Background: an optimization exercise with open tools, aiming at small area, a short achievable clock period and few clock cycles. Do not read the settings as production practice.
The RTL was checked by simulation tests, not by an equivalence proof against the original design.
The series may have gaps, and a smaller design here may also do less where the tests do not look.
Power and IR drop assume default switching activity.

## config.mk

```make
export PLATFORM = sky130hd
export DESIGN_NAME = router
export DESIGN_NICKNAME = router
export VERILOG_FILES = /design/flow/design.v
export SDC_FILE = /design/flow/constraint.sdc
export NUM_CORES = 4
export LEC_CHECK = 0
export CAP_MARGIN = 20
export CORE_MARGIN = 2
export CORE_UTILIZATION = 40
export SLEW_MARGIN = 20
```

## run.sh

```bash
#!/bin/bash
# synth_recipe.tcl (not shown) runs the flow's synth.tcl, then flattens the netlist and writes it again
# the make line also repeats each setting of config.mk as NAME=value (left out here)
make -C /OpenROAD-flow-scripts/flow DESIGN_CONFIG=/design/flow/config.mk WORK_HOME=/design/flow/orfs CLKGATE_MAP_FILE= SYNTH_SCRIPT=/design/flow/synth_recipe.tcl finish
```

## constraint.sdc

```tcl
create_clock -name core_clock -period 6.5 [get_ports {clk}]
set_input_delay 1.3000 -clock core_clock [delete_from_list [all_inputs] [get_ports {clk}]]
set_output_delay 1.3000 -clock core_clock [all_outputs]
set_load 0.01 [all_outputs]
```

## design.v

```verilog
module arb (
        req,
        grt,
        clk,
        rst_
);
input  [4:0]  req;
output [4:0]  grt;
input             clk, rst_;
assign  grt[0]  =                   req[0];
assign  grt[1]  = (req[0]   == 0) & req[1];
assign  grt[2]  = (req[1:0] == 0) & req[2];
assign  grt[3]  = (req[2:0] == 0) & req[3];
assign  grt[4]  = (req[3:0] == 0) & req[4];
endmodule
module rtcomp (
	addr,
	ivch,
	en,
	port,
	ovch,
	my_xpos,
	my_ypos,
	clk,
	rst_
);
input	[3:0]	addr;
input	[3:0]	ivch;
input			en;
output	[2:0]	port;
output	[0:0]	ovch;
input	[1:0]	my_xpos;
input	[1:0]	my_ypos;
input	clk;
input	rst_;
wire	[2:0]	port0;
reg	[2:0]	port1;
wire	[0:0]	ovch0;
reg	[0:0]	ovch1;
wire	[1:0]	dst_xpos;
wire	[1:0]	dst_ypos;
wire	[1:0]	delta_x1;	 
wire	[1:0]	delta_x3;	 
assign	dst_xpos= addr[1:0];
assign	dst_ypos= addr[3:2];
assign	port	= en ? port0 : port1;
assign	ovch	= en ? ovch0 : ovch1;
always @ (posedge clk) begin
	if (rst_ == 1'b0) begin
		port1	<= 0;
		ovch1	<= 0;
	end else if (en) begin
		port1	<= port0;
		ovch1	<= ovch0;
	end
end
assign	port0	= ( dst_xpos == my_xpos && dst_ypos == my_ypos ) ? 4 :
                  ( dst_xpos > my_xpos ) ? 1 :
                  ( dst_xpos < my_xpos ) ? 3 :
                  ( dst_ypos > my_ypos ) ? 2 : 0;
assign ovch0	= ivch;
endmodule
module fifo (
	idata,
	odata,
	wr_en,
	rd_en,
	empty,
	full,
	ordy,
	clk,
	rst_
);
input	[34:0]	idata;
output	[34:0]	odata;
input			wr_en;
input			rd_en;
output			empty;
output			full;
output			ordy;
input	clk, rst_;
reg	[34:0]	ram	[0:4];
reg	[2:0]	rd_addr, wr_addr;
reg	[3:0]	d_cnt;
wire			set;
integer	i;
always @ (posedge clk) begin
	if (rst_ == 1'b0)
		wr_addr	<= 0;
	else if (set)
		if (wr_addr == 4)
			wr_addr	<= 0;
		else
			wr_addr	<= wr_addr + 1;
end
always @ (posedge clk) begin
	if (rst_ == 1'b0)
		rd_addr	<= 0;
	else if (~empty & rd_en)
		if (rd_addr == 4)
			rd_addr	<= 0;
		else
			rd_addr	<= rd_addr + 1;
end
always @ (posedge clk) begin
	if (rst_ == 1'b0)
		d_cnt	<= 0;
	else if (~full  & wr_en & ~(rd_en & ~empty))
		d_cnt	<= d_cnt + 1;
	else if (~empty & rd_en & ~wr_en)
		d_cnt	<= d_cnt - 1;
end
assign	full	= (d_cnt == 5);
assign	empty	= (d_cnt == 0);
assign	set	= (~full | rd_en) & wr_en;
assign	ordy	= ((5 - d_cnt) >= 5) ? 1'b1 : 1'b0;
assign	odata	= ~empty ? ram[rd_addr] : 0;
always @ (posedge clk) begin
	if (rst_ == 1'b0)
		for (i = 0; i < 5; i = i + 1)
			ram[i]	<= 0;
	else if (set)
		ram[wr_addr]	<= idata;
end
endmodule
module vc (
        bdata,
        send,
        olck,
        irdy_0,
        irdy_1,
        irdy_2,
        irdy_3,
        irdy_4,
        ilck_0,
        ilck_1,
        ilck_2,
        ilck_3,
        ilck_4,
        grt_0,
        grt_1,
        grt_2,
        grt_3,
        grt_4,
        req,
        port,
        ovch,
        clk,
        rst_
);
parameter       ROUTERID= 0;
parameter       PCHID   = 0;
parameter       VCHID   = 0;
input   [34:0]      bdata;
output                  send;
output                  olck;
input   [1:0]        irdy_0;
input   [1:0]        irdy_1;
input   [1:0]        irdy_2;
input   [1:0]        irdy_3;
input   [1:0]        irdy_4;
input   [1:0]        ilck_0;
input   [1:0]        ilck_1;
input   [1:0]        ilck_2;
input   [1:0]        ilck_3;
input   [1:0]        ilck_4;
input                   grt_0;
input                   grt_1;
input                   grt_2;
input                   grt_3;
input                   grt_4;
output                  req;
input   [2:0]      port;
input   [0:0]       ovch;
input   clk, rst_;
reg     [1:0]           state;
wire    [2:0]      btype;
reg                     req;      
wire                    ilck;     
wire                    grt;	  
wire                    irdy;	  
reg                     send;
assign  btype   = bdata[34:32];
assign  ilck    = (
                   (port == 0 && ilck_0[ovch]) ||
                   (port == 1 && ilck_1[ovch]) ||
                   (port == 2 && ilck_2[ovch]) ||
                   (port == 3 && ilck_3[ovch]) ||
                   (port == 4 && ilck_4[ovch]) );
assign  grt     = (
                   (port == 0 && grt_0) ||
                   (port == 1 && grt_1) ||
                   (port == 2 && grt_2) ||
                   (port == 3 && grt_3) ||
                   (port == 4 && grt_4) );
assign  irdy    = (
                   (port == 0 && irdy_0[ovch]) ||
                   (port == 1 && irdy_1[ovch]) ||
                   (port == 2 && irdy_2[ovch]) ||
                   (port == 3 && irdy_3[ovch]) ||
                   (port == 4 && irdy_4[ovch]) );
assign  olck    = (state != 2'b00);
always @ (posedge clk) begin
	if (rst_ == 1'b0) begin
		state	<= 2'b00;
		send	<= 1'b0;
		req	<= 1'b0;
	end else begin
		case (state)
		2'b00: begin
			if (btype == 3'b001 ||
			    btype == 3'b011) begin
				state	<= 2'b01;
				send	<= 1'b0;
				req	<= 1'b1;
			end
		end
                2'b01: begin
			if (ilck == 1'b1) begin
				req     <= 1'b0;
			end if (grt == 1'b0) begin
				req     <= 1'b1;
			end if (irdy == 1'b1 && grt == 1'b1) begin
                                state   <= 2'b10;
				send	<= 1'b1;
				req     <= 1'b1;
			end
                end
		2'b10: begin
			if (btype == 3'b011 ||
			    btype == 3'b010) begin
				state	<= 2'b00;
				send	<= 1'b0;
				req	<= 1'b0;
			end
		end
		endcase
	end
end
endmodule
module vcmux (
        ovalid0,
        ovalid1,
        odata0,
        odata1,
        ovch0,
        ovch1,
        req0,
        req1,
        port0,
        port1,
        ovalid,
        odata,
        ovch,
        req,
        port,
        vcsel,
        clk,
        rst_
);
input                   ovalid0;
input                   ovalid1;
input   [34:0]      odata0;
input   [34:0]      odata1;
input   [0:0]       ovch0;
input   [0:0]       ovch1;
input                   req0;
input                   req1;
input   [2:0]      port0;
input   [2:0]      port1;
output                  ovalid;
output  [34:0]      odata;
output  [0:0]       ovch;
output                  req;
output  [2:0]      port;
output  [1:0]        vcsel;
input   clk, rst_;
reg    [1:0]         last;
wire   [1:0]         grt;
wire   [1:0]         hold;
wire                    anyhold;
assign  hold    = last & {req1, req0};
assign  anyhold = |hold;
assign  vcsel   = grt;
always @ (posedge clk) begin
        if (rst_ == 1'b0)
                last    <= 2'b0;
        else if (last != grt)
                last    <= grt;
end
assign  grt[0]  = anyhold ? hold[0] : ( req0);
assign  grt[1]  = anyhold ? hold[1] : (!req0 &  req1);
assign  ovalid  = ovalid0 | ovalid1;
assign  req     = req0 | req1;
assign  odata   =
                  (last[0] == 1'b1) ? odata0 :
                  (last[1] == 1'b1) ? odata1 : 35'b0;
assign  ovch    =
                  (last[0] == 1'b1) ? ovch0 :
                  (last[1] == 1'b1) ? ovch1 : 1'b0;
assign  port    =
                  (vcsel[0] == 1'b1) ? port0 :
                  (vcsel[1] == 1'b1) ? port1 : 3'b0;
endmodule
module inputc (
        idata,
        ivalid,
        ivch,
        oack,
        ordy,
        olck,
        odata,
        ovalid,
        ovch,
        irdy_0,
        irdy_1,
        irdy_2,
        irdy_3,
        irdy_4,
        ilck_0,
        ilck_1,
        ilck_2,
        ilck_3,
        ilck_4,
        grt_0,
        grt_1,
        grt_2,
        grt_3,
        grt_4,
        port,
        req,
        my_xpos,
        my_ypos,
        clk,
        rst_
);
parameter       ROUTERID= 0;
parameter       PCHID   = 0;
input   [34:0]      idata;
input                   ivalid;
input   [0:0]       ivch;
output  [1:0]        oack;
output  [1:0]        ordy;
output  [1:0]        olck;
output  [34:0]      odata;
output                  ovalid;
output  [0:0]       ovch;
input   [1:0]        irdy_0;
input   [1:0]        irdy_1;
input   [1:0]        irdy_2;
input   [1:0]        irdy_3;
input   [1:0]        irdy_4;
input   [1:0]        ilck_0;
input   [1:0]        ilck_1;
input   [1:0]        ilck_2;
input   [1:0]        ilck_3;
input   [1:0]        ilck_4;
input                   grt_0;
input                   grt_1;
input                   grt_2;
input                   grt_3;
input                   grt_4;
output  [2:0]      port;
output                  req;
input   [1:0]     my_xpos;
input   [1:0]     my_ypos;
input   clk, rst_;
wire    [34:0]      odata0;
wire                    ovalid0;
wire    [0:0]       ovch0;
wire    [2:0]      port0;
wire                    req0;
wire                    send0;
wire    [34:0]      bdata0;
wire    [2:0]      btype0;
wire    [34:0]      odata1;
wire                    ovalid1;
wire    [0:0]       ovch1;
wire    [2:0]      port1;
wire                    req1;
wire                    send1;
wire    [34:0]      bdata1;
wire    [2:0]      btype1;
wire    [1:0]        vcsel;
assign  oack[0]        = send0;
assign  oack[1]        = send1;
vcmux vcmux (
        .ovalid0 ( ovalid0 ),
        .ovalid1 ( ovalid1 ),
        .odata0  ( odata0 ),
        .odata1  ( odata1 ),
        .ovch0   ( ovch0 ),
        .ovch1   ( ovch1 ),
        .req0    ( req0 ),
        .req1    ( req1 ),
        .port0   ( port0 ),
        .port1   ( port1 ),
        .ovalid  ( ovalid ),
        .odata   ( odata  ),
        .ovch    ( ovch   ),
        .req     ( req    ),
        .port    ( port   ),
        .vcsel   ( vcsel  ),
        .clk     ( clk    ),
        .rst_    ( rst_   )
);
vc #( ROUTERID, PCHID, 0 ) vc_0 (
       .bdata ( bdata0  ),
       .send  ( send0   ),
       .olck  ( olck[0] ),
       .irdy_0( irdy_0  ),
       .irdy_1( irdy_1  ),
       .irdy_2( irdy_2  ),
       .irdy_3( irdy_3  ),
       .irdy_4( irdy_4  ),
       .ilck_0( ilck_0  ),
       .ilck_1( ilck_1  ),
       .ilck_2( ilck_2  ),
       .ilck_3( ilck_3  ),
       .ilck_4( ilck_4  ),
       .grt_0 ( vcsel[0] ? grt_0 : 1'b0 ),
       .grt_1 ( vcsel[0] ? grt_1 : 1'b0 ),
       .grt_2 ( vcsel[0] ? grt_2 : 1'b0 ),
       .grt_3 ( vcsel[0] ? grt_3 : 1'b0 ),
       .grt_4 ( vcsel[0] ? grt_4 : 1'b0 ),
       .req   ( req0    ),
       .port  ( port0   ),
       .ovch  ( ovch0   ),
       .clk ( clk  ),
       .rst_( rst_ )
);
vc #( ROUTERID, PCHID, 1 ) vc_1 (
       .bdata ( bdata1  ),
       .send  ( send1   ),
       .olck  ( olck[1] ),
       .irdy_0( irdy_0  ),
       .irdy_1( irdy_1  ),
       .irdy_2( irdy_2  ),
       .irdy_3( irdy_3  ),
       .irdy_4( irdy_4  ),
       .ilck_0( ilck_0  ),
       .ilck_1( ilck_1  ),
       .ilck_2( ilck_2  ),
       .ilck_3( ilck_3  ),
       .ilck_4( ilck_4  ),
       .grt_0 ( vcsel[1] ? grt_0 : 1'b0 ),
       .grt_1 ( vcsel[1] ? grt_1 : 1'b0 ),
       .grt_2 ( vcsel[1] ? grt_2 : 1'b0 ),
       .grt_3 ( vcsel[1] ? grt_3 : 1'b0 ),
       .grt_4 ( vcsel[1] ? grt_4 : 1'b0 ),
       .req   ( req1    ),
       .port  ( port1   ),
       .ovch  ( ovch1   ),
       .clk ( clk  ),
       .rst_( rst_ )
);
assign  odata0   = send0 && btype0 != 3'b000 ? bdata0 : 35'b0;
assign  odata1   = send1 && btype1 != 3'b000 ? bdata1 : 35'b0;
assign  ovalid0  = send0 && btype0 != 3'b000;
assign  ovalid1  = send1 && btype1 != 3'b000;
assign  btype0  = bdata0[34:32];
assign  btype1  = bdata1[34:32];
rtcomp rc0 (
        .addr   ( bdata0[3:0] ),
        .ivch   ( bdata0[11:8] ),
        .en     ( btype0 == 3'b001 || btype0 == 3'b011 ),
        .port   ( port0  ),
        .ovch   ( ovch0  ),
        .my_xpos( my_xpos ),
        .my_ypos( my_ypos ),
        .clk    ( clk  ),
        .rst_   ( rst_ )
);
rtcomp rc1 (
        .addr   ( bdata1[3:0] ),
        .ivch   ( bdata1[11:8] ),
        .en     ( btype1 == 3'b001 || btype1 == 3'b011 ),
        .port   ( port1  ),
        .ovch   ( ovch1  ),
        .my_xpos( my_xpos ),
        .my_ypos( my_ypos ),
        .clk    ( clk  ),
        .rst_   ( rst_ )
);
fifo    ibuf0 (
        .idata  ( ivch == 0 ? idata  : 35'b0 ),
        .odata  ( bdata0 ),
        .wr_en  ( ivch == 0 ? ivalid : 1'b0 ),
        .rd_en  ( send0 ),
        .empty  (   ),
        .full   (   ),
        .ordy   ( ordy[0]        ),
        .clk    ( clk  ),
        .rst_   ( rst_ )
);
fifo    ibuf1 (
        .idata  ( ivch == 1 ? idata  : 35'b0 ),
        .odata  ( bdata1 ),
        .wr_en  ( ivch == 1 ? ivalid : 1'b0 ),
        .rd_en  ( send1 ),
        .empty  (   ),
        .full   (   ),
        .ordy   ( ordy[1]        ),
        .clk    ( clk  ),
        .rst_   ( rst_ )
);
endmodule
module muxcont (
        port_0,
        req_0,
        port_1,
        req_1,
        port_2,
        req_2,
        port_3,
        req_3,
        port_4,
        req_4,
        sel,
        grt,
        clk,
        rst_
);
parameter       PORTID = 0;
input  [2:0] port_0;
input             req_0;
input  [2:0] port_1;
input             req_1;
input  [2:0] port_2;
input             req_2;
input  [2:0] port_3;
input             req_3;
input  [2:0] port_4;
input             req_4;
output [4:0]  sel;
output [4:0]  grt;
input             clk, rst_;
reg    [4:0]  last;
wire   [4:0]  req;
wire   [4:0]  grt0;
wire   [4:0]  hold;
wire              anyhold;
assign  req[0]  = req_0 & (port_0 == PORTID);
assign  req[1]  = req_1 & (port_1 == PORTID);
assign  req[2]  = req_2 & (port_2 == PORTID);
assign  req[3]  = req_3 & (port_3 == PORTID);
assign  req[4]  = req_4 & (port_4 == PORTID);
assign  hold    = last & req;
assign  anyhold = |hold;
assign  sel     = last;
always @ (posedge clk) begin
        if (rst_ == 1'b0)
                last    <= 5'b0;
        else if (last != grt)
                last    <= grt;
end
assign  grt[0]  = anyhold ? hold[0] : grt0[0];
assign  grt[1]  = anyhold ? hold[1] : grt0[1];
assign  grt[2]  = anyhold ? hold[2] : grt0[2];
assign  grt[3]  = anyhold ? hold[3] : grt0[3];
assign  grt[4]  = anyhold ? hold[4] : grt0[4];
arb a0 (
        .req ( req  ),
        .grt ( grt0 ),
        .clk ( clk  ),
        .rst_( rst_ )
);
endmodule
module mux (
        idata_0,
        ivalid_0,
        ivch_0,
        idata_1,
        ivalid_1,
        ivch_1,
        idata_2,
        ivalid_2,
        ivch_2,
        idata_3,
        ivalid_3,
        ivch_3,
        idata_4,
        ivalid_4,
        ivch_4,
        sel,
        odata,
        ovalid,
        ovch
);
input    [34:0]    idata_0;
input                  ivalid_0;
input    [0:0]     ivch_0;
input    [34:0]    idata_1;
input                  ivalid_1;
input    [0:0]     ivch_1;
input    [34:0]    idata_2;
input                  ivalid_2;
input    [0:0]     ivch_2;
input    [34:0]    idata_3;
input                  ivalid_3;
input    [0:0]     ivch_3;
input    [34:0]    idata_4;
input                  ivalid_4;
input    [0:0]     ivch_4;
input    [4:0]     sel;
output   [34:0]    odata;
output                 ovalid;
output   [0:0]     ovch;
assign odata =
                (sel == 5'b00001) ? idata_0 :
                (sel == 5'b00010) ? idata_1 :
                (sel == 5'b00100) ? idata_2 :
                (sel == 5'b01000) ? idata_3 :
                (sel == 5'b10000) ? idata_4 :
                35'b0;
assign ovalid =
                (sel == 5'b00001) ? ivalid_0 :
                (sel == 5'b00010) ? ivalid_1 :
                (sel == 5'b00100) ? ivalid_2 :
                (sel == 5'b01000) ? ivalid_3 :
                (sel == 5'b10000) ? ivalid_4 :
                1'b0;
assign ovch =
                (sel == 5'b00001) ? ivch_0 :
                (sel == 5'b00010) ? ivch_1 :
                (sel == 5'b00100) ? ivch_2 :
                (sel == 5'b01000) ? ivch_3 :
                (sel == 5'b10000) ? ivch_4 :
                1'b0;
endmodule
module cb (
        idata_0,
        ivalid_0,
        ivch_0,
        port_0,
        req_0,
        grt_0,
        idata_1,
        ivalid_1,
        ivch_1,
        port_1,
        req_1,
        grt_1,
        idata_2,
        ivalid_2,
        ivch_2,
        port_2,
        req_2,
        grt_2,
        idata_3,
        ivalid_3,
        ivch_3,
        port_3,
        req_3,
        grt_3,
        idata_4,
        ivalid_4,
        ivch_4,
        port_4,
        req_4,
        grt_4,
        odata_0,
        ovalid_0,
        ovch_0,
        odata_1,
        ovalid_1,
        ovch_1,
        odata_2,
        ovalid_2,
        ovch_2,
        odata_3,
        ovalid_3,
        ovch_3,
        odata_4,
        ovalid_4,
        ovch_4,
        clk,
        rst_
);
input   [34:0]      idata_0;
input                   ivalid_0;
input   [0:0]       ivch_0;
input   [2:0]      port_0;
input                   req_0;
output  [4:0]       grt_0;
input   [34:0]      idata_1;
input                   ivalid_1;
input   [0:0]       ivch_1;
input   [2:0]      port_1;
input                   req_1;
output  [4:0]       grt_1;
input   [34:0]      idata_2;
input                   ivalid_2;
input   [0:0]       ivch_2;
input   [2:0]      port_2;
input                   req_2;
output  [4:0]       grt_2;
input   [34:0]      idata_3;
input                   ivalid_3;
input   [0:0]       ivch_3;
input   [2:0]      port_3;
input                   req_3;
output  [4:0]       grt_3;
input   [34:0]      idata_4;
input                   ivalid_4;
input   [0:0]       ivch_4;
input   [2:0]      port_4;
input                   req_4;
output  [4:0]       grt_4;
output  [34:0]      odata_0;
output                  ovalid_0;
output  [0:0]       ovch_0;
output  [34:0]      odata_1;
output                  ovalid_1;
output  [0:0]       ovch_1;
output  [34:0]      odata_2;
output                  ovalid_2;
output  [0:0]       ovch_2;
output  [34:0]      odata_3;
output                  ovalid_3;
output  [0:0]       ovch_3;
output  [34:0]      odata_4;
output                  ovalid_4;
output  [0:0]       ovch_4;
input                   clk;
input                   rst_;
wire    [4:0]     cb_sel_0;
wire    [4:0]     cb_sel_1;
wire    [4:0]     cb_sel_2;
wire    [4:0]     cb_sel_3;
wire    [4:0]     cb_sel_4;
wire    [4:0]     cb_grt_0;
wire    [4:0]     cb_grt_1;
wire    [4:0]     cb_grt_2;
wire    [4:0]     cb_grt_3;
wire    [4:0]     cb_grt_4;
muxcont #( 0 ) muxcont_0 (
        .port_0   ( port_0   ),
        .req_0    ( req_0    ),
        .port_1   ( port_1   ),
        .req_1    ( req_1    ),
        .port_2   ( port_2   ),
        .req_2    ( req_2    ),
        .port_3   ( port_3   ),
        .req_3    ( req_3    ),
        .port_4   ( port_4   ),
        .req_4    ( req_4    ),
        .sel ( cb_sel_0 ),
        .grt ( cb_grt_0 ),
        .clk ( clk  ),
        .rst_( rst_ )
);
muxcont #( 1 ) muxcont_1 (
        .port_0   ( port_0   ),
        .req_0    ( req_0    ),
        .port_1   ( port_1   ),
        .req_1    ( req_1    ),
        .port_2   ( port_2   ),
        .req_2    ( req_2    ),
        .port_3   ( port_3   ),
        .req_3    ( req_3    ),
        .port_4   ( port_4   ),
        .req_4    ( req_4    ),
        .sel ( cb_sel_1 ),
        .grt ( cb_grt_1 ),
        .clk ( clk  ),
        .rst_( rst_ )
);
muxcont #( 2 ) muxcont_2 (
        .port_0   ( port_0   ),
        .req_0    ( req_0    ),
        .port_1   ( port_1   ),
        .req_1    ( req_1    ),
        .port_2   ( port_2   ),
        .req_2    ( req_2    ),
        .port_3   ( port_3   ),
        .req_3    ( req_3    ),
        .port_4   ( port_4   ),
        .req_4    ( req_4    ),
        .sel ( cb_sel_2 ),
        .grt ( cb_grt_2 ),
        .clk ( clk  ),
        .rst_( rst_ )
);
muxcont #( 3 ) muxcont_3 (
        .port_0   ( port_0   ),
        .req_0    ( req_0    ),
        .port_1   ( port_1   ),
        .req_1    ( req_1    ),
        .port_2   ( port_2   ),
        .req_2    ( req_2    ),
        .port_3   ( port_3   ),
        .req_3    ( req_3    ),
        .port_4   ( port_4   ),
        .req_4    ( req_4    ),
        .sel ( cb_sel_3 ),
        .grt ( cb_grt_3 ),
        .clk ( clk  ),
        .rst_( rst_ )
);
muxcont #( 4 ) muxcont_4 (
        .port_0   ( port_0   ),
        .req_0    ( req_0    ),
        .port_1   ( port_1   ),
        .req_1    ( req_1    ),
        .port_2   ( port_2   ),
        .req_2    ( req_2    ),
        .port_3   ( port_3   ),
        .req_3    ( req_3    ),
        .port_4   ( port_4   ),
        .req_4    ( req_4    ),
        .sel ( cb_sel_4 ),
        .grt ( cb_grt_4 ),
        .clk ( clk  ),
        .rst_( rst_ )
);
mux mux_0 (
        .idata_0  ( idata_0  ),
        .ivalid_0 ( ivalid_0 ),
        .ivch_0   ( ivch_0   ),
        .idata_1  ( idata_1  ),
        .ivalid_1 ( ivalid_1 ),
        .ivch_1   ( ivch_1   ),
        .idata_2  ( idata_2  ),
        .ivalid_2 ( ivalid_2 ),
        .ivch_2   ( ivch_2   ),
        .idata_3  ( idata_3  ),
        .ivalid_3 ( ivalid_3 ),
        .ivch_3   ( ivch_3   ),
        .idata_4  ( idata_4  ),
        .ivalid_4 ( ivalid_4 ),
        .ivch_4   ( ivch_4   ),
        .odata  ( odata_0    ),
        .ovalid ( ovalid_0   ),
        .ovch   ( ovch_0     ),
        .sel ( cb_sel_0 )
);
mux mux_1 (
        .idata_0  ( idata_0  ),
        .ivalid_0 ( ivalid_0 ),
        .ivch_0   ( ivch_0   ),
        .idata_1  ( idata_1  ),
        .ivalid_1 ( ivalid_1 ),
        .ivch_1   ( ivch_1   ),
        .idata_2  ( idata_2  ),
        .ivalid_2 ( ivalid_2 ),
        .ivch_2   ( ivch_2   ),
        .idata_3  ( idata_3  ),
        .ivalid_3 ( ivalid_3 ),
        .ivch_3   ( ivch_3   ),
        .idata_4  ( idata_4  ),
        .ivalid_4 ( ivalid_4 ),
        .ivch_4   ( ivch_4   ),
        .odata  ( odata_1    ),
        .ovalid ( ovalid_1   ),
        .ovch   ( ovch_1     ),
        .sel ( cb_sel_1 )
);
mux mux_2 (
        .idata_0  ( idata_0  ),
        .ivalid_0 ( ivalid_0 ),
        .ivch_0   ( ivch_0   ),
        .idata_1  ( idata_1  ),
        .ivalid_1 ( ivalid_1 ),
        .ivch_1   ( ivch_1   ),
        .idata_2  ( idata_2  ),
        .ivalid_2 ( ivalid_2 ),
        .ivch_2   ( ivch_2   ),
        .idata_3  ( idata_3  ),
        .ivalid_3 ( ivalid_3 ),
        .ivch_3   ( ivch_3   ),
        .idata_4  ( idata_4  ),
        .ivalid_4 ( ivalid_4 ),
        .ivch_4   ( ivch_4   ),
        .odata  ( odata_2    ),
        .ovalid ( ovalid_2   ),
        .ovch   ( ovch_2     ),
        .sel ( cb_sel_2 )
);
mux mux_3 (
        .idata_0  ( idata_0  ),
        .ivalid_0 ( ivalid_0 ),
        .ivch_0   ( ivch_0   ),
        .idata_1  ( idata_1  ),
        .ivalid_1 ( ivalid_1 ),
        .ivch_1   ( ivch_1   ),
        .idata_2  ( idata_2  ),
        .ivalid_2 ( ivalid_2 ),
        .ivch_2   ( ivch_2   ),
        .idata_3  ( idata_3  ),
        .ivalid_3 ( ivalid_3 ),
        .ivch_3   ( ivch_3   ),
        .idata_4  ( idata_4  ),
        .ivalid_4 ( ivalid_4 ),
        .ivch_4   ( ivch_4   ),
        .odata  ( odata_3    ),
        .ovalid ( ovalid_3   ),
        .ovch   ( ovch_3     ),
        .sel ( cb_sel_3 )
);
mux mux_4 (
        .idata_0  ( idata_0  ),
        .ivalid_0 ( ivalid_0 ),
        .ivch_0   ( ivch_0   ),
        .idata_1  ( idata_1  ),
        .ivalid_1 ( ivalid_1 ),
        .ivch_1   ( ivch_1   ),
        .idata_2  ( idata_2  ),
        .ivalid_2 ( ivalid_2 ),
        .ivch_2   ( ivch_2   ),
        .idata_3  ( idata_3  ),
        .ivalid_3 ( ivalid_3 ),
        .ivch_3   ( ivch_3   ),
        .idata_4  ( idata_4  ),
        .ivalid_4 ( ivalid_4 ),
        .ivch_4   ( ivch_4   ),
        .odata  ( odata_4    ),
        .ovalid ( ovalid_4   ),
        .ovch   ( ovch_4     ),
        .sel ( cb_sel_4 )
);
assign grt_0[0]  = cb_grt_0[0];
assign grt_0[1]  = cb_grt_1[0];
assign grt_0[2]  = cb_grt_2[0];
assign grt_0[3]  = cb_grt_3[0];
assign grt_0[4]  = cb_grt_4[0];
assign grt_1[0]  = cb_grt_0[1];
assign grt_1[1]  = cb_grt_1[1];
assign grt_1[2]  = cb_grt_2[1];
assign grt_1[3]  = cb_grt_3[1];
assign grt_1[4]  = cb_grt_4[1];
assign grt_2[0]  = cb_grt_0[2];
assign grt_2[1]  = cb_grt_1[2];
assign grt_2[2]  = cb_grt_2[2];
assign grt_2[3]  = cb_grt_3[2];
assign grt_2[4]  = cb_grt_4[2];
assign grt_3[0]  = cb_grt_0[3];
assign grt_3[1]  = cb_grt_1[3];
assign grt_3[2]  = cb_grt_2[3];
assign grt_3[3]  = cb_grt_3[3];
assign grt_3[4]  = cb_grt_4[3];
assign grt_4[0]  = cb_grt_0[4];
assign grt_4[1]  = cb_grt_1[4];
assign grt_4[2]  = cb_grt_2[4];
assign grt_4[3]  = cb_grt_3[4];
assign grt_4[4]  = cb_grt_4[4];
endmodule
module outputc (
        idata,
        ivalid,
        ivch,
        odata,
        ovalid,
        ovch,
        iack,
        ordy,
        ilck,
        olck,
        clk,
        rst_
);
parameter       ROUTERID= 0;
parameter       PCHID   = 0;
input   [34:0]      idata;
input                   ivalid;
input   [0:0]       ivch;
output  [34:0]      odata;
output                  ovalid;
output  [0:0]       ovch;
input   [1:0]        iack;
output  [1:0]        ordy;
input   [1:0]        ilck;
output  [1:0]        olck;
input   clk, rst_;
reg     [34:0]      odata;
reg                     ovalid;
reg     [0:0]       ovch;
wire    [2:0]      itype;
wire    [2:0]      otype;
reg     [1:0]        olck;
reg     [3:0]   cnt0;
reg     [3:0]   cnt1;
assign  itype   = (ivalid == 1'b1) ? idata[34:32] :
                                        3'b000;
assign  otype   = (ovalid == 1'b1) ? odata[34:32] :
                                        3'b000;
always @ (posedge clk) begin
        if (rst_ == 1'b0) begin
                odata   <= 35'b0;
                ovalid  <= 1'b0;
                ovch    <= 1'b0;
        end else if (ivalid) begin
                odata   <= idata;
                ovalid  <= ivalid;
                ovch    <= ivch;
        end else if (~ivalid & ovalid) begin
                odata   <= 35'b0;
                ovalid  <= 1'b0;
                ovch    <= 1'b0;
        end
end
always @ (posedge clk) begin
        if (rst_ == 1'b0)
                olck[0] <= 1'b0;
        else if ( (ivalid && ivch == 0) || (ovalid && ovch == 0) )
                olck[0] <= 1'b1;
        else if (olck[0] && ~ilck[0])
                olck[0] <= 1'b0;
end
always @ (posedge clk) begin
        if (rst_ == 1'b0)
                olck[1] <= 1'b0;
        else if ( (ivalid && ivch == 1) || (ovalid && ovch == 1) )
                olck[1] <= 1'b1;
        else if (olck[1] && ~ilck[1])
                olck[1] <= 1'b0;
end
assign  ordy[0] = ((5 - cnt0) >= 5) ? 1'b1 : 1'b0;
assign  ordy[1] = ((5 - cnt1) >= 5) ? 1'b1 : 1'b0;
always @ (posedge clk) begin
        if (rst_ == 1'b0)
                cnt0  <= 0;
        else if (iack[0] && ~(ivalid && ivch == 0) && cnt0 != 0)
                cnt0  <= cnt0 - 1;
        else if (~iack[0] && (ivalid && ivch == 0))
                cnt0  <= cnt0 + 1;
end
always @ (posedge clk) begin
        if (rst_ == 1'b0)
                cnt1  <= 0;
        else if (iack[1] && ~(ivalid && ivch == 1) && cnt1 != 0)
                cnt1  <= cnt1 - 1;
        else if (~iack[1] && (ivalid && ivch == 1))
                cnt1  <= cnt1 + 1;
end
endmodule
module router (
        idata_0,
        ivalid_0,
        ivch_0,
        oack_0,
        ordy_0,
        olck_0,
        idata_1,
        ivalid_1,
        ivch_1,
        oack_1,
        ordy_1,
        olck_1,
        idata_2,
        ivalid_2,
        ivch_2,
        oack_2,
        ordy_2,
        olck_2,
        idata_3,
        ivalid_3,
        ivch_3,
        oack_3,
        ordy_3,
        olck_3,
        idata_4,
        ivalid_4,
        ivch_4,
        oack_4,
        ordy_4,
        olck_4,
        odata_0,
        ovalid_0,
        ovch_0,
        iack_0,
        ilck_0,
        odata_1,
        ovalid_1,
        ovch_1,
        iack_1,
        ilck_1,
        odata_2,
        ovalid_2,
        ovch_2,
        iack_2,
        ilck_2,
        odata_3,
        ovalid_3,
        ovch_3,
        iack_3,
        ilck_3,
        odata_4,
        ovalid_4,
        ovch_4,
        iack_4,
        ilck_4,
        my_xpos,
        my_ypos,
        clk,
        rst_
);
parameter       ROUTERID = 0;
input   [34:0] idata_0;
input              ivalid_0;
input   [0:0]  ivch_0;
output  [1:0]   oack_0;
output  [1:0]   ordy_0;
output  [1:0]   olck_0;
input   [34:0] idata_1;
input              ivalid_1;
input   [0:0]  ivch_1;
output  [1:0]   oack_1;
output  [1:0]   ordy_1;
output  [1:0]   olck_1;
input   [34:0] idata_2;
input              ivalid_2;
input   [0:0]  ivch_2;
output  [1:0]   oack_2;
output  [1:0]   ordy_2;
output  [1:0]   olck_2;
input   [34:0] idata_3;
input              ivalid_3;
input   [0:0]  ivch_3;
output  [1:0]   oack_3;
output  [1:0]   ordy_3;
output  [1:0]   olck_3;
input   [34:0] idata_4;
input              ivalid_4;
input   [0:0]  ivch_4;
output  [1:0]   oack_4;
output  [1:0]   ordy_4;
output  [1:0]   olck_4;
output  [34:0] odata_0;
output             ovalid_0;
output  [0:0]  ovch_0;
input   [1:0]   iack_0;
input   [1:0]   ilck_0;
output  [34:0] odata_1;
output             ovalid_1;
output  [0:0]  ovch_1;
input   [1:0]   iack_1;
input   [1:0]   ilck_1;
output  [34:0] odata_2;
output             ovalid_2;
output  [0:0]  ovch_2;
input   [1:0]   iack_2;
input   [1:0]   ilck_2;
output  [34:0] odata_3;
output             ovalid_3;
output  [0:0]  ovch_3;
input   [1:0]   iack_3;
input   [1:0]   ilck_3;
output  [34:0] odata_4;
output             ovalid_4;
output  [0:0]  ovch_4;
input   [1:0]   iack_4;
input   [1:0]   ilck_4;
input [1:0]  my_xpos;
input [1:0]  my_ypos;
input    clk;
input    rst_;
wire [34:0] ic_odata_0;
wire [34:0] ic_odata_1;
wire [34:0] ic_odata_2;
wire [34:0] ic_odata_3;
wire [34:0] ic_odata_4;
wire            ic_ovalid_0;
wire            ic_ovalid_1;
wire            ic_ovalid_2;
wire            ic_ovalid_3;
wire            ic_ovalid_4;
wire [0:0]  ic_ovch_0;
wire [0:0]  ic_ovch_1;
wire [0:0]  ic_ovch_2;
wire [0:0]  ic_ovch_3;
wire [0:0]  ic_ovch_4;
wire [2:0] ic_port_0;
wire [2:0] ic_port_1;
wire [2:0] ic_port_2;
wire [2:0] ic_port_3;
wire [2:0] ic_port_4;
wire            ic_req_0;
wire            ic_req_1;
wire            ic_req_2;
wire            ic_req_3;
wire            ic_req_4;
wire [34:0] cb_odata_0;
wire [34:0] cb_odata_1;
wire [34:0] cb_odata_2;
wire [34:0] cb_odata_3;
wire [34:0] cb_odata_4;
wire            cb_ovalid_0;
wire            cb_ovalid_1;
wire            cb_ovalid_2;
wire            cb_ovalid_3;
wire            cb_ovalid_4;
wire [0:0]  cb_ovch_0;
wire [0:0]  cb_ovch_1;
wire [0:0]  cb_ovch_2;
wire [0:0]  cb_ovch_3;
wire [0:0]  cb_ovch_4;
wire [4:0]  cb_grt_0;
wire [4:0]  cb_grt_1;
wire [4:0]  cb_grt_2;
wire [4:0]  cb_grt_3;
wire [4:0]  cb_grt_4;
wire [1:0]   oc_ordy_0;
wire [1:0]   oc_ordy_1;
wire [1:0]   oc_ordy_2;
wire [1:0]   oc_ordy_3;
wire [1:0]   oc_ordy_4;
wire [1:0]   oc_olck_0;
wire [1:0]   oc_olck_1;
wire [1:0]   oc_olck_2;
wire [1:0]   oc_olck_3;
wire [1:0]   oc_olck_4;
inputc #( ROUTERID, 0 ) ic_0 (
       .idata ( idata_0     ),
       .ivalid( ivalid_0    ),
       .ivch  ( ivch_0      ),
       .oack  ( oack_0      ),
       .ordy  ( ordy_0      ),
       .olck  ( olck_0      ),
       .odata ( ic_odata_0  ),
       .ovalid( ic_ovalid_0 ),
       .ovch  ( ic_ovch_0   ),
       .irdy_0( oc_ordy_0   ),
       .irdy_1( oc_ordy_1   ),
       .irdy_2( oc_ordy_2   ),
       .irdy_3( oc_ordy_3   ),
       .irdy_4( oc_ordy_4   ),
       .ilck_0( oc_olck_0   ),
       .ilck_1( oc_olck_1   ),
       .ilck_2( oc_olck_2   ),
       .ilck_3( oc_olck_3   ),
       .ilck_4( oc_olck_4   ),
       .grt_0 ( cb_grt_0[0] ),
       .grt_1 ( cb_grt_0[1] ),
       .grt_2 ( cb_grt_0[2] ),
       .grt_3 ( cb_grt_0[3] ),
       .grt_4 ( cb_grt_0[4] ),
       .port  ( ic_port_0   ),
       .req   ( ic_req_0    ),
       .my_xpos( my_xpos    ),
       .my_ypos( my_ypos    ),
       .clk ( clk  ),
       .rst_( rst_ )
);
inputc #( ROUTERID, 1 ) ic_1 (
       .idata ( idata_1     ),
       .ivalid( ivalid_1    ),
       .ivch  ( ivch_1      ),
       .oack  ( oack_1      ),
       .ordy  ( ordy_1      ),
       .olck  ( olck_1      ),
       .odata ( ic_odata_1  ),
       .ovalid( ic_ovalid_1 ),
       .ovch  ( ic_ovch_1   ),
       .irdy_0( oc_ordy_0   ),
       .irdy_1( oc_ordy_1   ),
       .irdy_2( oc_ordy_2   ),
       .irdy_3( oc_ordy_3   ),
       .irdy_4( oc_ordy_4   ),
       .ilck_0( oc_olck_0   ),
       .ilck_1( oc_olck_1   ),
       .ilck_2( oc_olck_2   ),
       .ilck_3( oc_olck_3   ),
       .ilck_4( oc_olck_4   ),
       .grt_0 ( cb_grt_1[0] ),
       .grt_1 ( cb_grt_1[1] ),
       .grt_2 ( cb_grt_1[2] ),
       .grt_3 ( cb_grt_1[3] ),
       .grt_4 ( cb_grt_1[4] ),
       .port  ( ic_port_1   ),
       .req   ( ic_req_1    ),
       .my_xpos( my_xpos    ),
       .my_ypos( my_ypos    ),
       .clk ( clk  ),
       .rst_( rst_ )
);
inputc #( ROUTERID, 2 ) ic_2 (
       .idata ( idata_2     ),
       .ivalid( ivalid_2    ),
       .ivch  ( ivch_2      ),
       .oack  ( oack_2      ),
       .ordy  ( ordy_2      ),
       .olck  ( olck_2      ),
       .odata ( ic_odata_2  ),
       .ovalid( ic_ovalid_2 ),
       .ovch  ( ic_ovch_2   ),
       .irdy_0( oc_ordy_0   ),
       .irdy_1( oc_ordy_1   ),
       .irdy_2( oc_ordy_2   ),
       .irdy_3( oc_ordy_3   ),
       .irdy_4( oc_ordy_4   ),
       .ilck_0( oc_olck_0   ),
       .ilck_1( oc_olck_1   ),
       .ilck_2( oc_olck_2   ),
       .ilck_3( oc_olck_3   ),
       .ilck_4( oc_olck_4   ),
       .grt_0 ( cb_grt_2[0] ),
       .grt_1 ( cb_grt_2[1] ),
       .grt_2 ( cb_grt_2[2] ),
       .grt_3 ( cb_grt_2[3] ),
       .grt_4 ( cb_grt_2[4] ),
       .port  ( ic_port_2   ),
       .req   ( ic_req_2    ),
       .my_xpos( my_xpos    ),
       .my_ypos( my_ypos    ),
       .clk ( clk  ),
       .rst_( rst_ )
);
inputc #( ROUTERID, 3 ) ic_3 (
       .idata ( idata_3     ),
       .ivalid( ivalid_3    ),
       .ivch  ( ivch_3      ),
       .oack  ( oack_3      ),
       .ordy  ( ordy_3      ),
       .olck  ( olck_3      ),
       .odata ( ic_odata_3  ),
       .ovalid( ic_ovalid_3 ),
       .ovch  ( ic_ovch_3   ),
       .irdy_0( oc_ordy_0   ),
       .irdy_1( oc_ordy_1   ),
       .irdy_2( oc_ordy_2   ),
       .irdy_3( oc_ordy_3   ),
       .irdy_4( oc_ordy_4   ),
       .ilck_0( oc_olck_0   ),
       .ilck_1( oc_olck_1   ),
       .ilck_2( oc_olck_2   ),
       .ilck_3( oc_olck_3   ),
       .ilck_4( oc_olck_4   ),
       .grt_0 ( cb_grt_3[0] ),
       .grt_1 ( cb_grt_3[1] ),
       .grt_2 ( cb_grt_3[2] ),
       .grt_3 ( cb_grt_3[3] ),
       .grt_4 ( cb_grt_3[4] ),
       .port  ( ic_port_3   ),
       .req   ( ic_req_3    ),
       .my_xpos( my_xpos    ),
       .my_ypos( my_ypos    ),
       .clk ( clk  ),
       .rst_( rst_ )
);
inputc #( ROUTERID, 4 ) ic_4 (
       .idata ( idata_4     ),
       .ivalid( ivalid_4    ),
       .ivch  ( ivch_4      ),
       .oack  ( oack_4      ),
       .ordy  ( ordy_4      ),
       .olck  ( olck_4      ),
       .odata ( ic_odata_4  ),
       .ovalid( ic_ovalid_4 ),
       .ovch  ( ic_ovch_4   ),
       .irdy_0( oc_ordy_0   ),
       .irdy_1( oc_ordy_1   ),
       .irdy_2( oc_ordy_2   ),
       .irdy_3( oc_ordy_3   ),
       .irdy_4( oc_ordy_4   ),
       .ilck_0( oc_olck_0   ),
       .ilck_1( oc_olck_1   ),
       .ilck_2( oc_olck_2   ),
       .ilck_3( oc_olck_3   ),
       .ilck_4( oc_olck_4   ),
       .grt_0 ( cb_grt_4[0] ),
       .grt_1 ( cb_grt_4[1] ),
       .grt_2 ( cb_grt_4[2] ),
       .grt_3 ( cb_grt_4[3] ),
       .grt_4 ( cb_grt_4[4] ),
       .port  ( ic_port_4   ),
       .req   ( ic_req_4    ),
       .my_xpos( my_xpos    ),
       .my_ypos( my_ypos    ),
       .clk ( clk  ),
       .rst_( rst_ )
);
cb cb (
        .idata_0 ( ic_odata_0  ),
        .ivalid_0( ic_ovalid_0 ),
        .ivch_0  ( ic_ovch_0   ),
        .port_0  ( ic_port_0   ),
        .req_0   ( ic_req_0    ),
        .grt_0   ( cb_grt_0    ),
        .idata_1 ( ic_odata_1  ),
        .ivalid_1( ic_ovalid_1 ),
        .ivch_1  ( ic_ovch_1   ),
        .port_1  ( ic_port_1   ),
        .req_1   ( ic_req_1    ),
        .grt_1   ( cb_grt_1    ),
        .idata_2 ( ic_odata_2  ),
        .ivalid_2( ic_ovalid_2 ),
        .ivch_2  ( ic_ovch_2   ),
        .port_2  ( ic_port_2   ),
        .req_2   ( ic_req_2    ),
        .grt_2   ( cb_grt_2    ),
        .idata_3 ( ic_odata_3  ),
        .ivalid_3( ic_ovalid_3 ),
        .ivch_3  ( ic_ovch_3   ),
        .port_3  ( ic_port_3   ),
        .req_3   ( ic_req_3    ),
        .grt_3   ( cb_grt_3    ),
        .idata_4 ( ic_odata_4  ),
        .ivalid_4( ic_ovalid_4 ),
        .ivch_4  ( ic_ovch_4   ),
        .port_4  ( ic_port_4   ),
        .req_4   ( ic_req_4    ),
        .grt_4   ( cb_grt_4    ),
        .odata_0 ( cb_odata_0  ),
        .ovalid_0( cb_ovalid_0 ),
        .ovch_0  ( cb_ovch_0   ),
        .odata_1 ( cb_odata_1  ),
        .ovalid_1( cb_ovalid_1 ),
        .ovch_1  ( cb_ovch_1   ),
        .odata_2 ( cb_odata_2  ),
        .ovalid_2( cb_ovalid_2 ),
        .ovch_2  ( cb_ovch_2   ),
        .odata_3 ( cb_odata_3  ),
        .ovalid_3( cb_ovalid_3 ),
        .ovch_3  ( cb_ovch_3   ),
        .odata_4 ( cb_odata_4  ),
        .ovalid_4( cb_ovalid_4 ),
        .ovch_4  ( cb_ovch_4   ),
        .clk ( clk  ),
        .rst_( rst_ )
);
outputc #( ROUTERID, 0 ) oc_0 (
       .idata ( cb_odata_0  ),
       .ivalid( cb_ovalid_0 ),
       .ivch  ( cb_ovch_0   ),
       .odata ( odata_0     ),
       .ovalid( ovalid_0    ),
       .ovch  ( ovch_0      ),
       .iack  ( iack_0      ),
       .ordy  ( oc_ordy_0   ),
       .ilck  ( ilck_0      ),
       .olck  ( oc_olck_0   ),
       .clk ( clk  ),
       .rst_( rst_ )
);
outputc #( ROUTERID, 1 ) oc_1 (
       .idata ( cb_odata_1  ),
       .ivalid( cb_ovalid_1 ),
       .ivch  ( cb_ovch_1   ),
       .odata ( odata_1     ),
       .ovalid( ovalid_1    ),
       .ovch  ( ovch_1      ),
       .iack  ( iack_1      ),
       .ordy  ( oc_ordy_1   ),
       .ilck  ( ilck_1      ),
       .olck  ( oc_olck_1   ),
       .clk ( clk  ),
       .rst_( rst_ )
);
outputc #( ROUTERID, 2 ) oc_2 (
       .idata ( cb_odata_2  ),
       .ivalid( cb_ovalid_2 ),
       .ivch  ( cb_ovch_2   ),
       .odata ( odata_2     ),
       .ovalid( ovalid_2    ),
       .ovch  ( ovch_2      ),
       .iack  ( iack_2      ),
       .ordy  ( oc_ordy_2   ),
       .ilck  ( ilck_2      ),
       .olck  ( oc_olck_2   ),
       .clk ( clk  ),
       .rst_( rst_ )
);
outputc #( ROUTERID, 3 ) oc_3 (
       .idata ( cb_odata_3  ),
       .ivalid( cb_ovalid_3 ),
       .ivch  ( cb_ovch_3   ),
       .odata ( odata_3     ),
       .ovalid( ovalid_3    ),
       .ovch  ( ovch_3      ),
       .iack  ( iack_3      ),
       .ordy  ( oc_ordy_3   ),
       .ilck  ( ilck_3      ),
       .olck  ( oc_olck_3   ),
       .clk ( clk  ),
       .rst_( rst_ )
);
outputc #( ROUTERID, 4 ) oc_4 (
       .idata ( cb_odata_4  ),
       .ivalid( cb_ovalid_4 ),
       .ivch  ( cb_ovch_4   ),
       .odata ( odata_4     ),
       .ovalid( ovalid_4    ),
       .ovch  ( ovch_4      ),
       .iack  ( iack_4      ),
       .ordy  ( oc_ordy_4   ),
       .ilck  ( ilck_4      ),
       .olck  ( oc_olck_4   ),
       .clk ( clk  ),
       .rst_( rst_ )
);
endmodule
```

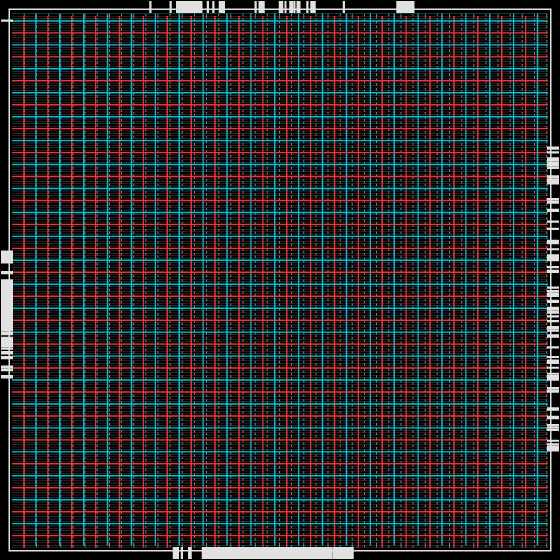
Run 1: floorplan with the power grid
Pins as bars on the die edge. Tap cells in grey.
Cyan is VDD. Red is VSS.
44 straps on met5. 224 met1 rails follow the rows.

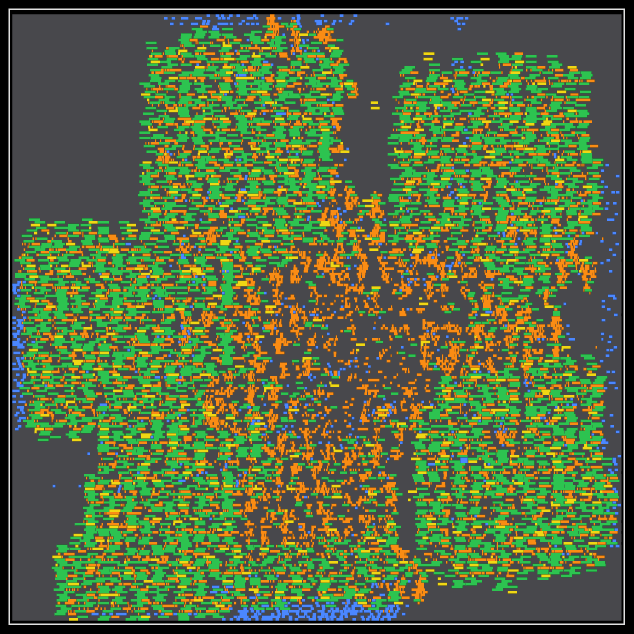
Run 1: cell classes on the final placement
Drawn at 1 px/um. Fill, decap, tap and diode cells in grey.
Yellow is clock drivers and dummy loads, cells 651. Green is flip-flops, cells 3270. Orange is all other logic, cells 7204. Blue is other buffers and delay cells, cells 819.

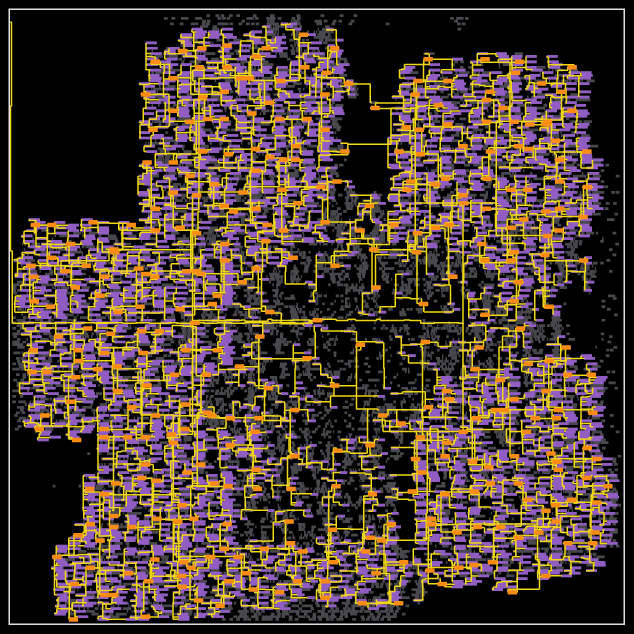
Run 1: clock network drawn from the DEF
Drawn at 1 px/um.
Yellow is clock wires, length 40.8 mm. Purple is flip-flops, count 3270. Orange is cells driving clock nets, count 358.
There are 359 routed clock nets. Position of the flops: widely spread.

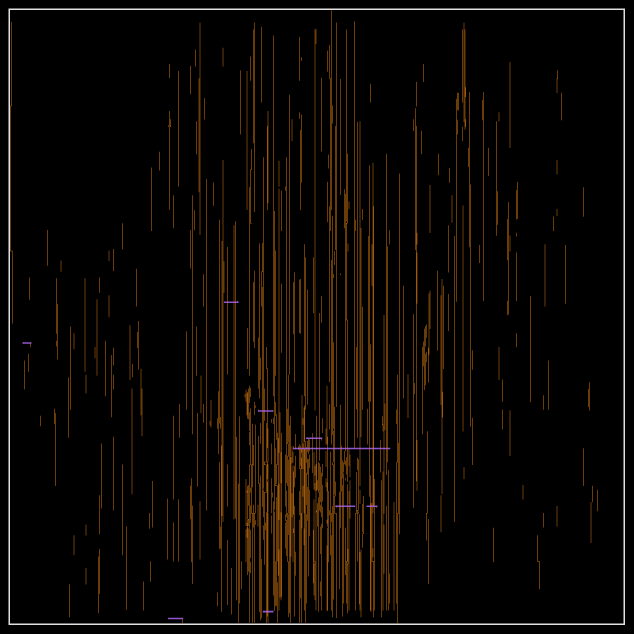
Run 1: wiring by layer
Drawn at 1 px/um. Two of the layers only.
Purple is met5, wire length 195 um. Orange is met4, wire length 36.8 mm.

==> flow_summary.json, run 1 <==
{
  "crit_required_ns": 7.30,
  "syn_avg_cell_area_um2": 13.31,
  "cellPowerDensity_nw_per_um2": 295.7,
  "dieArea_um2": 376400,
  "cp-start-kind": "flop",
  "cts_hold_buf": 0,
  "synth_top_family_by_area": "multiplexers",
  "slew_violations": 0,
  "synth.area.top_cells": "edfxtp_1 57%, mux4_2 11%, dfxtp_1 6.3%",
  "port_buffers": 425,
  "grt_pass1_vias": 98210,
  "synthSimpleGateAreaFrac_pct": 10.74,
  "cts_setup_buffers": 0,
  "maxCapViolations": 0,
  "rows": 223,
  "finClkSkew_ns": 0.1043,
  "ir_drop_uv": 221.4,
  "dpl_cell_area_um2": 159800,
  "fin_nets": 12070,
  "synth-compound-area-share_pct": 7.002,
  "routabilityCongestion": 0.9720,
  "r2r_cells": 16,
  "hpwlAfterDp_um": 355000,
  "drt_iter0_drc": 14080,
  "leakage_uw": 0.05951,
  "n_all_inverters": 549,
  "hp-start": "ic_3.ibuf0.rd_addr[1]",
  "clk-insertion-delay-late_ns": 1.02,
  "crit_fanout": 17,
  "setup_violations": 0,
  "die_x_um": 613.5,
  "tightest_slew_ns": 1.283,
  "drive_above_1_share_pct": 15.72,
  "outcome": "no timing/DRC/antenna violations",
  "fmax_mhz": 170.0,
  "synth-seq-area-share_pct": 62.91,
  "muxShareOfSynthArea_pct": 13.86,
  "gr-total-overflow": 0,
  "nNonClkBuffers": 819,
  "crit_end": "oc_4.cnt0[3]",
  "multi_input_area_share_pct": 29.57,
  "synth-edff-count": 2800,
  "wl_um": 526100,
  "cts_buffer_depth": 4,
  "synth_area_leader_cell": "edfxtp_1",
  "dr_wl_met3_um": 51580,
  "pin_count": 426,
  "seq_share_pct": 54.57,
  "drc": 0,
  "vias": 100800,
  "design.core.area_um2": 369400,
  "dr.pass1.iters": 13,
  "nClkBuffers": 441,
  "place_ws_ns": 0.4422,
  "totalPowerFinal_uw": 50690,
  "synth-async-reset-ratio_pct": 0,
  "endpoint_kind": "flop",
  "final_util_pct": 46.41,
  "fin_hold_ws_ns": 0.4506,
  "synthFlopType": "edfxtp_1",
  "rsz0062_at_grt": "no",
  "grt_pass1_wl_um": 734000,
  "ys_ff_latch": 3270,
  "synth.top_cell.area_share_pct": 56.58,
  "grtUsageTotal_pct": 27.34,
  "layoutNonFillerInstCount": 16910,
  "r2r-end": "oc_4.cnt0[3]",
  "path_clk_slew_ns": 0.06,
  "synth_xor_area_share_pct": 0.3713,
  "antenna_found_initial": 43,
  "yosys.area_share.adder_pct": 1.869,
  "ctsResizeCount": 0,
  "cts_max_level": 5,
  "synth_warnings": 23,
  "postSynthCellCount": 11170,
  "regArea_um2": 93560,
  "m1WireLength_um": 199600,
  "wl_met2_um": 237900,
  "dieHeight_um": 613.5,
  "area_growth_pct": 15.36,
  "fill_cells": 32460,
  "timing.final.ws_setup_ns": 0.6163,
  "root_buffer": "clkbuf_16",
  "bufAreaShareNonClock_pct": 4.301,
  "place_inst": 16240,
  "ys_types": 119,
  "period_needed_ns": 5.884,
  "cp.arrival_ns": 6.68,
  "numCtsBuffers": 358,
  "clkCellAreaFrac_pct": 6.722,
  "fin_area_um2": 171400,
  "min_path_type": "reg2reg",
  "diodes": 13,
  "floorplan.initialDensity_pct": 40.23,
  "wl_per_cell_um": 31.12,
  "clock_sinks": 3270,
  "seq_cells": 3270,
  "multi_input_area_um2": 50700
}
Testbench counts for the RTL of run 1, summed over its fixed seeds: cycles 13,206.
-- run 1: layout by cell type (no fill, tap or decap), drive strengths merged, types with 190 or more instances in the layout --
cell and count:
edfxtp 2800, nor2 2330, mux4 704, nand2 699
inv 563, dfxtp 470, clkbuf 442, mux2i 440
clkdlybuf4s50 419, buf 399, a21oi 320, nand2b 232
o21ai 231, ha 190
-- run 1: per-layer routing --
| metal | global-route usage, % | vias up |
|---|---|---|
| met2 | 42.35 | 5533 |
| met5 | 0 | - |
| met1 | 35.46 | 51450 |
| li1 | - | 42570 |
| met4 | 16.02 | 18 |
| met3 | 5.919 | 1187 |
-- run 1: synthesized netlist by cell type, drive strengths merged, types with 87 or more instances --
cell	instances
buf	172
dfxtp	470
a21oi	320
inv	547
ha	190
nand2	699
clkbuf	521
nor2	2330
o22a	87
mux2i	440
mux4	704
a22oi	123
a211oi	104
edfxtp	2800
nand2b	232
o21ai	231
o22ai	133
a222oi	88
-- run 1: where the power goes --
group / leakage (uW) / switching, uW / internal [uW]
Clock: 0.00563 / 8770 / 11400
Sequential: 0.0315 / 505 / 23400
Combinational: 0.0224 / 4450 / 2150
Total: 0.0595 / 13700 / 37000
-- run 1: sequential cells by signal, indices dropped and copies added, names as in the netlist, 280 cells and up, named ones only --
register,cells
ic_2.ibuf1.ram,280
ic_0.ibuf0.ram,280
ic_4.ibuf1.ram,280
ic_4.ibuf0.ram,280
ic_1.ibuf0.ram,280
ic_3.ibuf1.ram,280
ic_3.ibuf0.ram,280
ic_1.ibuf1.ram,280
ic_0.ibuf1.ram,280
ic_2.ibuf0.ram,280
-- run 1: critical path: stages, from the launching register on --
cell     delay [ns]
dfxtp_4        0.52
buf_4          0.39
mux4_2         0.32
or4b_1         0.61
nand2_1        0.27
mux2i_1        0.62
o22ai_1        0.52
a22oi_1        0.72
nand3_1        0.25
nand3_1        0.25
inv_1          0.11
ha_1           0.29
a21o_1         0.19
a21oi_1        0.22
mux2i_1        0.25
xnor2_1        0.15
nor2_1         0.06
-- run 1: logic make-up (layout without fill, tap and decap cells) --
group                      after synthesis  after routing
adders and majority gates              210            210
other                                    0             13
AOI/OAI and AO/OA                     1492           1492
xor gates and xnor gates                63             63
DFF                                   3270           3270
muxes                                 1171           1171
buffers and inverters                 1242           2019
and+or+nand+nor                       3719           3719
## Run 2: files that changed since run 1, shown whole
==> design.v <==
module shadow (
        idata_0, ivalid_0, ivch_0,
        idata_1, ivalid_1, ivch_1,
        idata_2, ivalid_2, ivch_2,
        idata_3, ivalid_3, ivch_3,
        idata_4, ivalid_4, ivch_4,
        iack_0, ilck_0,
        iack_1, ilck_1,
        iack_2, ilck_2,
        iack_3, ilck_3,
        iack_4, ilck_4,
        oack_0, olck_0,
        oack_1, olck_1,
        oack_2, olck_2,
        oack_3, olck_3,
        oack_4, olck_4,
        my_xpos, my_ypos,
        clk, rst_
);
input   [34:0] idata_0, idata_1, idata_2, idata_3, idata_4;
input              ivalid_0, ivalid_1, ivalid_2, ivalid_3, ivalid_4;
input   [0:0]  ivch_0, ivch_1, ivch_2, ivch_3, ivch_4;
input   [1:0]   iack_0, iack_1, iack_2, iack_3, iack_4;
input   [1:0]   ilck_0, ilck_1, ilck_2, ilck_3, ilck_4;
output  [1:0]   oack_0, oack_1, oack_2, oack_3, oack_4;
output  [1:0]   olck_0, olck_1, olck_2, olck_3, olck_4;
input [1:0]  my_xpos, my_ypos;
input              clk, rst_;
wire [34:0] idata [0:4];
wire        ivalid[0:4];
wire        ivch  [0:4];
wire [1:0]  iack  [0:4];
wire [1:0]  ilck  [0:4];
assign idata[0] = idata_0; assign ivalid[0] = ivalid_0; assign ivch[0] = ivch_0;
assign idata[1] = idata_1; assign ivalid[1] = ivalid_1; assign ivch[1] = ivch_1;
assign idata[2] = idata_2; assign ivalid[2] = ivalid_2; assign ivch[2] = ivch_2;
assign idata[3] = idata_3; assign ivalid[3] = ivalid_3; assign ivch[3] = ivch_3;
assign idata[4] = idata_4; assign ivalid[4] = ivalid_4; assign ivch[4] = ivch_4;
assign iack[0] = iack_0; assign iack[1] = iack_1; assign iack[2] = iack_2;
assign iack[3] = iack_3; assign iack[4] = iack_4;
assign ilck[0] = ilck_0; assign ilck[1] = ilck_1; assign ilck[2] = ilck_2;
assign ilck[3] = ilck_3; assign ilck[4] = ilck_4;
reg  [5:0]  ram   [0:49];        
reg  [2:0]  wr_a  [0:9];
reg  [2:0]  rd_a  [0:9];
reg  [3:0]  d_cnt [0:9];
reg  [1:0]  state [0:9];
reg  [9:0]  send;
reg  [9:0]  req;
reg  [2:0]  port1 [0:9];
reg  [9:0]  ovch1;
reg  [1:0]  vlast [0:4];
reg  [4:0]  mlast [0:4];
reg  [4:0]  oval;
reg  [4:0]  ovc;
reg  [1:0]  olk   [0:4];
reg  [3:0]  cnt0  [0:4];
reg  [3:0]  cnt1  [0:4];
wire [1:0]  irdy  [0:4];
wire [4:0]  mgrt  [0:4];         
wire [4:0]  cvalid;              
wire [4:0]  cvch;
wire [9:0]  vreq;
wire [2:0]  vport [0:9];
wire [9:0]  vovch;
wire [9:0]  vval;                
wire [1:0]  vsel  [0:4];
wire [4:0]  preq;
wire [2:0]  pport [0:4];
wire [4:0]  pval;
wire [4:0]  pvch;
genvar p, v, q, e;
generate
for (p = 0; p < 5; p = p + 1) begin : g_p
        wire [2:0] ty   = idata[p][34:32];
        wire [1:0] dx   = idata[p][1:0];
        wire [1:0] dy   = idata[p][3:2];
        wire [2:0] rt   = ( dx == my_xpos && dy == my_ypos ) ? 4 :
                          ( dx > my_xpos ) ? 1 :
                          ( dx < my_xpos ) ? 3 :
                          ( dy > my_ypos ) ? 2 : 0;
        wire [5:0] tag  = {ty == 3'b001 || ty == 3'b011,
                           ty == 3'b010 || ty == 3'b011,
                           idata[p][8], rt};
        for (v = 0; v < 2; v = v + 1) begin : g_v
                localparam k = p*2 + v;
                wire       wr_en = ivch[p] == v ? ivalid[p] : 1'b0;
                wire       rd_en = send[k];
                wire       full  = d_cnt[k] == 5;
                wire       empty = d_cnt[k] == 0;
                wire       set   = (~full | rd_en) & wr_en;
                wire [5:0] fr    = rd_a[k] == 0 ? ram[k*5]   :
                                   rd_a[k] == 1 ? ram[k*5+1] :
                                   rd_a[k] == 2 ? ram[k*5+2] :
                                   rd_a[k] == 3 ? ram[k*5+3] : ram[k*5+4];
                wire       bhead = ~empty & fr[5];
                wire       btail = ~empty & fr[4];
                always @ (posedge clk) begin
                        if (rst_ == 1'b0)
                                wr_a[k] <= 0;
                        else if (set)
                                wr_a[k] <= (wr_a[k] == 4) ? 0 : wr_a[k] + 1;
                end
                always @ (posedge clk) begin
                        if (rst_ == 1'b0)
                                rd_a[k] <= 0;
                        else if (~empty & rd_en)
                                rd_a[k] <= (rd_a[k] == 4) ? 0 : rd_a[k] + 1;
                end
                always @ (posedge clk) begin
                        if (rst_ == 1'b0)
                                d_cnt[k] <= 0;
                        else if (~full & wr_en & ~(rd_en & ~empty))
                                d_cnt[k] <= d_cnt[k] + 1;
                        else if (~empty & rd_en & ~wr_en)
                                d_cnt[k] <= d_cnt[k] - 1;
                end
                for (e = 0; e < 5; e = e + 1) begin : g_e
                        always @ (posedge clk)
                                if (set && wr_a[k] == e)
                                        ram[k*5+e] <= tag;
                end
                assign vport[k] = bhead ? fr[2:0] : port1[k];
                assign vovch[k] = bhead ? fr[3]   : ovch1[k];
                always @ (posedge clk) begin
                        if (rst_ == 1'b0) begin
                                port1[k] <= 0;
                                ovch1[k] <= 0;
                        end else if (bhead) begin
                                port1[k] <= fr[2:0];
                                ovch1[k] <= fr[3];
                        end
                end
                wire lck = olk[0][vovch[k]] && vport[k] == 0 ||
                           olk[1][vovch[k]] && vport[k] == 1 ||
                           olk[2][vovch[k]] && vport[k] == 2 ||
                           olk[3][vovch[k]] && vport[k] == 3 ||
                           olk[4][vovch[k]] && vport[k] == 4;
                wire rdy = irdy[0][vovch[k]] && vport[k] == 0 ||
                           irdy[1][vovch[k]] && vport[k] == 1 ||
                           irdy[2][vovch[k]] && vport[k] == 2 ||
                           irdy[3][vovch[k]] && vport[k] == 3 ||
                           irdy[4][vovch[k]] && vport[k] == 4;
                wire g   = vsel[p][v] && (
                           mgrt[0][p] && vport[k] == 0 ||
                           mgrt[1][p] && vport[k] == 1 ||
                           mgrt[2][p] && vport[k] == 2 ||
                           mgrt[3][p] && vport[k] == 3 ||
                           mgrt[4][p] && vport[k] == 4 );
                always @ (posedge clk) begin
                        if (rst_ == 1'b0) begin
                                state[k] <= 2'b00;
                                send[k]  <= 0;
                                req[k]   <= 0;
                        end else begin
                                case (state[k])
                                2'b00: begin
                                        if (bhead) begin
                                                state[k] <= 2'b01;
                                                send[k]  <= 0;
                                                req[k]   <= 1;
                                        end
                                end
                                2'b01: begin
                                        if (lck)
                                                req[k] <= 0;
                                        if (!g)
                                                req[k] <= 1;
                                        if (rdy && g) begin
                                                state[k] <= 2'b10;
                                                send[k]  <= 1;
                                                req[k]   <= 1;
                                        end
                                end
                                2'b10: begin
                                        if (btail) begin
                                                state[k] <= 2'b00;
                                                send[k]  <= 0;
                                                req[k]   <= 0;
                                        end
                                end
                                endcase
                        end
                end
                assign vreq[k] = req[k];
                assign vval[k] = send[k] & ~empty;
        end
        wire [1:0] hold = vlast[p] & {req[p*2+1], req[p*2]};
        wire       anyh = |hold;
        assign vsel[p]  = {anyh ? hold[1] : (!req[p*2] & req[p*2+1]),
                           anyh ? hold[0] : req[p*2]};
        always @ (posedge clk) begin
                if (rst_ == 1'b0)
                        vlast[p] <= 2'b00;
                else
                        vlast[p] <= vsel[p];
        end
        assign preq[p]  = req[p*2] | req[p*2+1];
        assign pval[p]  = vval[p*2] | vval[p*2+1];
        assign pvch[p]  = vlast[p][0] ? vovch[p*2] : vlast[p][1] ? vovch[p*2+1] : 1'b0;
        assign pport[p] = vsel[p][0] ? vport[p*2] : vsel[p][1] ? vport[p*2+1] : 3'd0;
end
for (q = 0; q < 5; q = q + 1) begin : g_q
        wire [4:0] r    = {preq[4] & pport[4] == q, preq[3] & pport[3] == q,
                           preq[2] & pport[2] == q, preq[1] & pport[1] == q,
                           preq[0] & pport[0] == q};
        wire [4:0] hold = mlast[q] & r;
        wire [4:0] a    = {r[4] & r[3:0] == 0, r[3] & r[2:0] == 0,
                           r[2] & r[1:0] == 0, r[1] & ~r[0], r[0]};
        assign mgrt[q]  = |hold ? hold : a;
        always @ (posedge clk) begin
                if (rst_ == 1'b0)
                        mlast[q] <= 5'b0;
                else
                        mlast[q] <= mgrt[q];
        end
        wire [4:0] s = mlast[q];
        assign cvalid[q] = (s == 5'b00001) ? pval[0] :
                           (s == 5'b00010) ? pval[1] :
                           (s == 5'b00100) ? pval[2] :
                           (s == 5'b01000) ? pval[3] :
                           (s == 5'b10000) ? pval[4] : 1'b0;
        assign cvch[q]   = (s == 5'b00001) ? pvch[0] :
                           (s == 5'b00010) ? pvch[1] :
                           (s == 5'b00100) ? pvch[2] :
                           (s == 5'b01000) ? pvch[3] :
                           (s == 5'b10000) ? pvch[4] : 1'b0;
        always @ (posedge clk) begin
                if (rst_ == 1'b0) begin
                        oval[q] <= 0;
                        ovc[q]  <= 0;
                end else if (cvalid[q]) begin
                        oval[q] <= 1;
                        ovc[q]  <= cvch[q];
                end else if (oval[q]) begin
                        oval[q] <= 0;
                        ovc[q]  <= 0;
                end
        end
        always @ (posedge clk) begin
                if (rst_ == 1'b0)
                        olk[q][0] <= 0;
                else if ((cvalid[q] && cvch[q] == 0) || (oval[q] && ovc[q] == 0))
                        olk[q][0] <= 1;
                else if (olk[q][0] && ~ilck[q][0])
                        olk[q][0] <= 0;
        end
        always @ (posedge clk) begin
                if (rst_ == 1'b0)
                        olk[q][1] <= 0;
                else if ((cvalid[q] && cvch[q] == 1) || (oval[q] && ovc[q] == 1))
                        olk[q][1] <= 1;
                else if (olk[q][1] && ~ilck[q][1])
                        olk[q][1] <= 0;
        end
        assign irdy[q][0] = ((5 - cnt0[q]) >= 5) ? 1'b1 : 1'b0;
        assign irdy[q][1] = ((5 - cnt1[q]) >= 5) ? 1'b1 : 1'b0;
        always @ (posedge clk) begin
                if (rst_ == 1'b0)
                        cnt0[q] <= 0;
                else if (iack[q][0] && ~(cvalid[q] && cvch[q] == 0) && cnt0[q] != 0)
                        cnt0[q] <= cnt0[q] - 1;
                else if (~iack[q][0] && (cvalid[q] && cvch[q] == 0))
                        cnt0[q] <= cnt0[q] + 1;
        end
        always @ (posedge clk) begin
                if (rst_ == 1'b0)
                        cnt1[q] <= 0;
                else if (iack[q][1] && ~(cvalid[q] && cvch[q] == 1) && cnt1[q] != 0)
                        cnt1[q] <= cnt1[q] - 1;
                else if (~iack[q][1] && (cvalid[q] && cvch[q] == 1))
                        cnt1[q] <= cnt1[q] + 1;
        end
end
endgenerate
assign oack_0 = send[1:0]; assign olck_0 = {state[1] != 0, state[0] != 0};
assign oack_1 = send[3:2]; assign olck_1 = {state[3] != 0, state[2] != 0};
assign oack_2 = send[5:4]; assign olck_2 = {state[5] != 0, state[4] != 0};
assign oack_3 = send[7:6]; assign olck_3 = {state[7] != 0, state[6] != 0};
assign oack_4 = send[9:8]; assign olck_4 = {state[9] != 0, state[8] != 0};
endmodule
module router (
        idata_0, ivalid_0, ivch_0, oack_0, ordy_0, olck_0,
        idata_1, ivalid_1, ivch_1, oack_1, ordy_1, olck_1,
        idata_2, ivalid_2, ivch_2, oack_2, ordy_2, olck_2,
        idata_3, ivalid_3, ivch_3, oack_3, ordy_3, olck_3,
        idata_4, ivalid_4, ivch_4, oack_4, ordy_4, olck_4,
        odata_0, ovalid_0, ovch_0, iack_0, ilck_0,
        odata_1, ovalid_1, ovch_1, iack_1, ilck_1,
        odata_2, ovalid_2, ovch_2, iack_2, ilck_2,
        odata_3, ovalid_3, ovch_3, iack_3, ilck_3,
        odata_4, ovalid_4, ovch_4, iack_4, ilck_4,
        my_xpos, my_ypos,
        clk, rst_
);
parameter       ROUTERID = 0;
input   [34:0] idata_0;
input              ivalid_0;
input   [0:0]  ivch_0;
output  [1:0]   oack_0;
output  [1:0]   ordy_0;
output  [1:0]   olck_0;
input   [34:0] idata_1;
input              ivalid_1;
input   [0:0]  ivch_1;
output  [1:0]   oack_1;
output  [1:0]   ordy_1;
output  [1:0]   olck_1;
input   [34:0] idata_2;
input              ivalid_2;
input   [0:0]  ivch_2;
output  [1:0]   oack_2;
output  [1:0]   ordy_2;
output  [1:0]   olck_2;
input   [34:0] idata_3;
input              ivalid_3;
input   [0:0]  ivch_3;
output  [1:0]   oack_3;
output  [1:0]   ordy_3;
output  [1:0]   olck_3;
input   [34:0] idata_4;
input              ivalid_4;
input   [0:0]  ivch_4;
output  [1:0]   oack_4;
output  [1:0]   ordy_4;
output  [1:0]   olck_4;
output  [34:0] odata_0;
output             ovalid_0;
output  [0:0]  ovch_0;
input   [1:0]   iack_0;
input   [1:0]   ilck_0;
output  [34:0] odata_1;
output             ovalid_1;
output  [0:0]  ovch_1;
input   [1:0]   iack_1;
input   [1:0]   ilck_1;
output  [34:0] odata_2;
output             ovalid_2;
output  [0:0]  ovch_2;
input   [1:0]   iack_2;
input   [1:0]   ilck_2;
output  [34:0] odata_3;
output             ovalid_3;
output  [0:0]  ovch_3;
input   [1:0]   iack_3;
input   [1:0]   ilck_3;
output  [34:0] odata_4;
output             ovalid_4;
output  [0:0]  ovch_4;
input   [1:0]   iack_4;
input   [1:0]   ilck_4;
input [1:0]  my_xpos;
input [1:0]  my_ypos;
input    clk;
input    rst_;
wire [34:0] idata [0:4];
wire        ivalid[0:4];
wire        ivch  [0:4];
wire [1:0]  iack  [0:4];
reg  [34:0] odata [0:4];
reg         ovalid[0:4];
reg         ovch  [0:4];
wire [1:0]  ordy  [0:4];
assign idata[0] = idata_0; assign ivalid[0] = ivalid_0; assign ivch[0] = ivch_0; assign iack[0] = iack_0;
assign idata[1] = idata_1; assign ivalid[1] = ivalid_1; assign ivch[1] = ivch_1; assign iack[1] = iack_1;
assign idata[2] = idata_2; assign ivalid[2] = ivalid_2; assign ivch[2] = ivch_2; assign iack[2] = iack_2;
assign idata[3] = idata_3; assign ivalid[3] = ivalid_3; assign ivch[3] = ivch_3; assign iack[3] = iack_3;
assign idata[4] = idata_4; assign ivalid[4] = ivalid_4; assign ivch[4] = ivch_4; assign iack[4] = iack_4;
assign odata_0 = odata[0]; assign ovalid_0 = ovalid[0]; assign ovch_0 = ovch[0];
assign odata_1 = odata[1]; assign ovalid_1 = ovalid[1]; assign ovch_1 = ovch[1];
assign odata_2 = odata[2]; assign ovalid_2 = ovalid[2]; assign ovch_2 = ovch[2];
assign odata_3 = odata[3]; assign ovalid_3 = ovalid[3]; assign ovch_3 = ovch[3];
assign odata_4 = odata[4]; assign ovalid_4 = ovalid[4]; assign ovch_4 = ovch[4];
assign ordy_0 = ordy[0]; assign ordy_1 = ordy[1]; assign ordy_2 = ordy[2];
assign ordy_3 = ordy[3]; assign ordy_4 = ordy[4];
shadow sh (
        .idata_0(idata_0), .ivalid_0(ivalid_0), .ivch_0(ivch_0),
        .idata_1(idata_1), .ivalid_1(ivalid_1), .ivch_1(ivch_1),
        .idata_2(idata_2), .ivalid_2(ivalid_2), .ivch_2(ivch_2),
        .idata_3(idata_3), .ivalid_3(ivalid_3), .ivch_3(ivch_3),
        .idata_4(idata_4), .ivalid_4(ivalid_4), .ivch_4(ivch_4),
        .iack_0(iack_0), .ilck_0(ilck_0),
        .iack_1(iack_1), .ilck_1(ilck_1),
        .iack_2(iack_2), .ilck_2(ilck_2),
        .iack_3(iack_3), .ilck_3(ilck_3),
        .iack_4(iack_4), .ilck_4(ilck_4),
        .oack_0(oack_0), .olck_0(olck_0),
        .oack_1(oack_1), .olck_1(olck_1),
        .oack_2(oack_2), .olck_2(olck_2),
        .oack_3(oack_3), .olck_3(olck_3),
        .oack_4(oack_4), .olck_4(olck_4),
        .my_xpos(my_xpos), .my_ypos(my_ypos),
        .clk(clk), .rst_(rst_)
);
reg  [31:0] mem  [0:24];         
reg  [2:0]  wptr [0:4];          
reg  [2:0]  rptr [0:4];          
reg  [4:0]  rsel [0:4];          
reg  [4:0]  wsel [0:4];          
reg         tseen[0:4];          
reg  [2:0]  tpos [0:4];          
reg  [4:0]  dst  [0:4];          
reg         dvc  [0:4];          
reg         pref [0:4];          
reg  [4:0]  avr, hwr, lstr;      
reg  [1:0]  rdyr [0:4];          
wire [34:0] front[0:4];          
wire [4:0]  av;                  
wire [4:0]  hw;                  
wire [4:0]  last;                
wire [4:0]  gnt;                 
reg  [2:0]  cnt  [0:9];          
reg  [4:0]  own  [0:9];          
reg  [9:0]  oz, cz, co;          
reg  [9:0]  hok;                 
reg  [4:0]  cand [0:9];          
reg  [4:0]  mj;                  
reg  [4:0]  hrr  [0:4];          
wire [4:0]  grt  [0:4];          
function [4:0] ffs5;
        input [4:0] x;
        ffs5 = {x[4] & ~(x[3] | x[2] | x[1] | x[0]),
                x[3] & ~(x[2] | x[1] | x[0]),
                x[2] & ~(x[1] | x[0]),
                x[1] & ~x[0],
                x[0]};
endfunction
function [4:0] rrpick;
        input [4:0] r;
        input [4:0] s;
        reg   [4:0] m, hi;
        begin
                m  = {s[4] | s[3] | s[2] | s[1] | s[0],
                      s[3] | s[2] | s[1] | s[0],
                      s[2] | s[1] | s[0],
                      s[1] | s[0],
                      s[0]};
                hi = r & m;
                rrpick = (hi != 0) ? ffs5(hi) : ffs5(r);
        end
endfunction
genvar p, q, i;
generate
for (p = 0; p < 5; p = p + 1) begin : g_in
        wire [2:0] ty = idata[p][34:32];
        wire       itail = (ty == 3'b010 || ty == 3'b011);
        wire [1:0] dx = idata[p][1:0];
        wire [1:0] dy = idata[p][3:2];
        wire [4:0] route = (dx == my_xpos && dy == my_ypos) ? 5'b10000 :
                           (dx > my_xpos) ? 5'b00010 :
                           (dx < my_xpos) ? 5'b01000 :
                           (dy > my_ypos) ? 5'b00100 : 5'b00001;
        wire       empty = (wptr[p] == 0);
        assign front[p][31:0] = ({32{rsel[p][0]}} & mem[p*5])   | ({32{rsel[p][1]}} & mem[p*5+1]) |
                                ({32{rsel[p][2]}} & mem[p*5+2]) | ({32{rsel[p][3]}} & mem[p*5+3]) |
                                ({32{rsel[p][4]}} & mem[p*5+4]);
        assign front[p][34:32] = {~rsel[p][0] & ~lstr[p], lstr[p], rsel[p][0]};
        assign av[p]    = avr[p];
        assign hw[p]    = hwr[p];
        assign last[p]  = lstr[p];
        assign gnt[p]   = grt[0][p] | grt[1][p] | grt[2][p] | grt[3][p] | grt[4][p];
        assign ordy[p]  = rdyr[p];
        for (i = 0; i < 5; i = i + 1) begin : g_mem
                always @ (posedge clk)
                        if (ivalid[p] && wsel[p][i])
                                mem[p*5+i] <= idata[p][31:0];
        end
        wire       fin    = gnt[p] && lstr[p];
        wire [2:0] wn     = wptr[p] + ivalid[p];
        wire       tsn    = tseen[p] | (ivalid[p] & itail);
        wire [2:0] tpn    = (ivalid[p] & itail) ? wptr[p] : tpos[p];
        wire [2:0] r1     = rptr[p] + 1;
        wire       av0    = wn != rptr[p];
        wire       av1    = wn != r1;
        wire       lst0   = tsn && rptr[p] == tpn;
        wire       lst1   = tsn && r1 == tpn;
        wire       hw0    = av0 && rptr[p] == 0;
        wire       mt     = (empty && !ivalid[p]) || fin;
        wire       pn     = (ivalid[p] && empty) ? ~ivch[p] : empty ? ~pref[p] : pref[p];
        always @ (posedge clk) begin
                if (rst_ == 1'b0) begin
                        wptr[p]  <= 0;
                        rptr[p]  <= 0;
                        rsel[p]  <= 5'b00001;
                        wsel[p]  <= 5'b00001;
                        tseen[p] <= 0;
                        pref[p]  <= 0;
                        avr[p]   <= 0;
                        hwr[p]   <= 0;
                        lstr[p]  <= 0;
                        rdyr[p]  <= 2'b01;
                end else begin
                        if (fin) begin
                                wptr[p]  <= 0;
                                rptr[p]  <= 0;
                                rsel[p]  <= 5'b00001;
                                wsel[p]  <= 5'b00001;
                                tseen[p] <= 0;
                                avr[p]   <= 0;
                                hwr[p]   <= 0;
                                lstr[p]  <= 0;
                        end else if (gnt[p]) begin
                                wptr[p]  <= wn;
                                rptr[p]  <= r1;
                                rsel[p]  <= {rsel[p][3:0], 1'b0};
                                if (ivalid[p])
                                        wsel[p] <= {wsel[p][3:0], 1'b0};
                                tseen[p] <= tsn;
                                avr[p]   <= av1;
                                hwr[p]   <= 0;
                                lstr[p]  <= lst1;
                        end else begin
                                wptr[p]  <= wn;
                                if (ivalid[p])
                                        wsel[p] <= {wsel[p][3:0], 1'b0};
                                tseen[p] <= tsn;
                                avr[p]   <= av0;
                                hwr[p]   <= hw0;
                                lstr[p]  <= lst0;
                        end
                        pref[p] <= pn;
                        rdyr[p] <= mt ? {pn, ~pn} : 2'b00;
                end
        end
        always @ (posedge clk) begin
                tpos[p] <= tpn;
                if (ivalid[p] && empty) begin
                        dst[p] <= route;
                        dvc[p] <= idata[p][8];
                end
        end
end
for (q = 0; q < 5; q = q + 1) begin : g_out
        wire [4:0] hq  = hw & {dst[4][q], dst[3][q], dst[2][q], dst[1][q], dst[0][q]};
        wire [4:0] hv  = {dvc[4], dvc[3], dvc[2], dvc[1], dvc[0]};
        wire [4:0] h0  = hq & ~hv;
        wire [4:0] h1  = hq & hv;
        wire [2:0] n0  = h0[0] + h0[1] + h0[2] + h0[3] + h0[4];
        wire [2:0] n1  = h1[0] + h1[1] + h1[2] + h1[3] + h1[4];
        wire       b0  = (own[q*2]   & av) != 0;
        wire       b1  = (own[q*2+1] & av) != 0;
        wire       s0  = b0 | (hok[q*2]   & (cz[q*2]   | (co[q*2]   & iack[q][0])));
        wire       s1  = b1 | (hok[q*2+1] & (cz[q*2+1] | (co[q*2+1] & iack[q][1])));
        wire       vs  = mj[q] ? s1 : !s0;
        wire       gv  = s0 | s1;
        wire       bv  = vs ? b1 : b0;
        wire [4:0] g   = !gv ? 5'b0 : vs ? (b1 ? own[q*2+1] : cand[q*2+1]) :
                                            (b0 ? own[q*2]   : cand[q*2]);
        assign grt[q]  = g;
        wire       gl  = (g & last) != 0;
        wire [34:0] gd = ({35{g[0]}} & front[0]) | ({35{g[1]}} & front[1]) |
                         ({35{g[2]}} & front[2]) | ({35{g[3]}} & front[3]) |
                         ({35{g[4]}} & front[4]);
        always @ (posedge clk) begin
                odata[q] <= gd;
                ovch[q]  <= vs;
                cand[q*2]   <= rrpick(h0, hrr[q]);
                cand[q*2+1] <= rrpick(h1, hrr[q]);
                mj[q]       <= (n1 > n0) || (n1 == n0 && b1);
        end
        always @ (posedge clk) begin
                if (rst_ == 1'b0) begin
                        ovalid[q] <= 0;
                        hrr[q]    <= 5'b00001;
                end else begin
                        ovalid[q] <= gv;
                        if (gv && !bv)
                                hrr[q] <= {g[3:0], g[4]};
                end
        end
        for (i = 0; i < 2; i = i + 1) begin : g_w
                wire       sent = gv && vs == i;
                wire       hdv  = (i ? h1 : h0) != 0;
                wire       dec  = iack[q][i] && !cz[q*2+i];
                wire [2:0] cn   = cnt[q*2+i] + sent - dec;
                always @ (posedge clk) begin
                        if (rst_ == 1'b0) begin
                                cnt[q*2+i] <= 0;
                                cz[q*2+i]  <= 1;
                                co[q*2+i]  <= 0;
                                own[q*2+i] <= 0;
                                oz[q*2+i]  <= 1;
                                hok[q*2+i] <= 0;
                        end else begin
                                cnt[q*2+i] <= cn;
                                cz[q*2+i]  <= cn == 0;
                                co[q*2+i]  <= cn == 1;
                                if (sent) begin
                                        own[q*2+i] <= gl ? 5'b0 : g;
                                        oz[q*2+i]  <= gl;
                                        hok[q*2+i] <= bv && gl && hdv;
                                end else
                                        hok[q*2+i] <= oz[q*2+i] && hdv;
                        end
                end
        end
end
endgenerate
endmodule
==> config.mk <==
export PLATFORM = sky130hd
export DESIGN_NAME = router
export DESIGN_NICKNAME = router
export VERILOG_FILES = /design/flow/design.v
export SDC_FILE = /design/flow/constraint.sdc
export NUM_CORES = 4
export LEC_CHECK = 0
export CAP_MARGIN = 20
export CORE_MARGIN = 2
export CORE_UTILIZATION = 35
export SETUP_SLACK_MARGIN = 3.3
export SLEW_MARGIN = 20
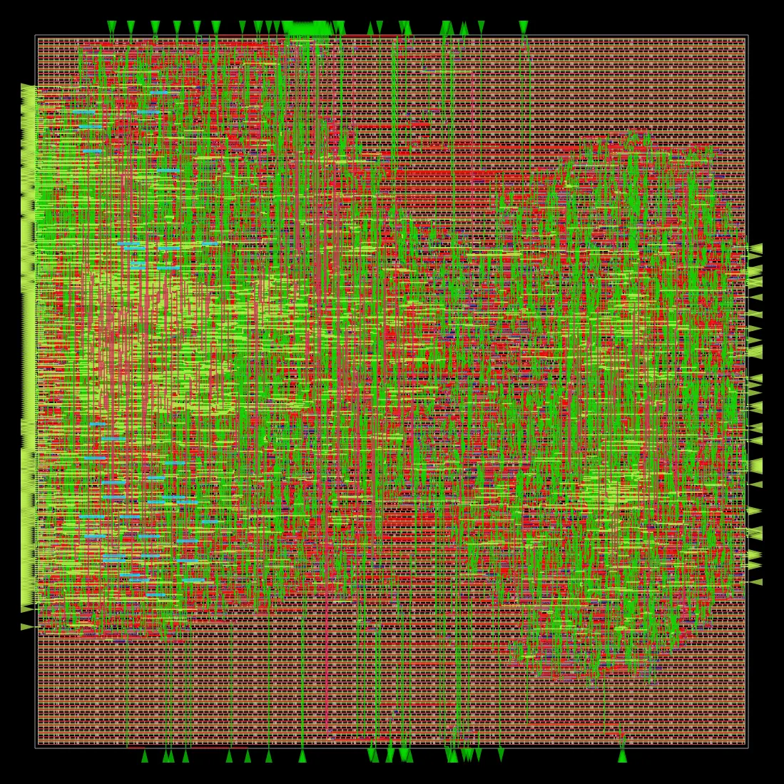
Run 2: routing view
Routed WL per cell: 26.56 um
Metal-1 WL: 120500 um

==> run 2 against run 1 <==
Net effect: still clean; first-iteration DRC count decreased by 37%; synthesized cell count decreased by 34%; synthesized area decreased by 43%; cell count decreased by 31%; hold slack got worse by 0.013 ns; routed wire length decreased by 41%; fmax increased by 41%; total power decreased by 28%; via count decreased by 33%; critical path depth increased by 6; clock power decreased by 41%; utilization decreased by 1.0 points; critical endpoint is now sh.cnt1[3][3]; largest power group unchanged.
==> flow_summary.json, run 2 <==
{
  "outcome": "no timing/DRC/antenna violations",
  "place_ws_ns": 1.201,
  "pwr-share-seq_pct": 40.5,
  "postSynthCellCount": 7339,
  "synth.most_common_cell": "edfxtp_1",
  "place_inst": 10720,
  "synth_common_cells": "1130 x edfxtp_1, 780 x dfxtp_1, 632 x nor2_1",
  "final_cell_mix": "1130 x edfxtp_1, 623 x dfxtp_1, 603 x nor2_1, 480 x buf_4, 435 x nand2_1",
  "totalPowerFinal_uw": 36350,
  "power.switching_uw": 11730,
  "dieArea_um2": 247400,
  "routabilityCongestion": 0.9420,
  "floorplan.initialDensity_pct": 35.13,
  "numCtsBuffers": 199,
  "endpoint_kind": "flop",
  "synth-seq-area-share_pct": 58.15,
  "fin_hold_ws_ns": 0.4375,
  "root_buffer": "clkbuf_16",
  "setup_violations": 0,
  "crit_fanout": 4,
  "cellPowerDensity_nw_per_um2": 330.1,
  "pwr-share-clk_pct": 33.1,
  "crit_required_ns": 7.19,
  "cp.arrival_ns": 4.85,
  "synthFlopType": "edfxtp_1",
  "antenna_found_initial": 76,
  "ys_ff_latch": 1910,
  "drive_above_1_share_pct": 23.07,
  "vias": 67440,
  "pin_count": 426,
  "drt_iter0_drc": 8820,
  "cts_buffer_depth": 3,
  "cts_max_level": 4,
  "synth-async-reset-ratio_pct": 0,
  "gr-total-overflow": 0,
  "hpwlAfterDp_um": 204200,
  "dr.pass1.iters": 17,
  "final_util_pct": 45.41,
  "synth-edff-count": 1130,
  "grt_pass1_vias": 65190,
  "fmax_mhz": 240.4,
  "cts_hold_buf": 0,
  "layoutNonFillerInstCount": 11630,
  "slew_violations": 0,
  "port_buffers": 425,
  "synth.top_cell.area_share_pct": 39.82,
  "switching_share_pct": 32.27,
  "period_needed_ns": 4.160,
  "regMostFlops": "mem",
  "fin_nets": 8776,
  "dpl_cell_area_um2": 94650,
  "maxCapViolations": 0,
  "grtUsageTotal_pct": 23.58,
  "synth_warnings": 31,
  "final_common_cell": "edfxtp_1",
  "path_clk_slew_ns": 0.06,
  "syn_avg_cell_area_um2": 11.61,
  "drc": 0,
  "cp-start-kind": "flop",
  "leakage_uw": 0.04036,
  "area_growth_pct": 29.25,
  "synth.area.top_cells": "edfxtp_1 40%, dfxtp_1 18%, ha_1 4.3%",
  "fill_cells": 21660,
  "fin_area_um2": 110100,
  "rsz0062_at_grt": "yes",
  "grt_pass1_wl_um": 437500
}
Testbench counts for the RTL of run 2, summed over its fixed seeds: cycles 8,208.
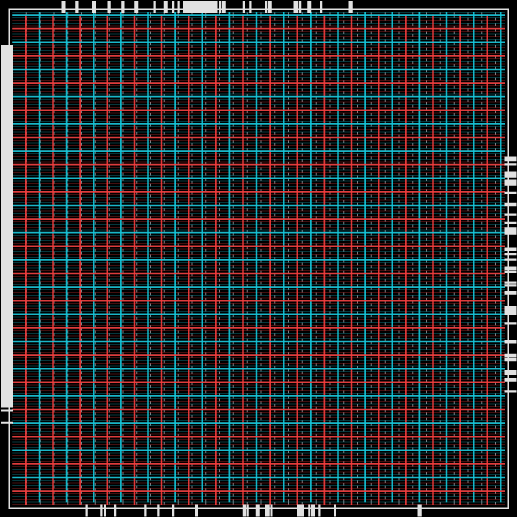
Run 2: floorplan with the power grid
Drawn at 1 px/um. Pins as bars on the die edge. Tap cells in grey.
Cyan is VDD. Red is VSS.
36 straps on met4. 426 signal pins sit on the boundary.
Die Wd: 497.4 um
VDD IR-drop max: 287.6 uV

==> run 2: kinds of logic after synthesis <==
family                     share of synthesized area, %
AOI/OAI and AO/OA                                 16.88
muxes                                             3.151
DFF                                               58.15
adders and majority gates                         5.507
buffers and inverters                             3.768
and+or+nand+nor                                   11.19
xor gates and xnor gates                          1.347
==> run 2: layer usage <==
metal | part of all wire (%) | track usage, % | routed length [um]
met3 | 9.4 | 6.024 | 28950
met2 | 46 | 37.58 | 141600
met1 | 39 | 29.43 | 120500
met4 | 5.6 | 12.35 | 17450
met5 | 0.15 | 0 | 455
==> run 2: critical path, cell delays in order (launching register included) <==
cell and delay [ns]:
dfxtp_4 0.38, ha_4 0.17, ha_4 0.16, buf_4 0.14, buf_4 0.13, mux2i_2 0.15, nand2_2 0.09, a21oi_4 0.08
or3_4 0.44, a21boi_4 0.27, nor2_2 0.07, o41a_1 0.35, o31ai_4 0.22, and2b_2 0.19, or2_4 0.13, inv_4 0.05
ha_4 0.25, a21o_1 0.11, a21oi_2 0.06, nor2b_2 0.14, mux2i_1 0.18, xor2_1 0.16, nor2_1 0.05
==> run 2: power groups by stage <==
stage	registers (uW)	clock network (uW)	logic [uW]
after floorplan	14500	0	5070
after global placement	14900	0	7650
after detailed placement	14900	0	7830
after CTS	14700	12200	8830
after global routing	14800	12700	10300
final	14700	12000	9600
==> run 2: repair_timing <==
action / in CTS / in global routing
gates resized for setup: 759 / 362
pin swaps: 212 / 193
setup buffers: 334 / 146
gates cloned: 5 / 14
endpoints found under the setup margin: 720 / 361
==> run 2: worst paths after layout <==
| kind | startpoint | to | slack (ns) | depth (start not counted) |
|---|---|---|---|---|
| worst max-delay path | sh.rd_a[6][1] | sh.cnt1[3][3] | 2.34 | 22 |
| worst min-delay path | oz[0] | hok[0] | 0.44 | 2 |
| worst max register to register | sh.rd_a[6][1] | sh.cnt1[3][3] | 2.34 | 22 |
| worst min register to register | oz[0] | hok[0] | 0.44 | 2 |
==> run 2: layout make-up <==
cell class                 instances  share of cell area, %
timing repair buffer            1083                  9.327
tap                             3202                  3.638
inverter                         420                  1.494
clock inverter                   113                  1.352
antenna                           33                0.07498
sequential                      1910                  45.31
clock buffer                     264                  5.005
multi-input combinational       4606                  33.80
## Run 3: what changed since run 2
--- a/design.v
+++ b/design.v
@@ -41,6 +41,8 @@
 assign ilck[0] = ilck_0; assign ilck[1] = ilck_1; assign ilck[2] = ilck_2;
 assign ilck[3] = ilck_3; assign ilck[4] = ilck_4;
 reg  [5:0]  ram   [0:49];        
+reg  [5:0]  frr   [0:9];         
+reg  [9:0]  ne, bh, bt;          
 reg  [2:0]  wr_a  [0:9];
 reg  [2:0]  rd_a  [0:9];
 reg  [3:0]  d_cnt [0:9];
@@ -87,14 +89,20 @@
                 wire       wr_en = ivch[p] == v ? ivalid[p] : 1'b0;
                 wire       rd_en = send[k];
                 wire       full  = d_cnt[k] == 5;
-                wire       empty = d_cnt[k] == 0;
+                wire       empty = ~ne[k];
                 wire       set   = (~full | rd_en) & wr_en;
-                wire [5:0] fr    = rd_a[k] == 0 ? ram[k*5]   :
-                                   rd_a[k] == 1 ? ram[k*5+1] :
-                                   rd_a[k] == 2 ? ram[k*5+2] :
-                                   rd_a[k] == 3 ? ram[k*5+3] : ram[k*5+4];
-                wire       bhead = ~empty & fr[5];
-                wire       btail = ~empty & fr[4];
+                wire       rd    = ~empty & rd_en;
+                wire [2:0] rd_n  = rd ? ((rd_a[k] == 4) ? 3'd0 : rd_a[k] + 3'd1) : rd_a[k];
+                wire [5:0] fr    = frr[k];
+                wire [5:0] rn    = (set && wr_a[k] == rd_n) ? tag :
+                                   rd_n == 0 ? ram[k*5]   :
+                                   rd_n == 1 ? ram[k*5+1] :
+                                   rd_n == 2 ? ram[k*5+2] :
+                                   rd_n == 3 ? ram[k*5+3] : ram[k*5+4];
+                always @ (posedge clk)
+                        frr[k] <= rn;
+                wire       bhead = bh[k];
+                wire       btail = bt[k];
                 always @ (posedge clk) begin
                         if (rst_ == 1'b0)
                                 wr_a[k] <= 0;
@@ -104,16 +112,23 @@
                 always @ (posedge clk) begin
                         if (rst_ == 1'b0)
                                 rd_a[k] <= 0;
-                        else if (~empty & rd_en)
-                                rd_a[k] <= (rd_a[k] == 4) ? 0 : rd_a[k] + 1;
+                        else
+                                rd_a[k] <= rd_n;
                 end
+                wire [3:0] dn    = (~full & wr_en & ~(rd_en & ~empty)) ? d_cnt[k] + 4'd1 :
+                                   (~empty & rd_en & ~wr_en) ? d_cnt[k] - 4'd1 : d_cnt[k];
                 always @ (posedge clk) begin
-                        if (rst_ == 1'b0)
+                        if (rst_ == 1'b0) begin
                                 d_cnt[k] <= 0;
-                        else if (~full & wr_en & ~(rd_en & ~empty))
-                                d_cnt[k] <= d_cnt[k] + 1;
-                        else if (~empty & rd_en & ~wr_en)
-                                d_cnt[k] <= d_cnt[k] - 1;
+                                ne[k]    <= 0;
+                                bh[k]    <= 0;
+                                bt[k]    <= 0;
+                        end else begin
+                                d_cnt[k] <= dn;
+                                ne[k]    <= dn != 0;
+                                bh[k]    <= dn != 0 && rn[5];
+                                bt[k]    <= dn != 0 && rn[4];
+                        end
                 end
                 for (e = 0; e < 5; e = e + 1) begin : g_e
                         always @ (posedge clk)
@@ -410,7 +425,6 @@
 wire [4:0]  last;                
 wire [4:0]  gnt;                 
 reg  [2:0]  cnt  [0:9];          
-reg  [4:0]  own  [0:9];          
 reg  [9:0]  oz, cz, co;          
 reg  [9:0]  hok;                 
 reg  [4:0]  cand [0:9];          
@@ -537,15 +551,19 @@
         wire [4:0] h1  = hq & hv;
         wire [2:0] n0  = h0[0] + h0[1] + h0[2] + h0[3] + h0[4];
         wire [2:0] n1  = h1[0] + h1[1] + h1[2] + h1[3] + h1[4];
-        wire       b0  = (own[q*2]   & av) != 0;
-        wire       b1  = (own[q*2+1] & av) != 0;
+        wire [4:0] act = {~rsel[4][0], ~rsel[3][0], ~rsel[2][0], ~rsel[1][0], ~rsel[0][0]};
+        wire [4:0] dq  = {dst[4][q], dst[3][q], dst[2][q], dst[1][q], dst[0][q]};
+        wire [4:0] own0 = act & dq & ~hv;
+        wire [4:0] own1 = act & dq & hv;
+        wire       b0  = (own0 & av) != 0;
+        wire       b1  = (own1 & av) != 0;
         wire       s0  = b0 | (hok[q*2]   & (cz[q*2]   | (co[q*2]   & iack[q][0])));
         wire       s1  = b1 | (hok[q*2+1] & (cz[q*2+1] | (co[q*2+1] & iack[q][1])));
         wire       vs  = mj[q] ? s1 : !s0;
         wire       gv  = s0 | s1;
         wire       bv  = vs ? b1 : b0;
-        wire [4:0] g   = !gv ? 5'b0 : vs ? (b1 ? own[q*2+1] : cand[q*2+1]) :
-                                            (b0 ? own[q*2]   : cand[q*2]);
+        wire [4:0] g   = !gv ? 5'b0 : vs ? (b1 ? own1 : cand[q*2+1]) :
+                                            (b0 ? own0 : cand[q*2]);
         assign grt[q]  = g;
         wire       gl  = (g & last) != 0;
         wire [34:0] gd = ({35{g[0]}} & front[0]) | ({35{g[1]}} & front[1]) |
@@ -578,7 +596,6 @@
                                 cnt[q*2+i] <= 0;
                                 cz[q*2+i]  <= 1;
                                 co[q*2+i]  <= 0;
-                                own[q*2+i] <= 0;
                                 oz[q*2+i]  <= 1;
                                 hok[q*2+i] <= 0;
                         end else begin
@@ -586,7 +603,6 @@
                                 cz[q*2+i]  <= cn == 0;
                                 co[q*2+i]  <= cn == 1;
                                 if (sent) begin
-                                        own[q*2+i] <= gl ? 5'b0 : g;
                                         oz[q*2+i]  <= gl;
                                         hok[q*2+i] <= bv && gl && hdv;
                                 end else
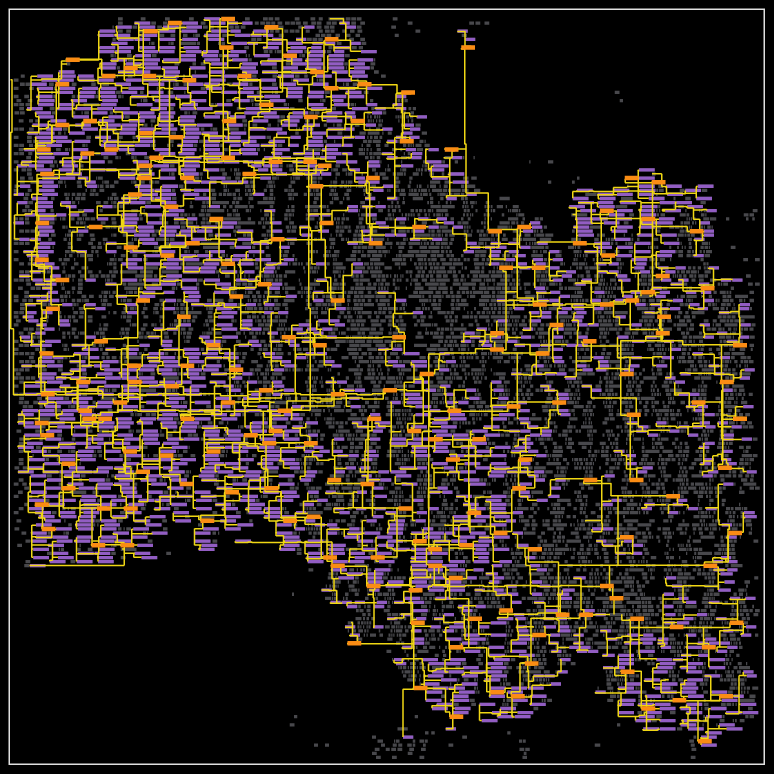
Run 3: clock network drawn from the DEF
Drawn at 1.5 px/um.
Orange is cells driving clock nets, count 200. Purple is flip-flops, count 1930. Yellow is clock wires, length 23.5 mm.
There are 201 routed clock nets. Position of the flops: widely spread.
power in the clock group: 12000 uW
Clock power frac: 32.5%

==> run 3 against run 2 <==
Net effect: worst setup slack improved by 0.74 ns; still clean; synthesized cell count rose by 2.7%; critical path type unchanged; largest cell class unchanged; clock power about the same.
==> flow_summary.json, run 3 <==
{
  "outcome": "no timing/DRC/antenna violations",
  "seq_share_pct": 45.44,
  "synth.area.top_cells": "edfxtp_1 39%, dfxtp_1 18%, ha_1 4.0%",
  "fmax_mhz": 292.7,
  "area_dominant_class": "registers",
  "antenna_found_initial": 64,
  "design.core.area_um2": 246400,
  "hold_depth": 2,
  "regMostFlops": "mem",
  "hpwlAfterDp_um": 214300,
  "r2r-start": "dvc[2]",
  "diodes": 23,
  "fin_hold_ws_ns": 0.4521,
  "dr.pass1.iters": 22,
  "hp-start": "rsel[0][4]",
  "ir_drop_uv": 255.8,
  "final_common_cell": "edfxtp_1",
  "postSynthCellCount": 7534,
  "syn_avg_cell_area_um2": 11.54,
  "cp.arrival_ns": 4.20,
  "wl_met2_um": 143200,
  "fin_nets": 8899,
  "power.switching_uw": 12330,
  "final_cell_mix": "1130 x edfxtp_1, 695 x dfxtp_1, 689 x nand2_1, 575 x nor2_1, 432 x buf_4",
  "routabilityCongestion": 0.9554,
  "die_x_um": 502.4,
  "nClkBuffers": 269,
  "floorplan.initialDensity_pct": 35.28,
  "crit_fanout": 7,
  "internal-power_uw": 24760,
  "pin_count": 426,
  "dr_wl_met3_um": 31800,
  "clkCellAreaFrac_pct": 6.339,
  "cts_max_level": 4,
  "combPwrFrac_pct": 26.9,
  "period_needed_ns": 3.416,
  "multi_input_area_um2": 37610,
  "synth-async-reset-ratio_pct": 0,
  "root_buffer": "clkbuf_16",
  "drive_above_1_share_pct": 19.52,
  "endpoint_kind": "flop",
  "ys_types": 117,
  "r2r_cells": 14,
  "cellPowerDensity_nw_per_um2": 335.9,
  "cts_hold_buf": 0,
  "dieArea_um2": 252400,
  "largestRegisters": "mem x800, sh.ram x300, odata x175",
  "area_growth_pct": 26.99,
  "path_clk_slew_ns": 0.06,
  "nMultiInputCombCells": 4869,
  "regArea_um2": 50170,
  "dieHeight_um": 502.4,
  "wl_um": 321700,
  "fill_cells": 22390,
  "min_path_type": "reg2reg",
  "largest_reg_flops": 800,
  "tightest_slew_ns": 1.164,
  "grt_use_met2_pct": 37.52,
  "crit_required_ns": 7.28,
  "bufAreaShareNonClock_pct": 9.056,
  "gr-max-usage-layer": "met2",
  "wl_per_cell_um": 27.07,
  "synth_common_cells": "1130 x edfxtp_1, 800 x dfxtp_1, 719 x nand2_1",
  "vias": 68790,
  "seq_cells": 1930,
  "leakage_uw": 0.04155,
  "gr-total-overflow": 0,
  "r2r-end": "lstr[4]",
  "rsz0062_at_grt": "yes",
  "multi_input_area_share_pct": 34.06,
  "synth-seq-area-share_pct": 57.45,
  "synth_warnings": 31,
  "synth-edff-count": 1130,
  "maxCapViolations": 0,
  "synth.top_cell.area_share_pct": 39.03,
  "reg2reg_slack_ns": 3.08,
  "grtUsageTotal_pct": 24.07,
  "grt_pass1_wl_um": 449600,
  "met3_usage_pct": 5.897,
  "nNonClkBuffers": 1008,
  "switching_share_pct": 33.25,
  "ys_ff_latch": 1930,
  "m1WireLength_um": 126100,
  "use_met1_pct": 30.66,
  "synthFlopType": "edfxtp_1",
  "synth_area_leader_cell": "edfxtp_1",
  "top_layer": "met5"
}
Testbench counts for the RTL of run 3, summed over its fixed seeds: cycles 8,208.
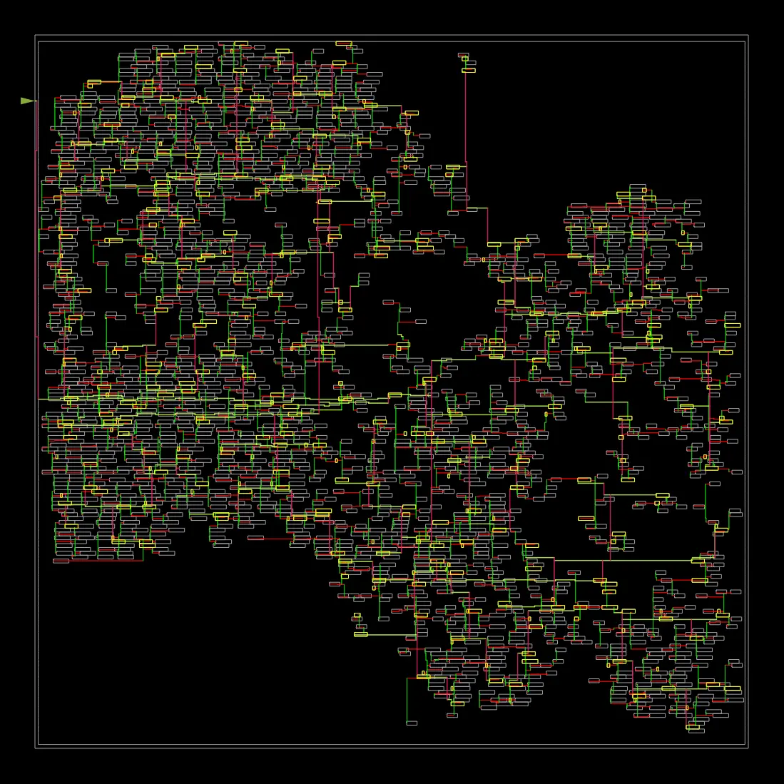
Run 3: the clock network
Num CTS Buffers: 200
Clk Latency, worst-skew pair: 0.90 ns
Setup Skew: 0.1222 ns

[run 3: changes by cell type after synthesis, moves of 37 or more]
cell	delta
a21oi_1	-110
o21ai_0	+63
inv_1	-52
nor3b_1	-37
mux2_2	+38
mux2i_1	+44
a22oi_1	+231
o221ai_1	-164
nand3_1	-45
nand2_1	+222
a221oi_1	-72
clkbuf_1	-41
a211oi_1	+40
xnor2_1	+42
[run 3: power by group through the flow]
stage | Combinational (uW) | Sequential [uW] | Clock (uW)
floorplan | 5010 | 14700 | 0
global placement | 8010 | 15200 | 0
detailed placement | 8200 | 15200 | 0
CTS | 8900 | 15000 | 12200
global route | 10600 | 15100 | 12700
finish | 9970 | 15100 | 12000
[run 3: per-stage QoR]
stage               cells  setup slack (ns)  area [um2]  utilization, %  total power (uW)
floorplan            7534             2.977       87300               -             19730
global placement    11030             1.268       95310           38.68             23210
detailed placement  11030             1.125       95320           38.69             23410
CTS                 11650             3.145      106500           43.22             36110
global route        11870             3.046      110400           44.79             38390
finish              11880             3.084      110400           44.81             37090
[run 3: how the worst max path moves through the flow]
stage	start	slack (ns)	depth (start not counted)	endpoint
3_5_place_dp	iack_1[1]	1.12	10	lstr[0]
3_3_place_gp	iack_1[1]	1.27	10	lstr[0]
5_1_grt	dvc[2]	3.05	14	lstr[4]
4_1_cts	dvc[4]	3.15	14	lstr[0]
2_1_floorplan	iack_1[1]	2.98	10	lstr[2]
6_report	dvc[2]	3.08	14	lstr[4]
[run 3: logic make-up after synthesis]
| kind of cell | count (synthesis) | synth area share, % |
|---|---|---|
| buf+inv | 741 | 3.371 |
| compound gates | 1869 | 16.23 |
| fa+ha+maj | 315 | 4.879 |
| flops | 1930 | 57.45 |
| simple gates | 2168 | 12.08 |
| xor+xnor | 168 | 1.693 |
| mux | 343 | 4.295 |
[run 3: what timing repair did]
item | CTS | global route
pin swaps | 110 | 221
setup endpoints to repair | 763 | 332
resized for setup | 576 | 420
setup buffers | 227 | 201
gates cloned | 17 | 11
[run 3: critical path: stages (launching register included)]
cell and delay [ns]:
edfxtp_1 0.41, buf_12 0.16, and3b_2 0.28, buf_12 0.15
a32o_2 0.26, nor2_4 0.18, buf_4 0.14, mux2_4 0.31
o22ai_4 0.26, or3_4 0.23, nor3_4 0.06, buf_12 0.13
buf_12 0.13, or3_4 0.39, a2111oi_4 0.27
## Run 4: what changed since run 3
--- a/design.v
+++ b/design.v
@@ -45,11 +45,11 @@
 reg  [9:0]  ne, bh, bt;          
 reg  [2:0]  wr_a  [0:9];
 reg  [2:0]  rd_a  [0:9];
-reg  [3:0]  d_cnt [0:9];
 reg  [1:0]  state [0:9];
 reg  [9:0]  send;
 reg  [9:0]  req;
-reg  [2:0]  port1 [0:9];
+reg  [4:0]  port1 [0:9];         
+reg  [4:0]  frh   [0:9];         
 reg  [9:0]  ovch1;
 reg  [1:0]  vlast [0:4];
 reg  [4:0]  mlast [0:4];
@@ -63,12 +63,12 @@
 wire [4:0]  cvalid;              
 wire [4:0]  cvch;
 wire [9:0]  vreq;
-wire [2:0]  vport [0:9];
+wire [4:0]  vport [0:9];         
 wire [9:0]  vovch;
 wire [9:0]  vval;                
 wire [1:0]  vsel  [0:4];
 wire [4:0]  preq;
-wire [2:0]  pport [0:4];
+wire [4:0]  pport [0:4];         
 wire [4:0]  pval;
 wire [4:0]  pvch;
 genvar p, v, q, e;
@@ -88,26 +88,30 @@
                 localparam k = p*2 + v;
                 wire       wr_en = ivch[p] == v ? ivalid[p] : 1'b0;
                 wire       rd_en = send[k];
-                wire       full  = d_cnt[k] == 5;
+                wire       full  = ne[k] && wr_a[k] == rd_a[k];
                 wire       empty = ~ne[k];
                 wire       set   = (~full | rd_en) & wr_en;
                 wire       rd    = ~empty & rd_en;
                 wire [2:0] rd_n  = rd ? ((rd_a[k] == 4) ? 3'd0 : rd_a[k] + 3'd1) : rd_a[k];
                 wire [5:0] fr    = frr[k];
+                wire [2:0] wr_n  = set ? ((wr_a[k] == 4) ? 3'd0 : wr_a[k] + 3'd1) : wr_a[k];
+                wire       nen   = set | (ne[k] & ~(rd & rd_n == wr_a[k]));
                 wire [5:0] rn    = (set && wr_a[k] == rd_n) ? tag :
                                    rd_n == 0 ? ram[k*5]   :
                                    rd_n == 1 ? ram[k*5+1] :
                                    rd_n == 2 ? ram[k*5+2] :
                                    rd_n == 3 ? ram[k*5+3] : ram[k*5+4];
-                always @ (posedge clk)
+                always @ (posedge clk) begin
                         frr[k] <= rn;
+                        frh[k] <= 5'b00001 << rn[2:0];
+                end
                 wire       bhead = bh[k];
                 wire       btail = bt[k];
                 always @ (posedge clk) begin
                         if (rst_ == 1'b0)
                                 wr_a[k] <= 0;
-                        else if (set)
-                                wr_a[k] <= (wr_a[k] == 4) ? 0 : wr_a[k] + 1;
+                        else
+                                wr_a[k] <= wr_n;
                 end
                 always @ (posedge clk) begin
                         if (rst_ == 1'b0)
@@ -115,19 +119,15 @@
                         else
                                 rd_a[k] <= rd_n;
                 end
-                wire [3:0] dn    = (~full & wr_en & ~(rd_en & ~empty)) ? d_cnt[k] + 4'd1 :
-                                   (~empty & rd_en & ~wr_en) ? d_cnt[k] - 4'd1 : d_cnt[k];
                 always @ (posedge clk) begin
                         if (rst_ == 1'b0) begin
-                                d_cnt[k] <= 0;
                                 ne[k]    <= 0;
                                 bh[k]    <= 0;
                                 bt[k]    <= 0;
                         end else begin
-                                d_cnt[k] <= dn;
-                                ne[k]    <= dn != 0;
-                                bh[k]    <= dn != 0 && rn[5];
-                                bt[k]    <= dn != 0 && rn[4];
+                                ne[k]    <= nen;
+                                bh[k]    <= nen && rn[5];
+                                bt[k]    <= nen && rn[4];
                         end
                 end
                 for (e = 0; e < 5; e = e + 1) begin : g_e
@@ -135,33 +135,33 @@
                                 if (set && wr_a[k] == e)
                                         ram[k*5+e] <= tag;
                 end
-                assign vport[k] = bhead ? fr[2:0] : port1[k];
+                assign vport[k] = bhead ? frh[k] : port1[k];
                 assign vovch[k] = bhead ? fr[3]   : ovch1[k];
                 always @ (posedge clk) begin
                         if (rst_ == 1'b0) begin
-                                port1[k] <= 0;
+                                port1[k] <= 5'b00001;
                                 ovch1[k] <= 0;
                         end else if (bhead) begin
-                                port1[k] <= fr[2:0];
+                                port1[k] <= frh[k];
                                 ovch1[k] <= fr[3];
                         end
                 end
-                wire lck = olk[0][vovch[k]] && vport[k] == 0 ||
-                           olk[1][vovch[k]] && vport[k] == 1 ||
-                           olk[2][vovch[k]] && vport[k] == 2 ||
-                           olk[3][vovch[k]] && vport[k] == 3 ||
-                           olk[4][vovch[k]] && vport[k] == 4;
-                wire rdy = irdy[0][vovch[k]] && vport[k] == 0 ||
-                           irdy[1][vovch[k]] && vport[k] == 1 ||
-                           irdy[2][vovch[k]] && vport[k] == 2 ||
-                           irdy[3][vovch[k]] && vport[k] == 3 ||
-                           irdy[4][vovch[k]] && vport[k] == 4;
+                wire lck = olk[0][vovch[k]] && vport[k][0] ||
+                           olk[1][vovch[k]] && vport[k][1] ||
+                           olk[2][vovch[k]] && vport[k][2] ||
+                           olk[3][vovch[k]] && vport[k][3] ||
+                           olk[4][vovch[k]] && vport[k][4];
+                wire rdy = irdy[0][vovch[k]] && vport[k][0] ||
+                           irdy[1][vovch[k]] && vport[k][1] ||
+                           irdy[2][vovch[k]] && vport[k][2] ||
+                           irdy[3][vovch[k]] && vport[k][3] ||
+                           irdy[4][vovch[k]] && vport[k][4];
                 wire g   = vsel[p][v] && (
-                           mgrt[0][p] && vport[k] == 0 ||
-                           mgrt[1][p] && vport[k] == 1 ||
-                           mgrt[2][p] && vport[k] == 2 ||
-                           mgrt[3][p] && vport[k] == 3 ||
-                           mgrt[4][p] && vport[k] == 4 );
+                           mgrt[0][p] && vport[k][0] ||
+                           mgrt[1][p] && vport[k][1] ||
+                           mgrt[2][p] && vport[k][2] ||
+                           mgrt[3][p] && vport[k][3] ||
+                           mgrt[4][p] && vport[k][4] );
                 always @ (posedge clk) begin
                         if (rst_ == 1'b0) begin
                                 state[k] <= 2'b00;
@@ -213,12 +213,12 @@
         assign preq[p]  = req[p*2] | req[p*2+1];
         assign pval[p]  = vval[p*2] | vval[p*2+1];
         assign pvch[p]  = vlast[p][0] ? vovch[p*2] : vlast[p][1] ? vovch[p*2+1] : 1'b0;
-        assign pport[p] = vsel[p][0] ? vport[p*2] : vsel[p][1] ? vport[p*2+1] : 3'd0;
+        assign pport[p] = vsel[p][0] ? vport[p*2] : vport[p*2+1];
 end
 for (q = 0; q < 5; q = q + 1) begin : g_q
-        wire [4:0] r    = {preq[4] & pport[4] == q, preq[3] & pport[3] == q,
-                           preq[2] & pport[2] == q, preq[1] & pport[1] == q,
-                           preq[0] & pport[0] == q};
+        wire [4:0] r    = {preq[4] & pport[4][q], preq[3] & pport[3][q],
+                           preq[2] & pport[2][q], preq[1] & pport[1][q],
+                           preq[0] & pport[0][q]};
         wire [4:0] hold = mlast[q] & r;
         wire [4:0] a    = {r[4] & r[3:0] == 0, r[3] & r[2:0] == 0,
                            r[2] & r[1:0] == 0, r[1] & ~r[0], r[0]};
@@ -414,8 +414,9 @@
 reg  [4:0]  wsel [0:4];          
 reg         tseen[0:4];          
 reg  [2:0]  tpos [0:4];          
-reg  [4:0]  dst  [0:4];          
-reg         dvc  [0:4];          
+reg  [4:0]  tg0  [0:4];          
+reg  [4:0]  tg1  [0:4];          
+reg  [4:0]  bav;                 
 reg         pref [0:4];          
 reg  [4:0]  avr, hwr, lstr;      
 reg  [1:0]  rdyr [0:4];          
@@ -502,6 +503,7 @@
                         avr[p]   <= 0;
                         hwr[p]   <= 0;
                         lstr[p]  <= 0;
+                        bav[p]   <= 0;
                         rdyr[p]  <= 2'b01;
                 end else begin
                         if (fin) begin
@@ -513,6 +515,7 @@
                                 avr[p]   <= 0;
                                 hwr[p]   <= 0;
                                 lstr[p]  <= 0;
+                                bav[p]   <= 0;
                         end else if (gnt[p]) begin
                                 wptr[p]  <= wn;
                                 rptr[p]  <= r1;
@@ -521,6 +524,7 @@
                                         wsel[p] <= {wsel[p][3:0], 1'b0};
                                 tseen[p] <= tsn;
                                 avr[p]   <= av1;
+                                bav[p]   <= av1;
                                 hwr[p]   <= 0;
                                 lstr[p]  <= lst1;
                         end else begin
@@ -529,6 +533,7 @@
                                         wsel[p] <= {wsel[p][3:0], 1'b0};
                                 tseen[p] <= tsn;
                                 avr[p]   <= av0;
+                                bav[p]   <= av0 & ~rsel[p][0];
                                 hwr[p]   <= hw0;
                                 lstr[p]  <= lst0;
                         end
@@ -539,24 +544,23 @@
         always @ (posedge clk) begin
                 tpos[p] <= tpn;
                 if (ivalid[p] && empty) begin
-                        dst[p] <= route;
-                        dvc[p] <= idata[p][8];
+                        tg0[p] <= idata[p][8] ? 5'b0 : route;
+                        tg1[p] <= idata[p][8] ? route : 5'b0;
                 end
         end
 end
 for (q = 0; q < 5; q = q + 1) begin : g_out
-        wire [4:0] hq  = hw & {dst[4][q], dst[3][q], dst[2][q], dst[1][q], dst[0][q]};
-        wire [4:0] hv  = {dvc[4], dvc[3], dvc[2], dvc[1], dvc[0]};
-        wire [4:0] h0  = hq & ~hv;
-        wire [4:0] h1  = hq & hv;
+        wire [4:0] t0  = {tg0[4][q], tg0[3][q], tg0[2][q], tg0[1][q], tg0[0][q]};
+        wire [4:0] t1  = {tg1[4][q], tg1[3][q], tg1[2][q], tg1[1][q], tg1[0][q]};
+        wire [4:0] h0  = hw & t0;
+        wire [4:0] h1  = hw & t1;
         wire [2:0] n0  = h0[0] + h0[1] + h0[2] + h0[3] + h0[4];
         wire [2:0] n1  = h1[0] + h1[1] + h1[2] + h1[3] + h1[4];
         wire [4:0] act = {~rsel[4][0], ~rsel[3][0], ~rsel[2][0], ~rsel[1][0], ~rsel[0][0]};
-        wire [4:0] dq  = {dst[4][q], dst[3][q], dst[2][q], dst[1][q], dst[0][q]};
-        wire [4:0] own0 = act & dq & ~hv;
-        wire [4:0] own1 = act & dq & hv;
-        wire       b0  = (own0 & av) != 0;
-        wire       b1  = (own1 & av) != 0;
+        wire [4:0] own0 = act & t0;
+        wire [4:0] own1 = act & t1;
+        wire       b0  = (bav & t0) != 0;
+        wire       b1  = (bav & t1) != 0;
         wire       s0  = b0 | (hok[q*2]   & (cz[q*2]   | (co[q*2]   & iack[q][0])));
         wire       s1  = b1 | (hok[q*2+1] & (cz[q*2+1] | (co[q*2+1] & iack[q][1])));
         wire       vs  = mj[q] ? s1 : !s0;
--- a/config.mk
+++ b/config.mk
@@ -7,6 +7,6 @@
 export LEC_CHECK = 0
 export CAP_MARGIN = 20
 export CORE_MARGIN = 2
-export CORE_UTILIZATION = 35
-export SETUP_SLACK_MARGIN = 3.3
+export CORE_UTILIZATION = 40
+export SETUP_SLACK_MARGIN = 3.6
 export SLEW_MARGIN = 20
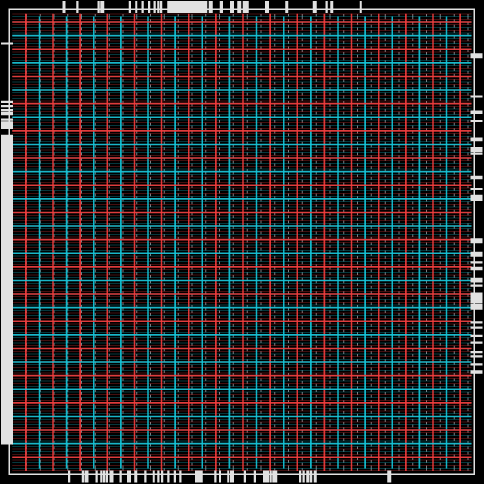
Run 4: floorplan with the power grid
Drawn at 1 px/um. Pins as bars on the die edge. Tap cells in grey.
Cyan is VDD. Red is VSS.
33 straps on met4. 426 signal pins sit on the boundary. 169 met1 rails follow the rows. 2805 tap cells.
Die Wd: 463.6 um
VDD IR-drop max: 327.5 uV
die height: 463.6 um
Core ar.: 209800 um2

==> run 4 against run 3 <==
Net effect: sequential power up 9.9%; register-to-register slack improved by 0.09 ns; utilization grew 7.7 points; sequential share of layout area up 0.77 points; worst setup slack improved by 0.087 ns; combinational power increased by about 80%.
==> flow_summary.json, run 4 <==
{
  "timing.final.ws_setup_ns": 3.171,
  "cts_buffer_depth": 3,
  "synth-async-reset-ratio_pct": 0,
  "cts_tree": "done",
  "critical_path_class": "reg2reg",
  "wl_um": 306700,
  "ant_nets": 0,
  "final_cell_mix": "1150 x edfxtp_1, 640 x dfxtp_1, 498 x nor2_1, 490 x buf_4, 412 x nand2_1",
  "synth_common_cells": "1150 x edfxtp_1, 800 x dfxtp_1, 553 x nor2_1",
  "synthSimpleGateAreaFrac_pct": 9.648,
  "gr-total-overflow": 0,
  "fin_nets": 8470,
  "min_path_type": "reg2reg",
  "root_buffer": "clkbuf_16",
  "hold_violations": 0,
  "synth_warnings": 31,
  "grt_max_degree": 119,
  "crit_buf_inv": 12,
  "syn_avg_cell_area_um2": 12.11,
  "place_ws_ns": 1.105,
  "leakage_uw": 0.04200,
  "fin_hold_ws_ns": 0.4495,
  "synth-seq-area-share_pct": 59.83,
  "path_clk_slew_ns": 0.06,
  "multi_input_area_um2": 35460,
  "cp-start-kind": "flop",
  "cp_top_family": "buffers and inverters",
  "endpoint_kind": "flop",
  "ys_ff_latch": 1950,
  "rsz0062_at_grt": "yes",
  "postSynthCellCount": 6976,
  "regArea_um2": 50940,
  "setup_violations": 0,
  "yosys.area_share.adder_pct": 4.576,
  "numCtsBuffers": 204,
  "muxShareOfSynthArea_pct": 5.127,
  "crit_required_ns": 7.23,
  "tightest_slew_ns": 1.272,
  "ys_types": 94,
  "grt_pass1_wl_um": 430700,
  "synth_top_family_by_area": "compound AO/OA/AOI/OAI gates",
  "hpwlAfterDp_um": 195300,
  "regMostFlops": "mem",
  "pin_count": 426,
  "period_needed_ns": 3.329,
  "viasPerCell": 6.001,
  "tns_ns": 0,
  "outcome": "no timing/DRC/antenna violations",
  "grtUsageTotal_pct": 26.90,
  "crit_fanout": 8,
  "synth.top_cell.area_share_pct": 40.87,
  "fill_cells": 17700,
  "cts_max_level": 4,
  "drive_above_1_share_pct": 25.39,
  "syn-num-nets": 7472,
  "clk-insertion-delay-late_ns": 0.89,
  "synth-compound-area-share_pct": 15.52,
  "largest_reg_flops": 800,
  "synth_xor_area_share_pct": 1.678,
  "clock_sinks": 1950,
  "rows": 168,
  "cts_hold_buf": 0,
  "drt_iter0_drc": 9339,
  "routabilityCongestion": 0.9713,
  "largestRegisters": "mem x800, sh.ram x300, odata x175",
  "cellPowerDensity_nw_per_um2": 422.6,
  "dr.pass1.iters": 19,
  "wl_per_cell_um": 27.95,
  "final_common_cell": "edfxtp_1",
  "fmax_mhz": 300.4,
  "synth.area.top_cells": "edfxtp_1 41%, dfxtp_1 19%, a222oi_1 3.9%",
  "cpMostUsedCell": "buf_6",
  "area_growth_pct": 30.47,
  "slew_violations": 0,
  "relSlewSlack_pct": 15.20,
  "slowest_delay_ns": 0.37,
  "antenna_found_initial": 47,
  "syn-cell-area_um2": 84490,
  "finClkSkew_ns": 0.06460,
  "synth.most_common_cell": "edfxtp_1",
  "synthFlopType": "edfxtp_1",
  "vias": 65870,
  "post-route-period-util_pct": 51.22,
  "port_buffers": 425,
  "dieArea_um2": 214900,
  "drc": 0,
  "crit_slowest_cell": "dfxtp_4",
  "maxCapViolations": 0,
  "synth-edff-count": 1150,
  "synth_area_leader_cell": "edfxtp_1",
  "grt_pass1_vias": 62940,
  "floorplan.initialDensity_pct": 40.27,
  "cp.arrival_ns": 4.06,
  "path_cells": "buf_8, buf_6, buf_6, buf_6, a222oi_1, buf_4, o211ai_1, buf_4, o21ai_4, buf_6, buf_6, buf_6, o22ai_4, buf_6, buf_16, buf_12, a222oi_1, o221ai_1"
}
Testbench counts for the RTL of run 4, summed over its fixed seeds: cycles 8,208.
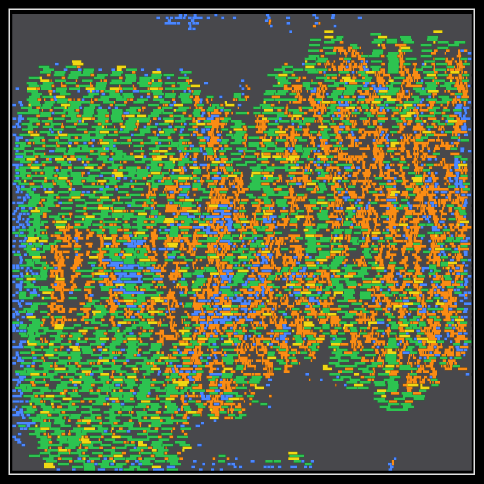
Run 4: cell classes on the final placement
Drawn at 1 px/um. Fill, decap, tap and diode cells in grey.
Green is flip-flops, cells 1950. Orange is all other logic, cells 4657. Yellow is clock drivers and dummy loads, cells 388. Blue is other buffers and delay cells, cells 1161.

-- run 4: cell types whose count changed in the layout (fill, tap and decap cells not counted), sizes merged, moves of 59 or more --
cell	change
a22oi	-235
o221ai	+155
nand2	-271
clkdlybuf4s15	+81
clkdlybuf4s50	-182
buf	+171
dlygate4sd2	+72
a21oi	-59
-- run 4: layout make-up --
type,instances,share of cell area [%]
tap,2805,3.184
sequential,1950,46.22
timing repair buffer,1161,10.42
clock inverter,119,1.297
antenna,14,0.03178
multi-input combinational,4244,32.17
clock buffer,269,5.111
inverter,413,1.566
-- run 4: worst register-to-register path, stage by stage (launching register included) --
cell      delay (ns)
dfxtp_4         0.37
buf_8           0.15
buf_6           0.12
buf_6           0.10
buf_6           0.11
a222oi_1        0.29
buf_4           0.21
o211ai_1        0.14
buf_4           0.20
o21ai_4         0.14
buf_6           0.16
buf_6           0.08
buf_6           0.09
o22ai_4         0.08
buf_6           0.16
buf_16          0.15
buf_12          0.15
a222oi_1        0.31
o221ai_1        0.18
-- run 4: power breakdown --
part | internal (uW) | total [uW] | switching, uW
Sequential | 14700 | 16600 | 1830
Combinational | 7610 | 17900 | 10300
Clock | 7000 | 12200 | 5150
Total | 29400 | 46600 | 17200
-- run 4: final timing paths --
| path | startpoint | endpoint | slack [ns] | depth (start not counted) |
|---|---|---|---|---|
| hold reg to reg | wsel[0][0] | wsel[0][0] | 0.45 | 1 |
| setup reg to reg | bav[3] | odata[0][21] | 3.17 | 18 |
| setup / recovery | bav[3] | odata[0][21] | 3.17 | 18 |
| hold / removal | wsel[0][0] | wsel[0][0] | 0.45 | 1 |
-- run 4: what timing repair did --
action,CTS,global route
resized for setup,1191,587
buffers inserted,325,216
cloned,15,17
setup endpoints to repair,1021,481
pin swaps,195,290
-- run 4: per-stage QoR --
step | total power (uW) | utilization [%] | cells | cell area (um2)
floorplan | 23700 | - | 6976 | 85460
global placement | 29440 | 44.21 | 9994 | 92740
detailed placement | 29610 | 44.22 | 9996 | 92760
CTS | 44090 | 50.36 | 10720 | 105600
global route | 48140 | 52.53 | 10960 | 110200
finish | 46590 | 52.54 | 10980 | 110200
-- run 4: layer usage --
layer | up-vias | track usage, % | part of all wire (%)
li1 | 28770 | - | -
met1 | 32310 | 33.69 | 38
met2 | 3727 | 42.50 | 45
met3 | 1030 | 6.040 | 9.8
met4 | 38 | 16.09 | 7.5
met5 | - | 0 | 0.080

==> screenshots <==
Wiring by layer.
Drawn at 1 px/um. Two of the layers only.
shot_01.png
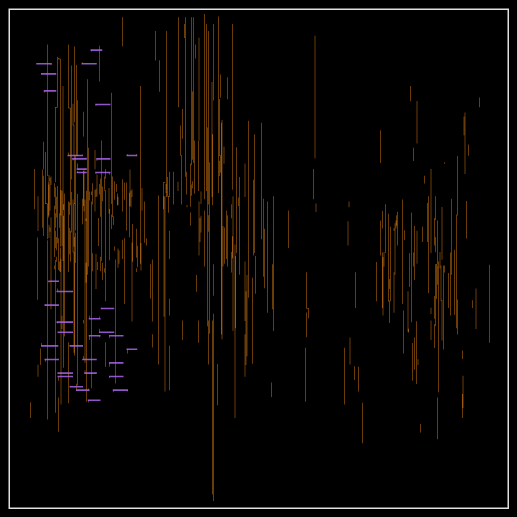
shot_02.png
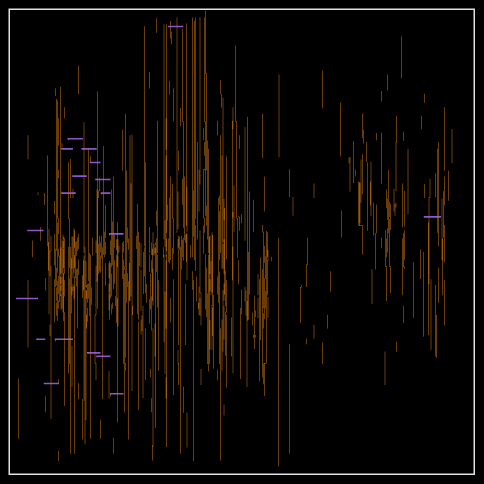
- largest die: shot_01.png
shot_01.png comes from run 2.
shot_02.png comes from run 4.

Key to shot_02.png:
Orange is met4, wire length 23.2 mm. Purple is met5, wire length 247 um.


==> notes/layouts.md <==
Pictures saved along the way, in no particular order.

Routing view.
picture 1
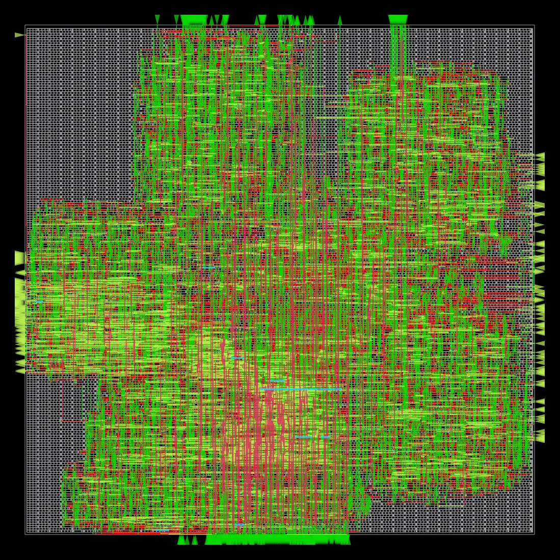
picture 2
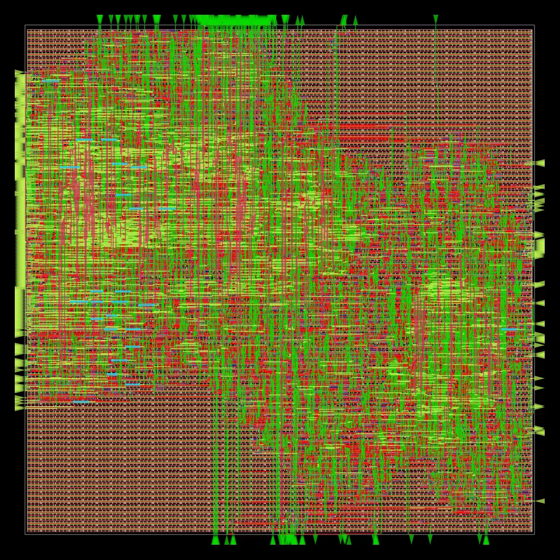
picture 3
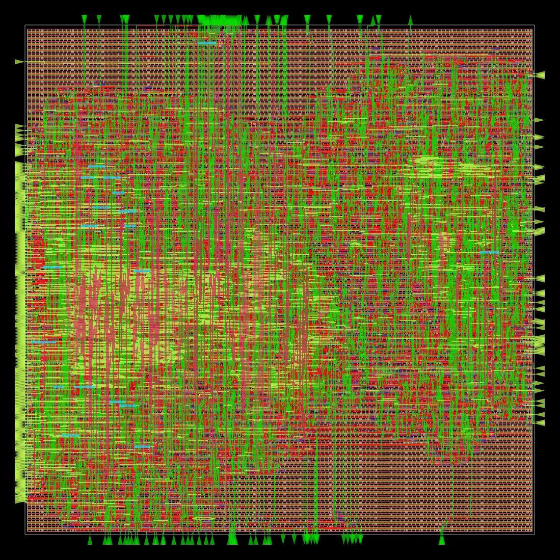
- run 1 = picture 1
- run 4 = picture 3
- run 3 = picture 2

-- re-timing with driven ports --
The flow's constraints put no driver on any port. The routed layouts listed below were extracted and timed again, unchanged, in two steps. Step 1, drivers: a clkbuf_16 drives clk and a buf_2 each remaining input, both assumed. Step 2, shift: input delay + t, output delay - t, t = (earliest + latest rising clock arrival at the registers) / 2. This alone moves slack from input paths to output paths. Slacks: no drivers / after step 1 / after step 2; pairs: no drivers / after step 1.
| run | t, ns | setup WS [ns] | worst register clock-pin slew, ns |
|---|---|---|---|
| run 1 | 1.083 | 0.616 / 0.616 / 0.287 | 0.07 / 0.07 |
| run 2 | 0.943 | 2.340 / 2.340 / 2.271 | 0.07 / 0.07 |
| run 3 | 0.942 | 3.084 / 3.084 / 2.310 | 0.07 / 0.07 |
| run 4 | 0.940 | 3.171 / 3.171 / 2.386 | 0.07 / 0.07 |
After both steps setup and hold are still met in every run listed. For run 4, which loses most, drivers alone change the setup slack by 0.000 ns; drivers and shift together by -0.785 ns.
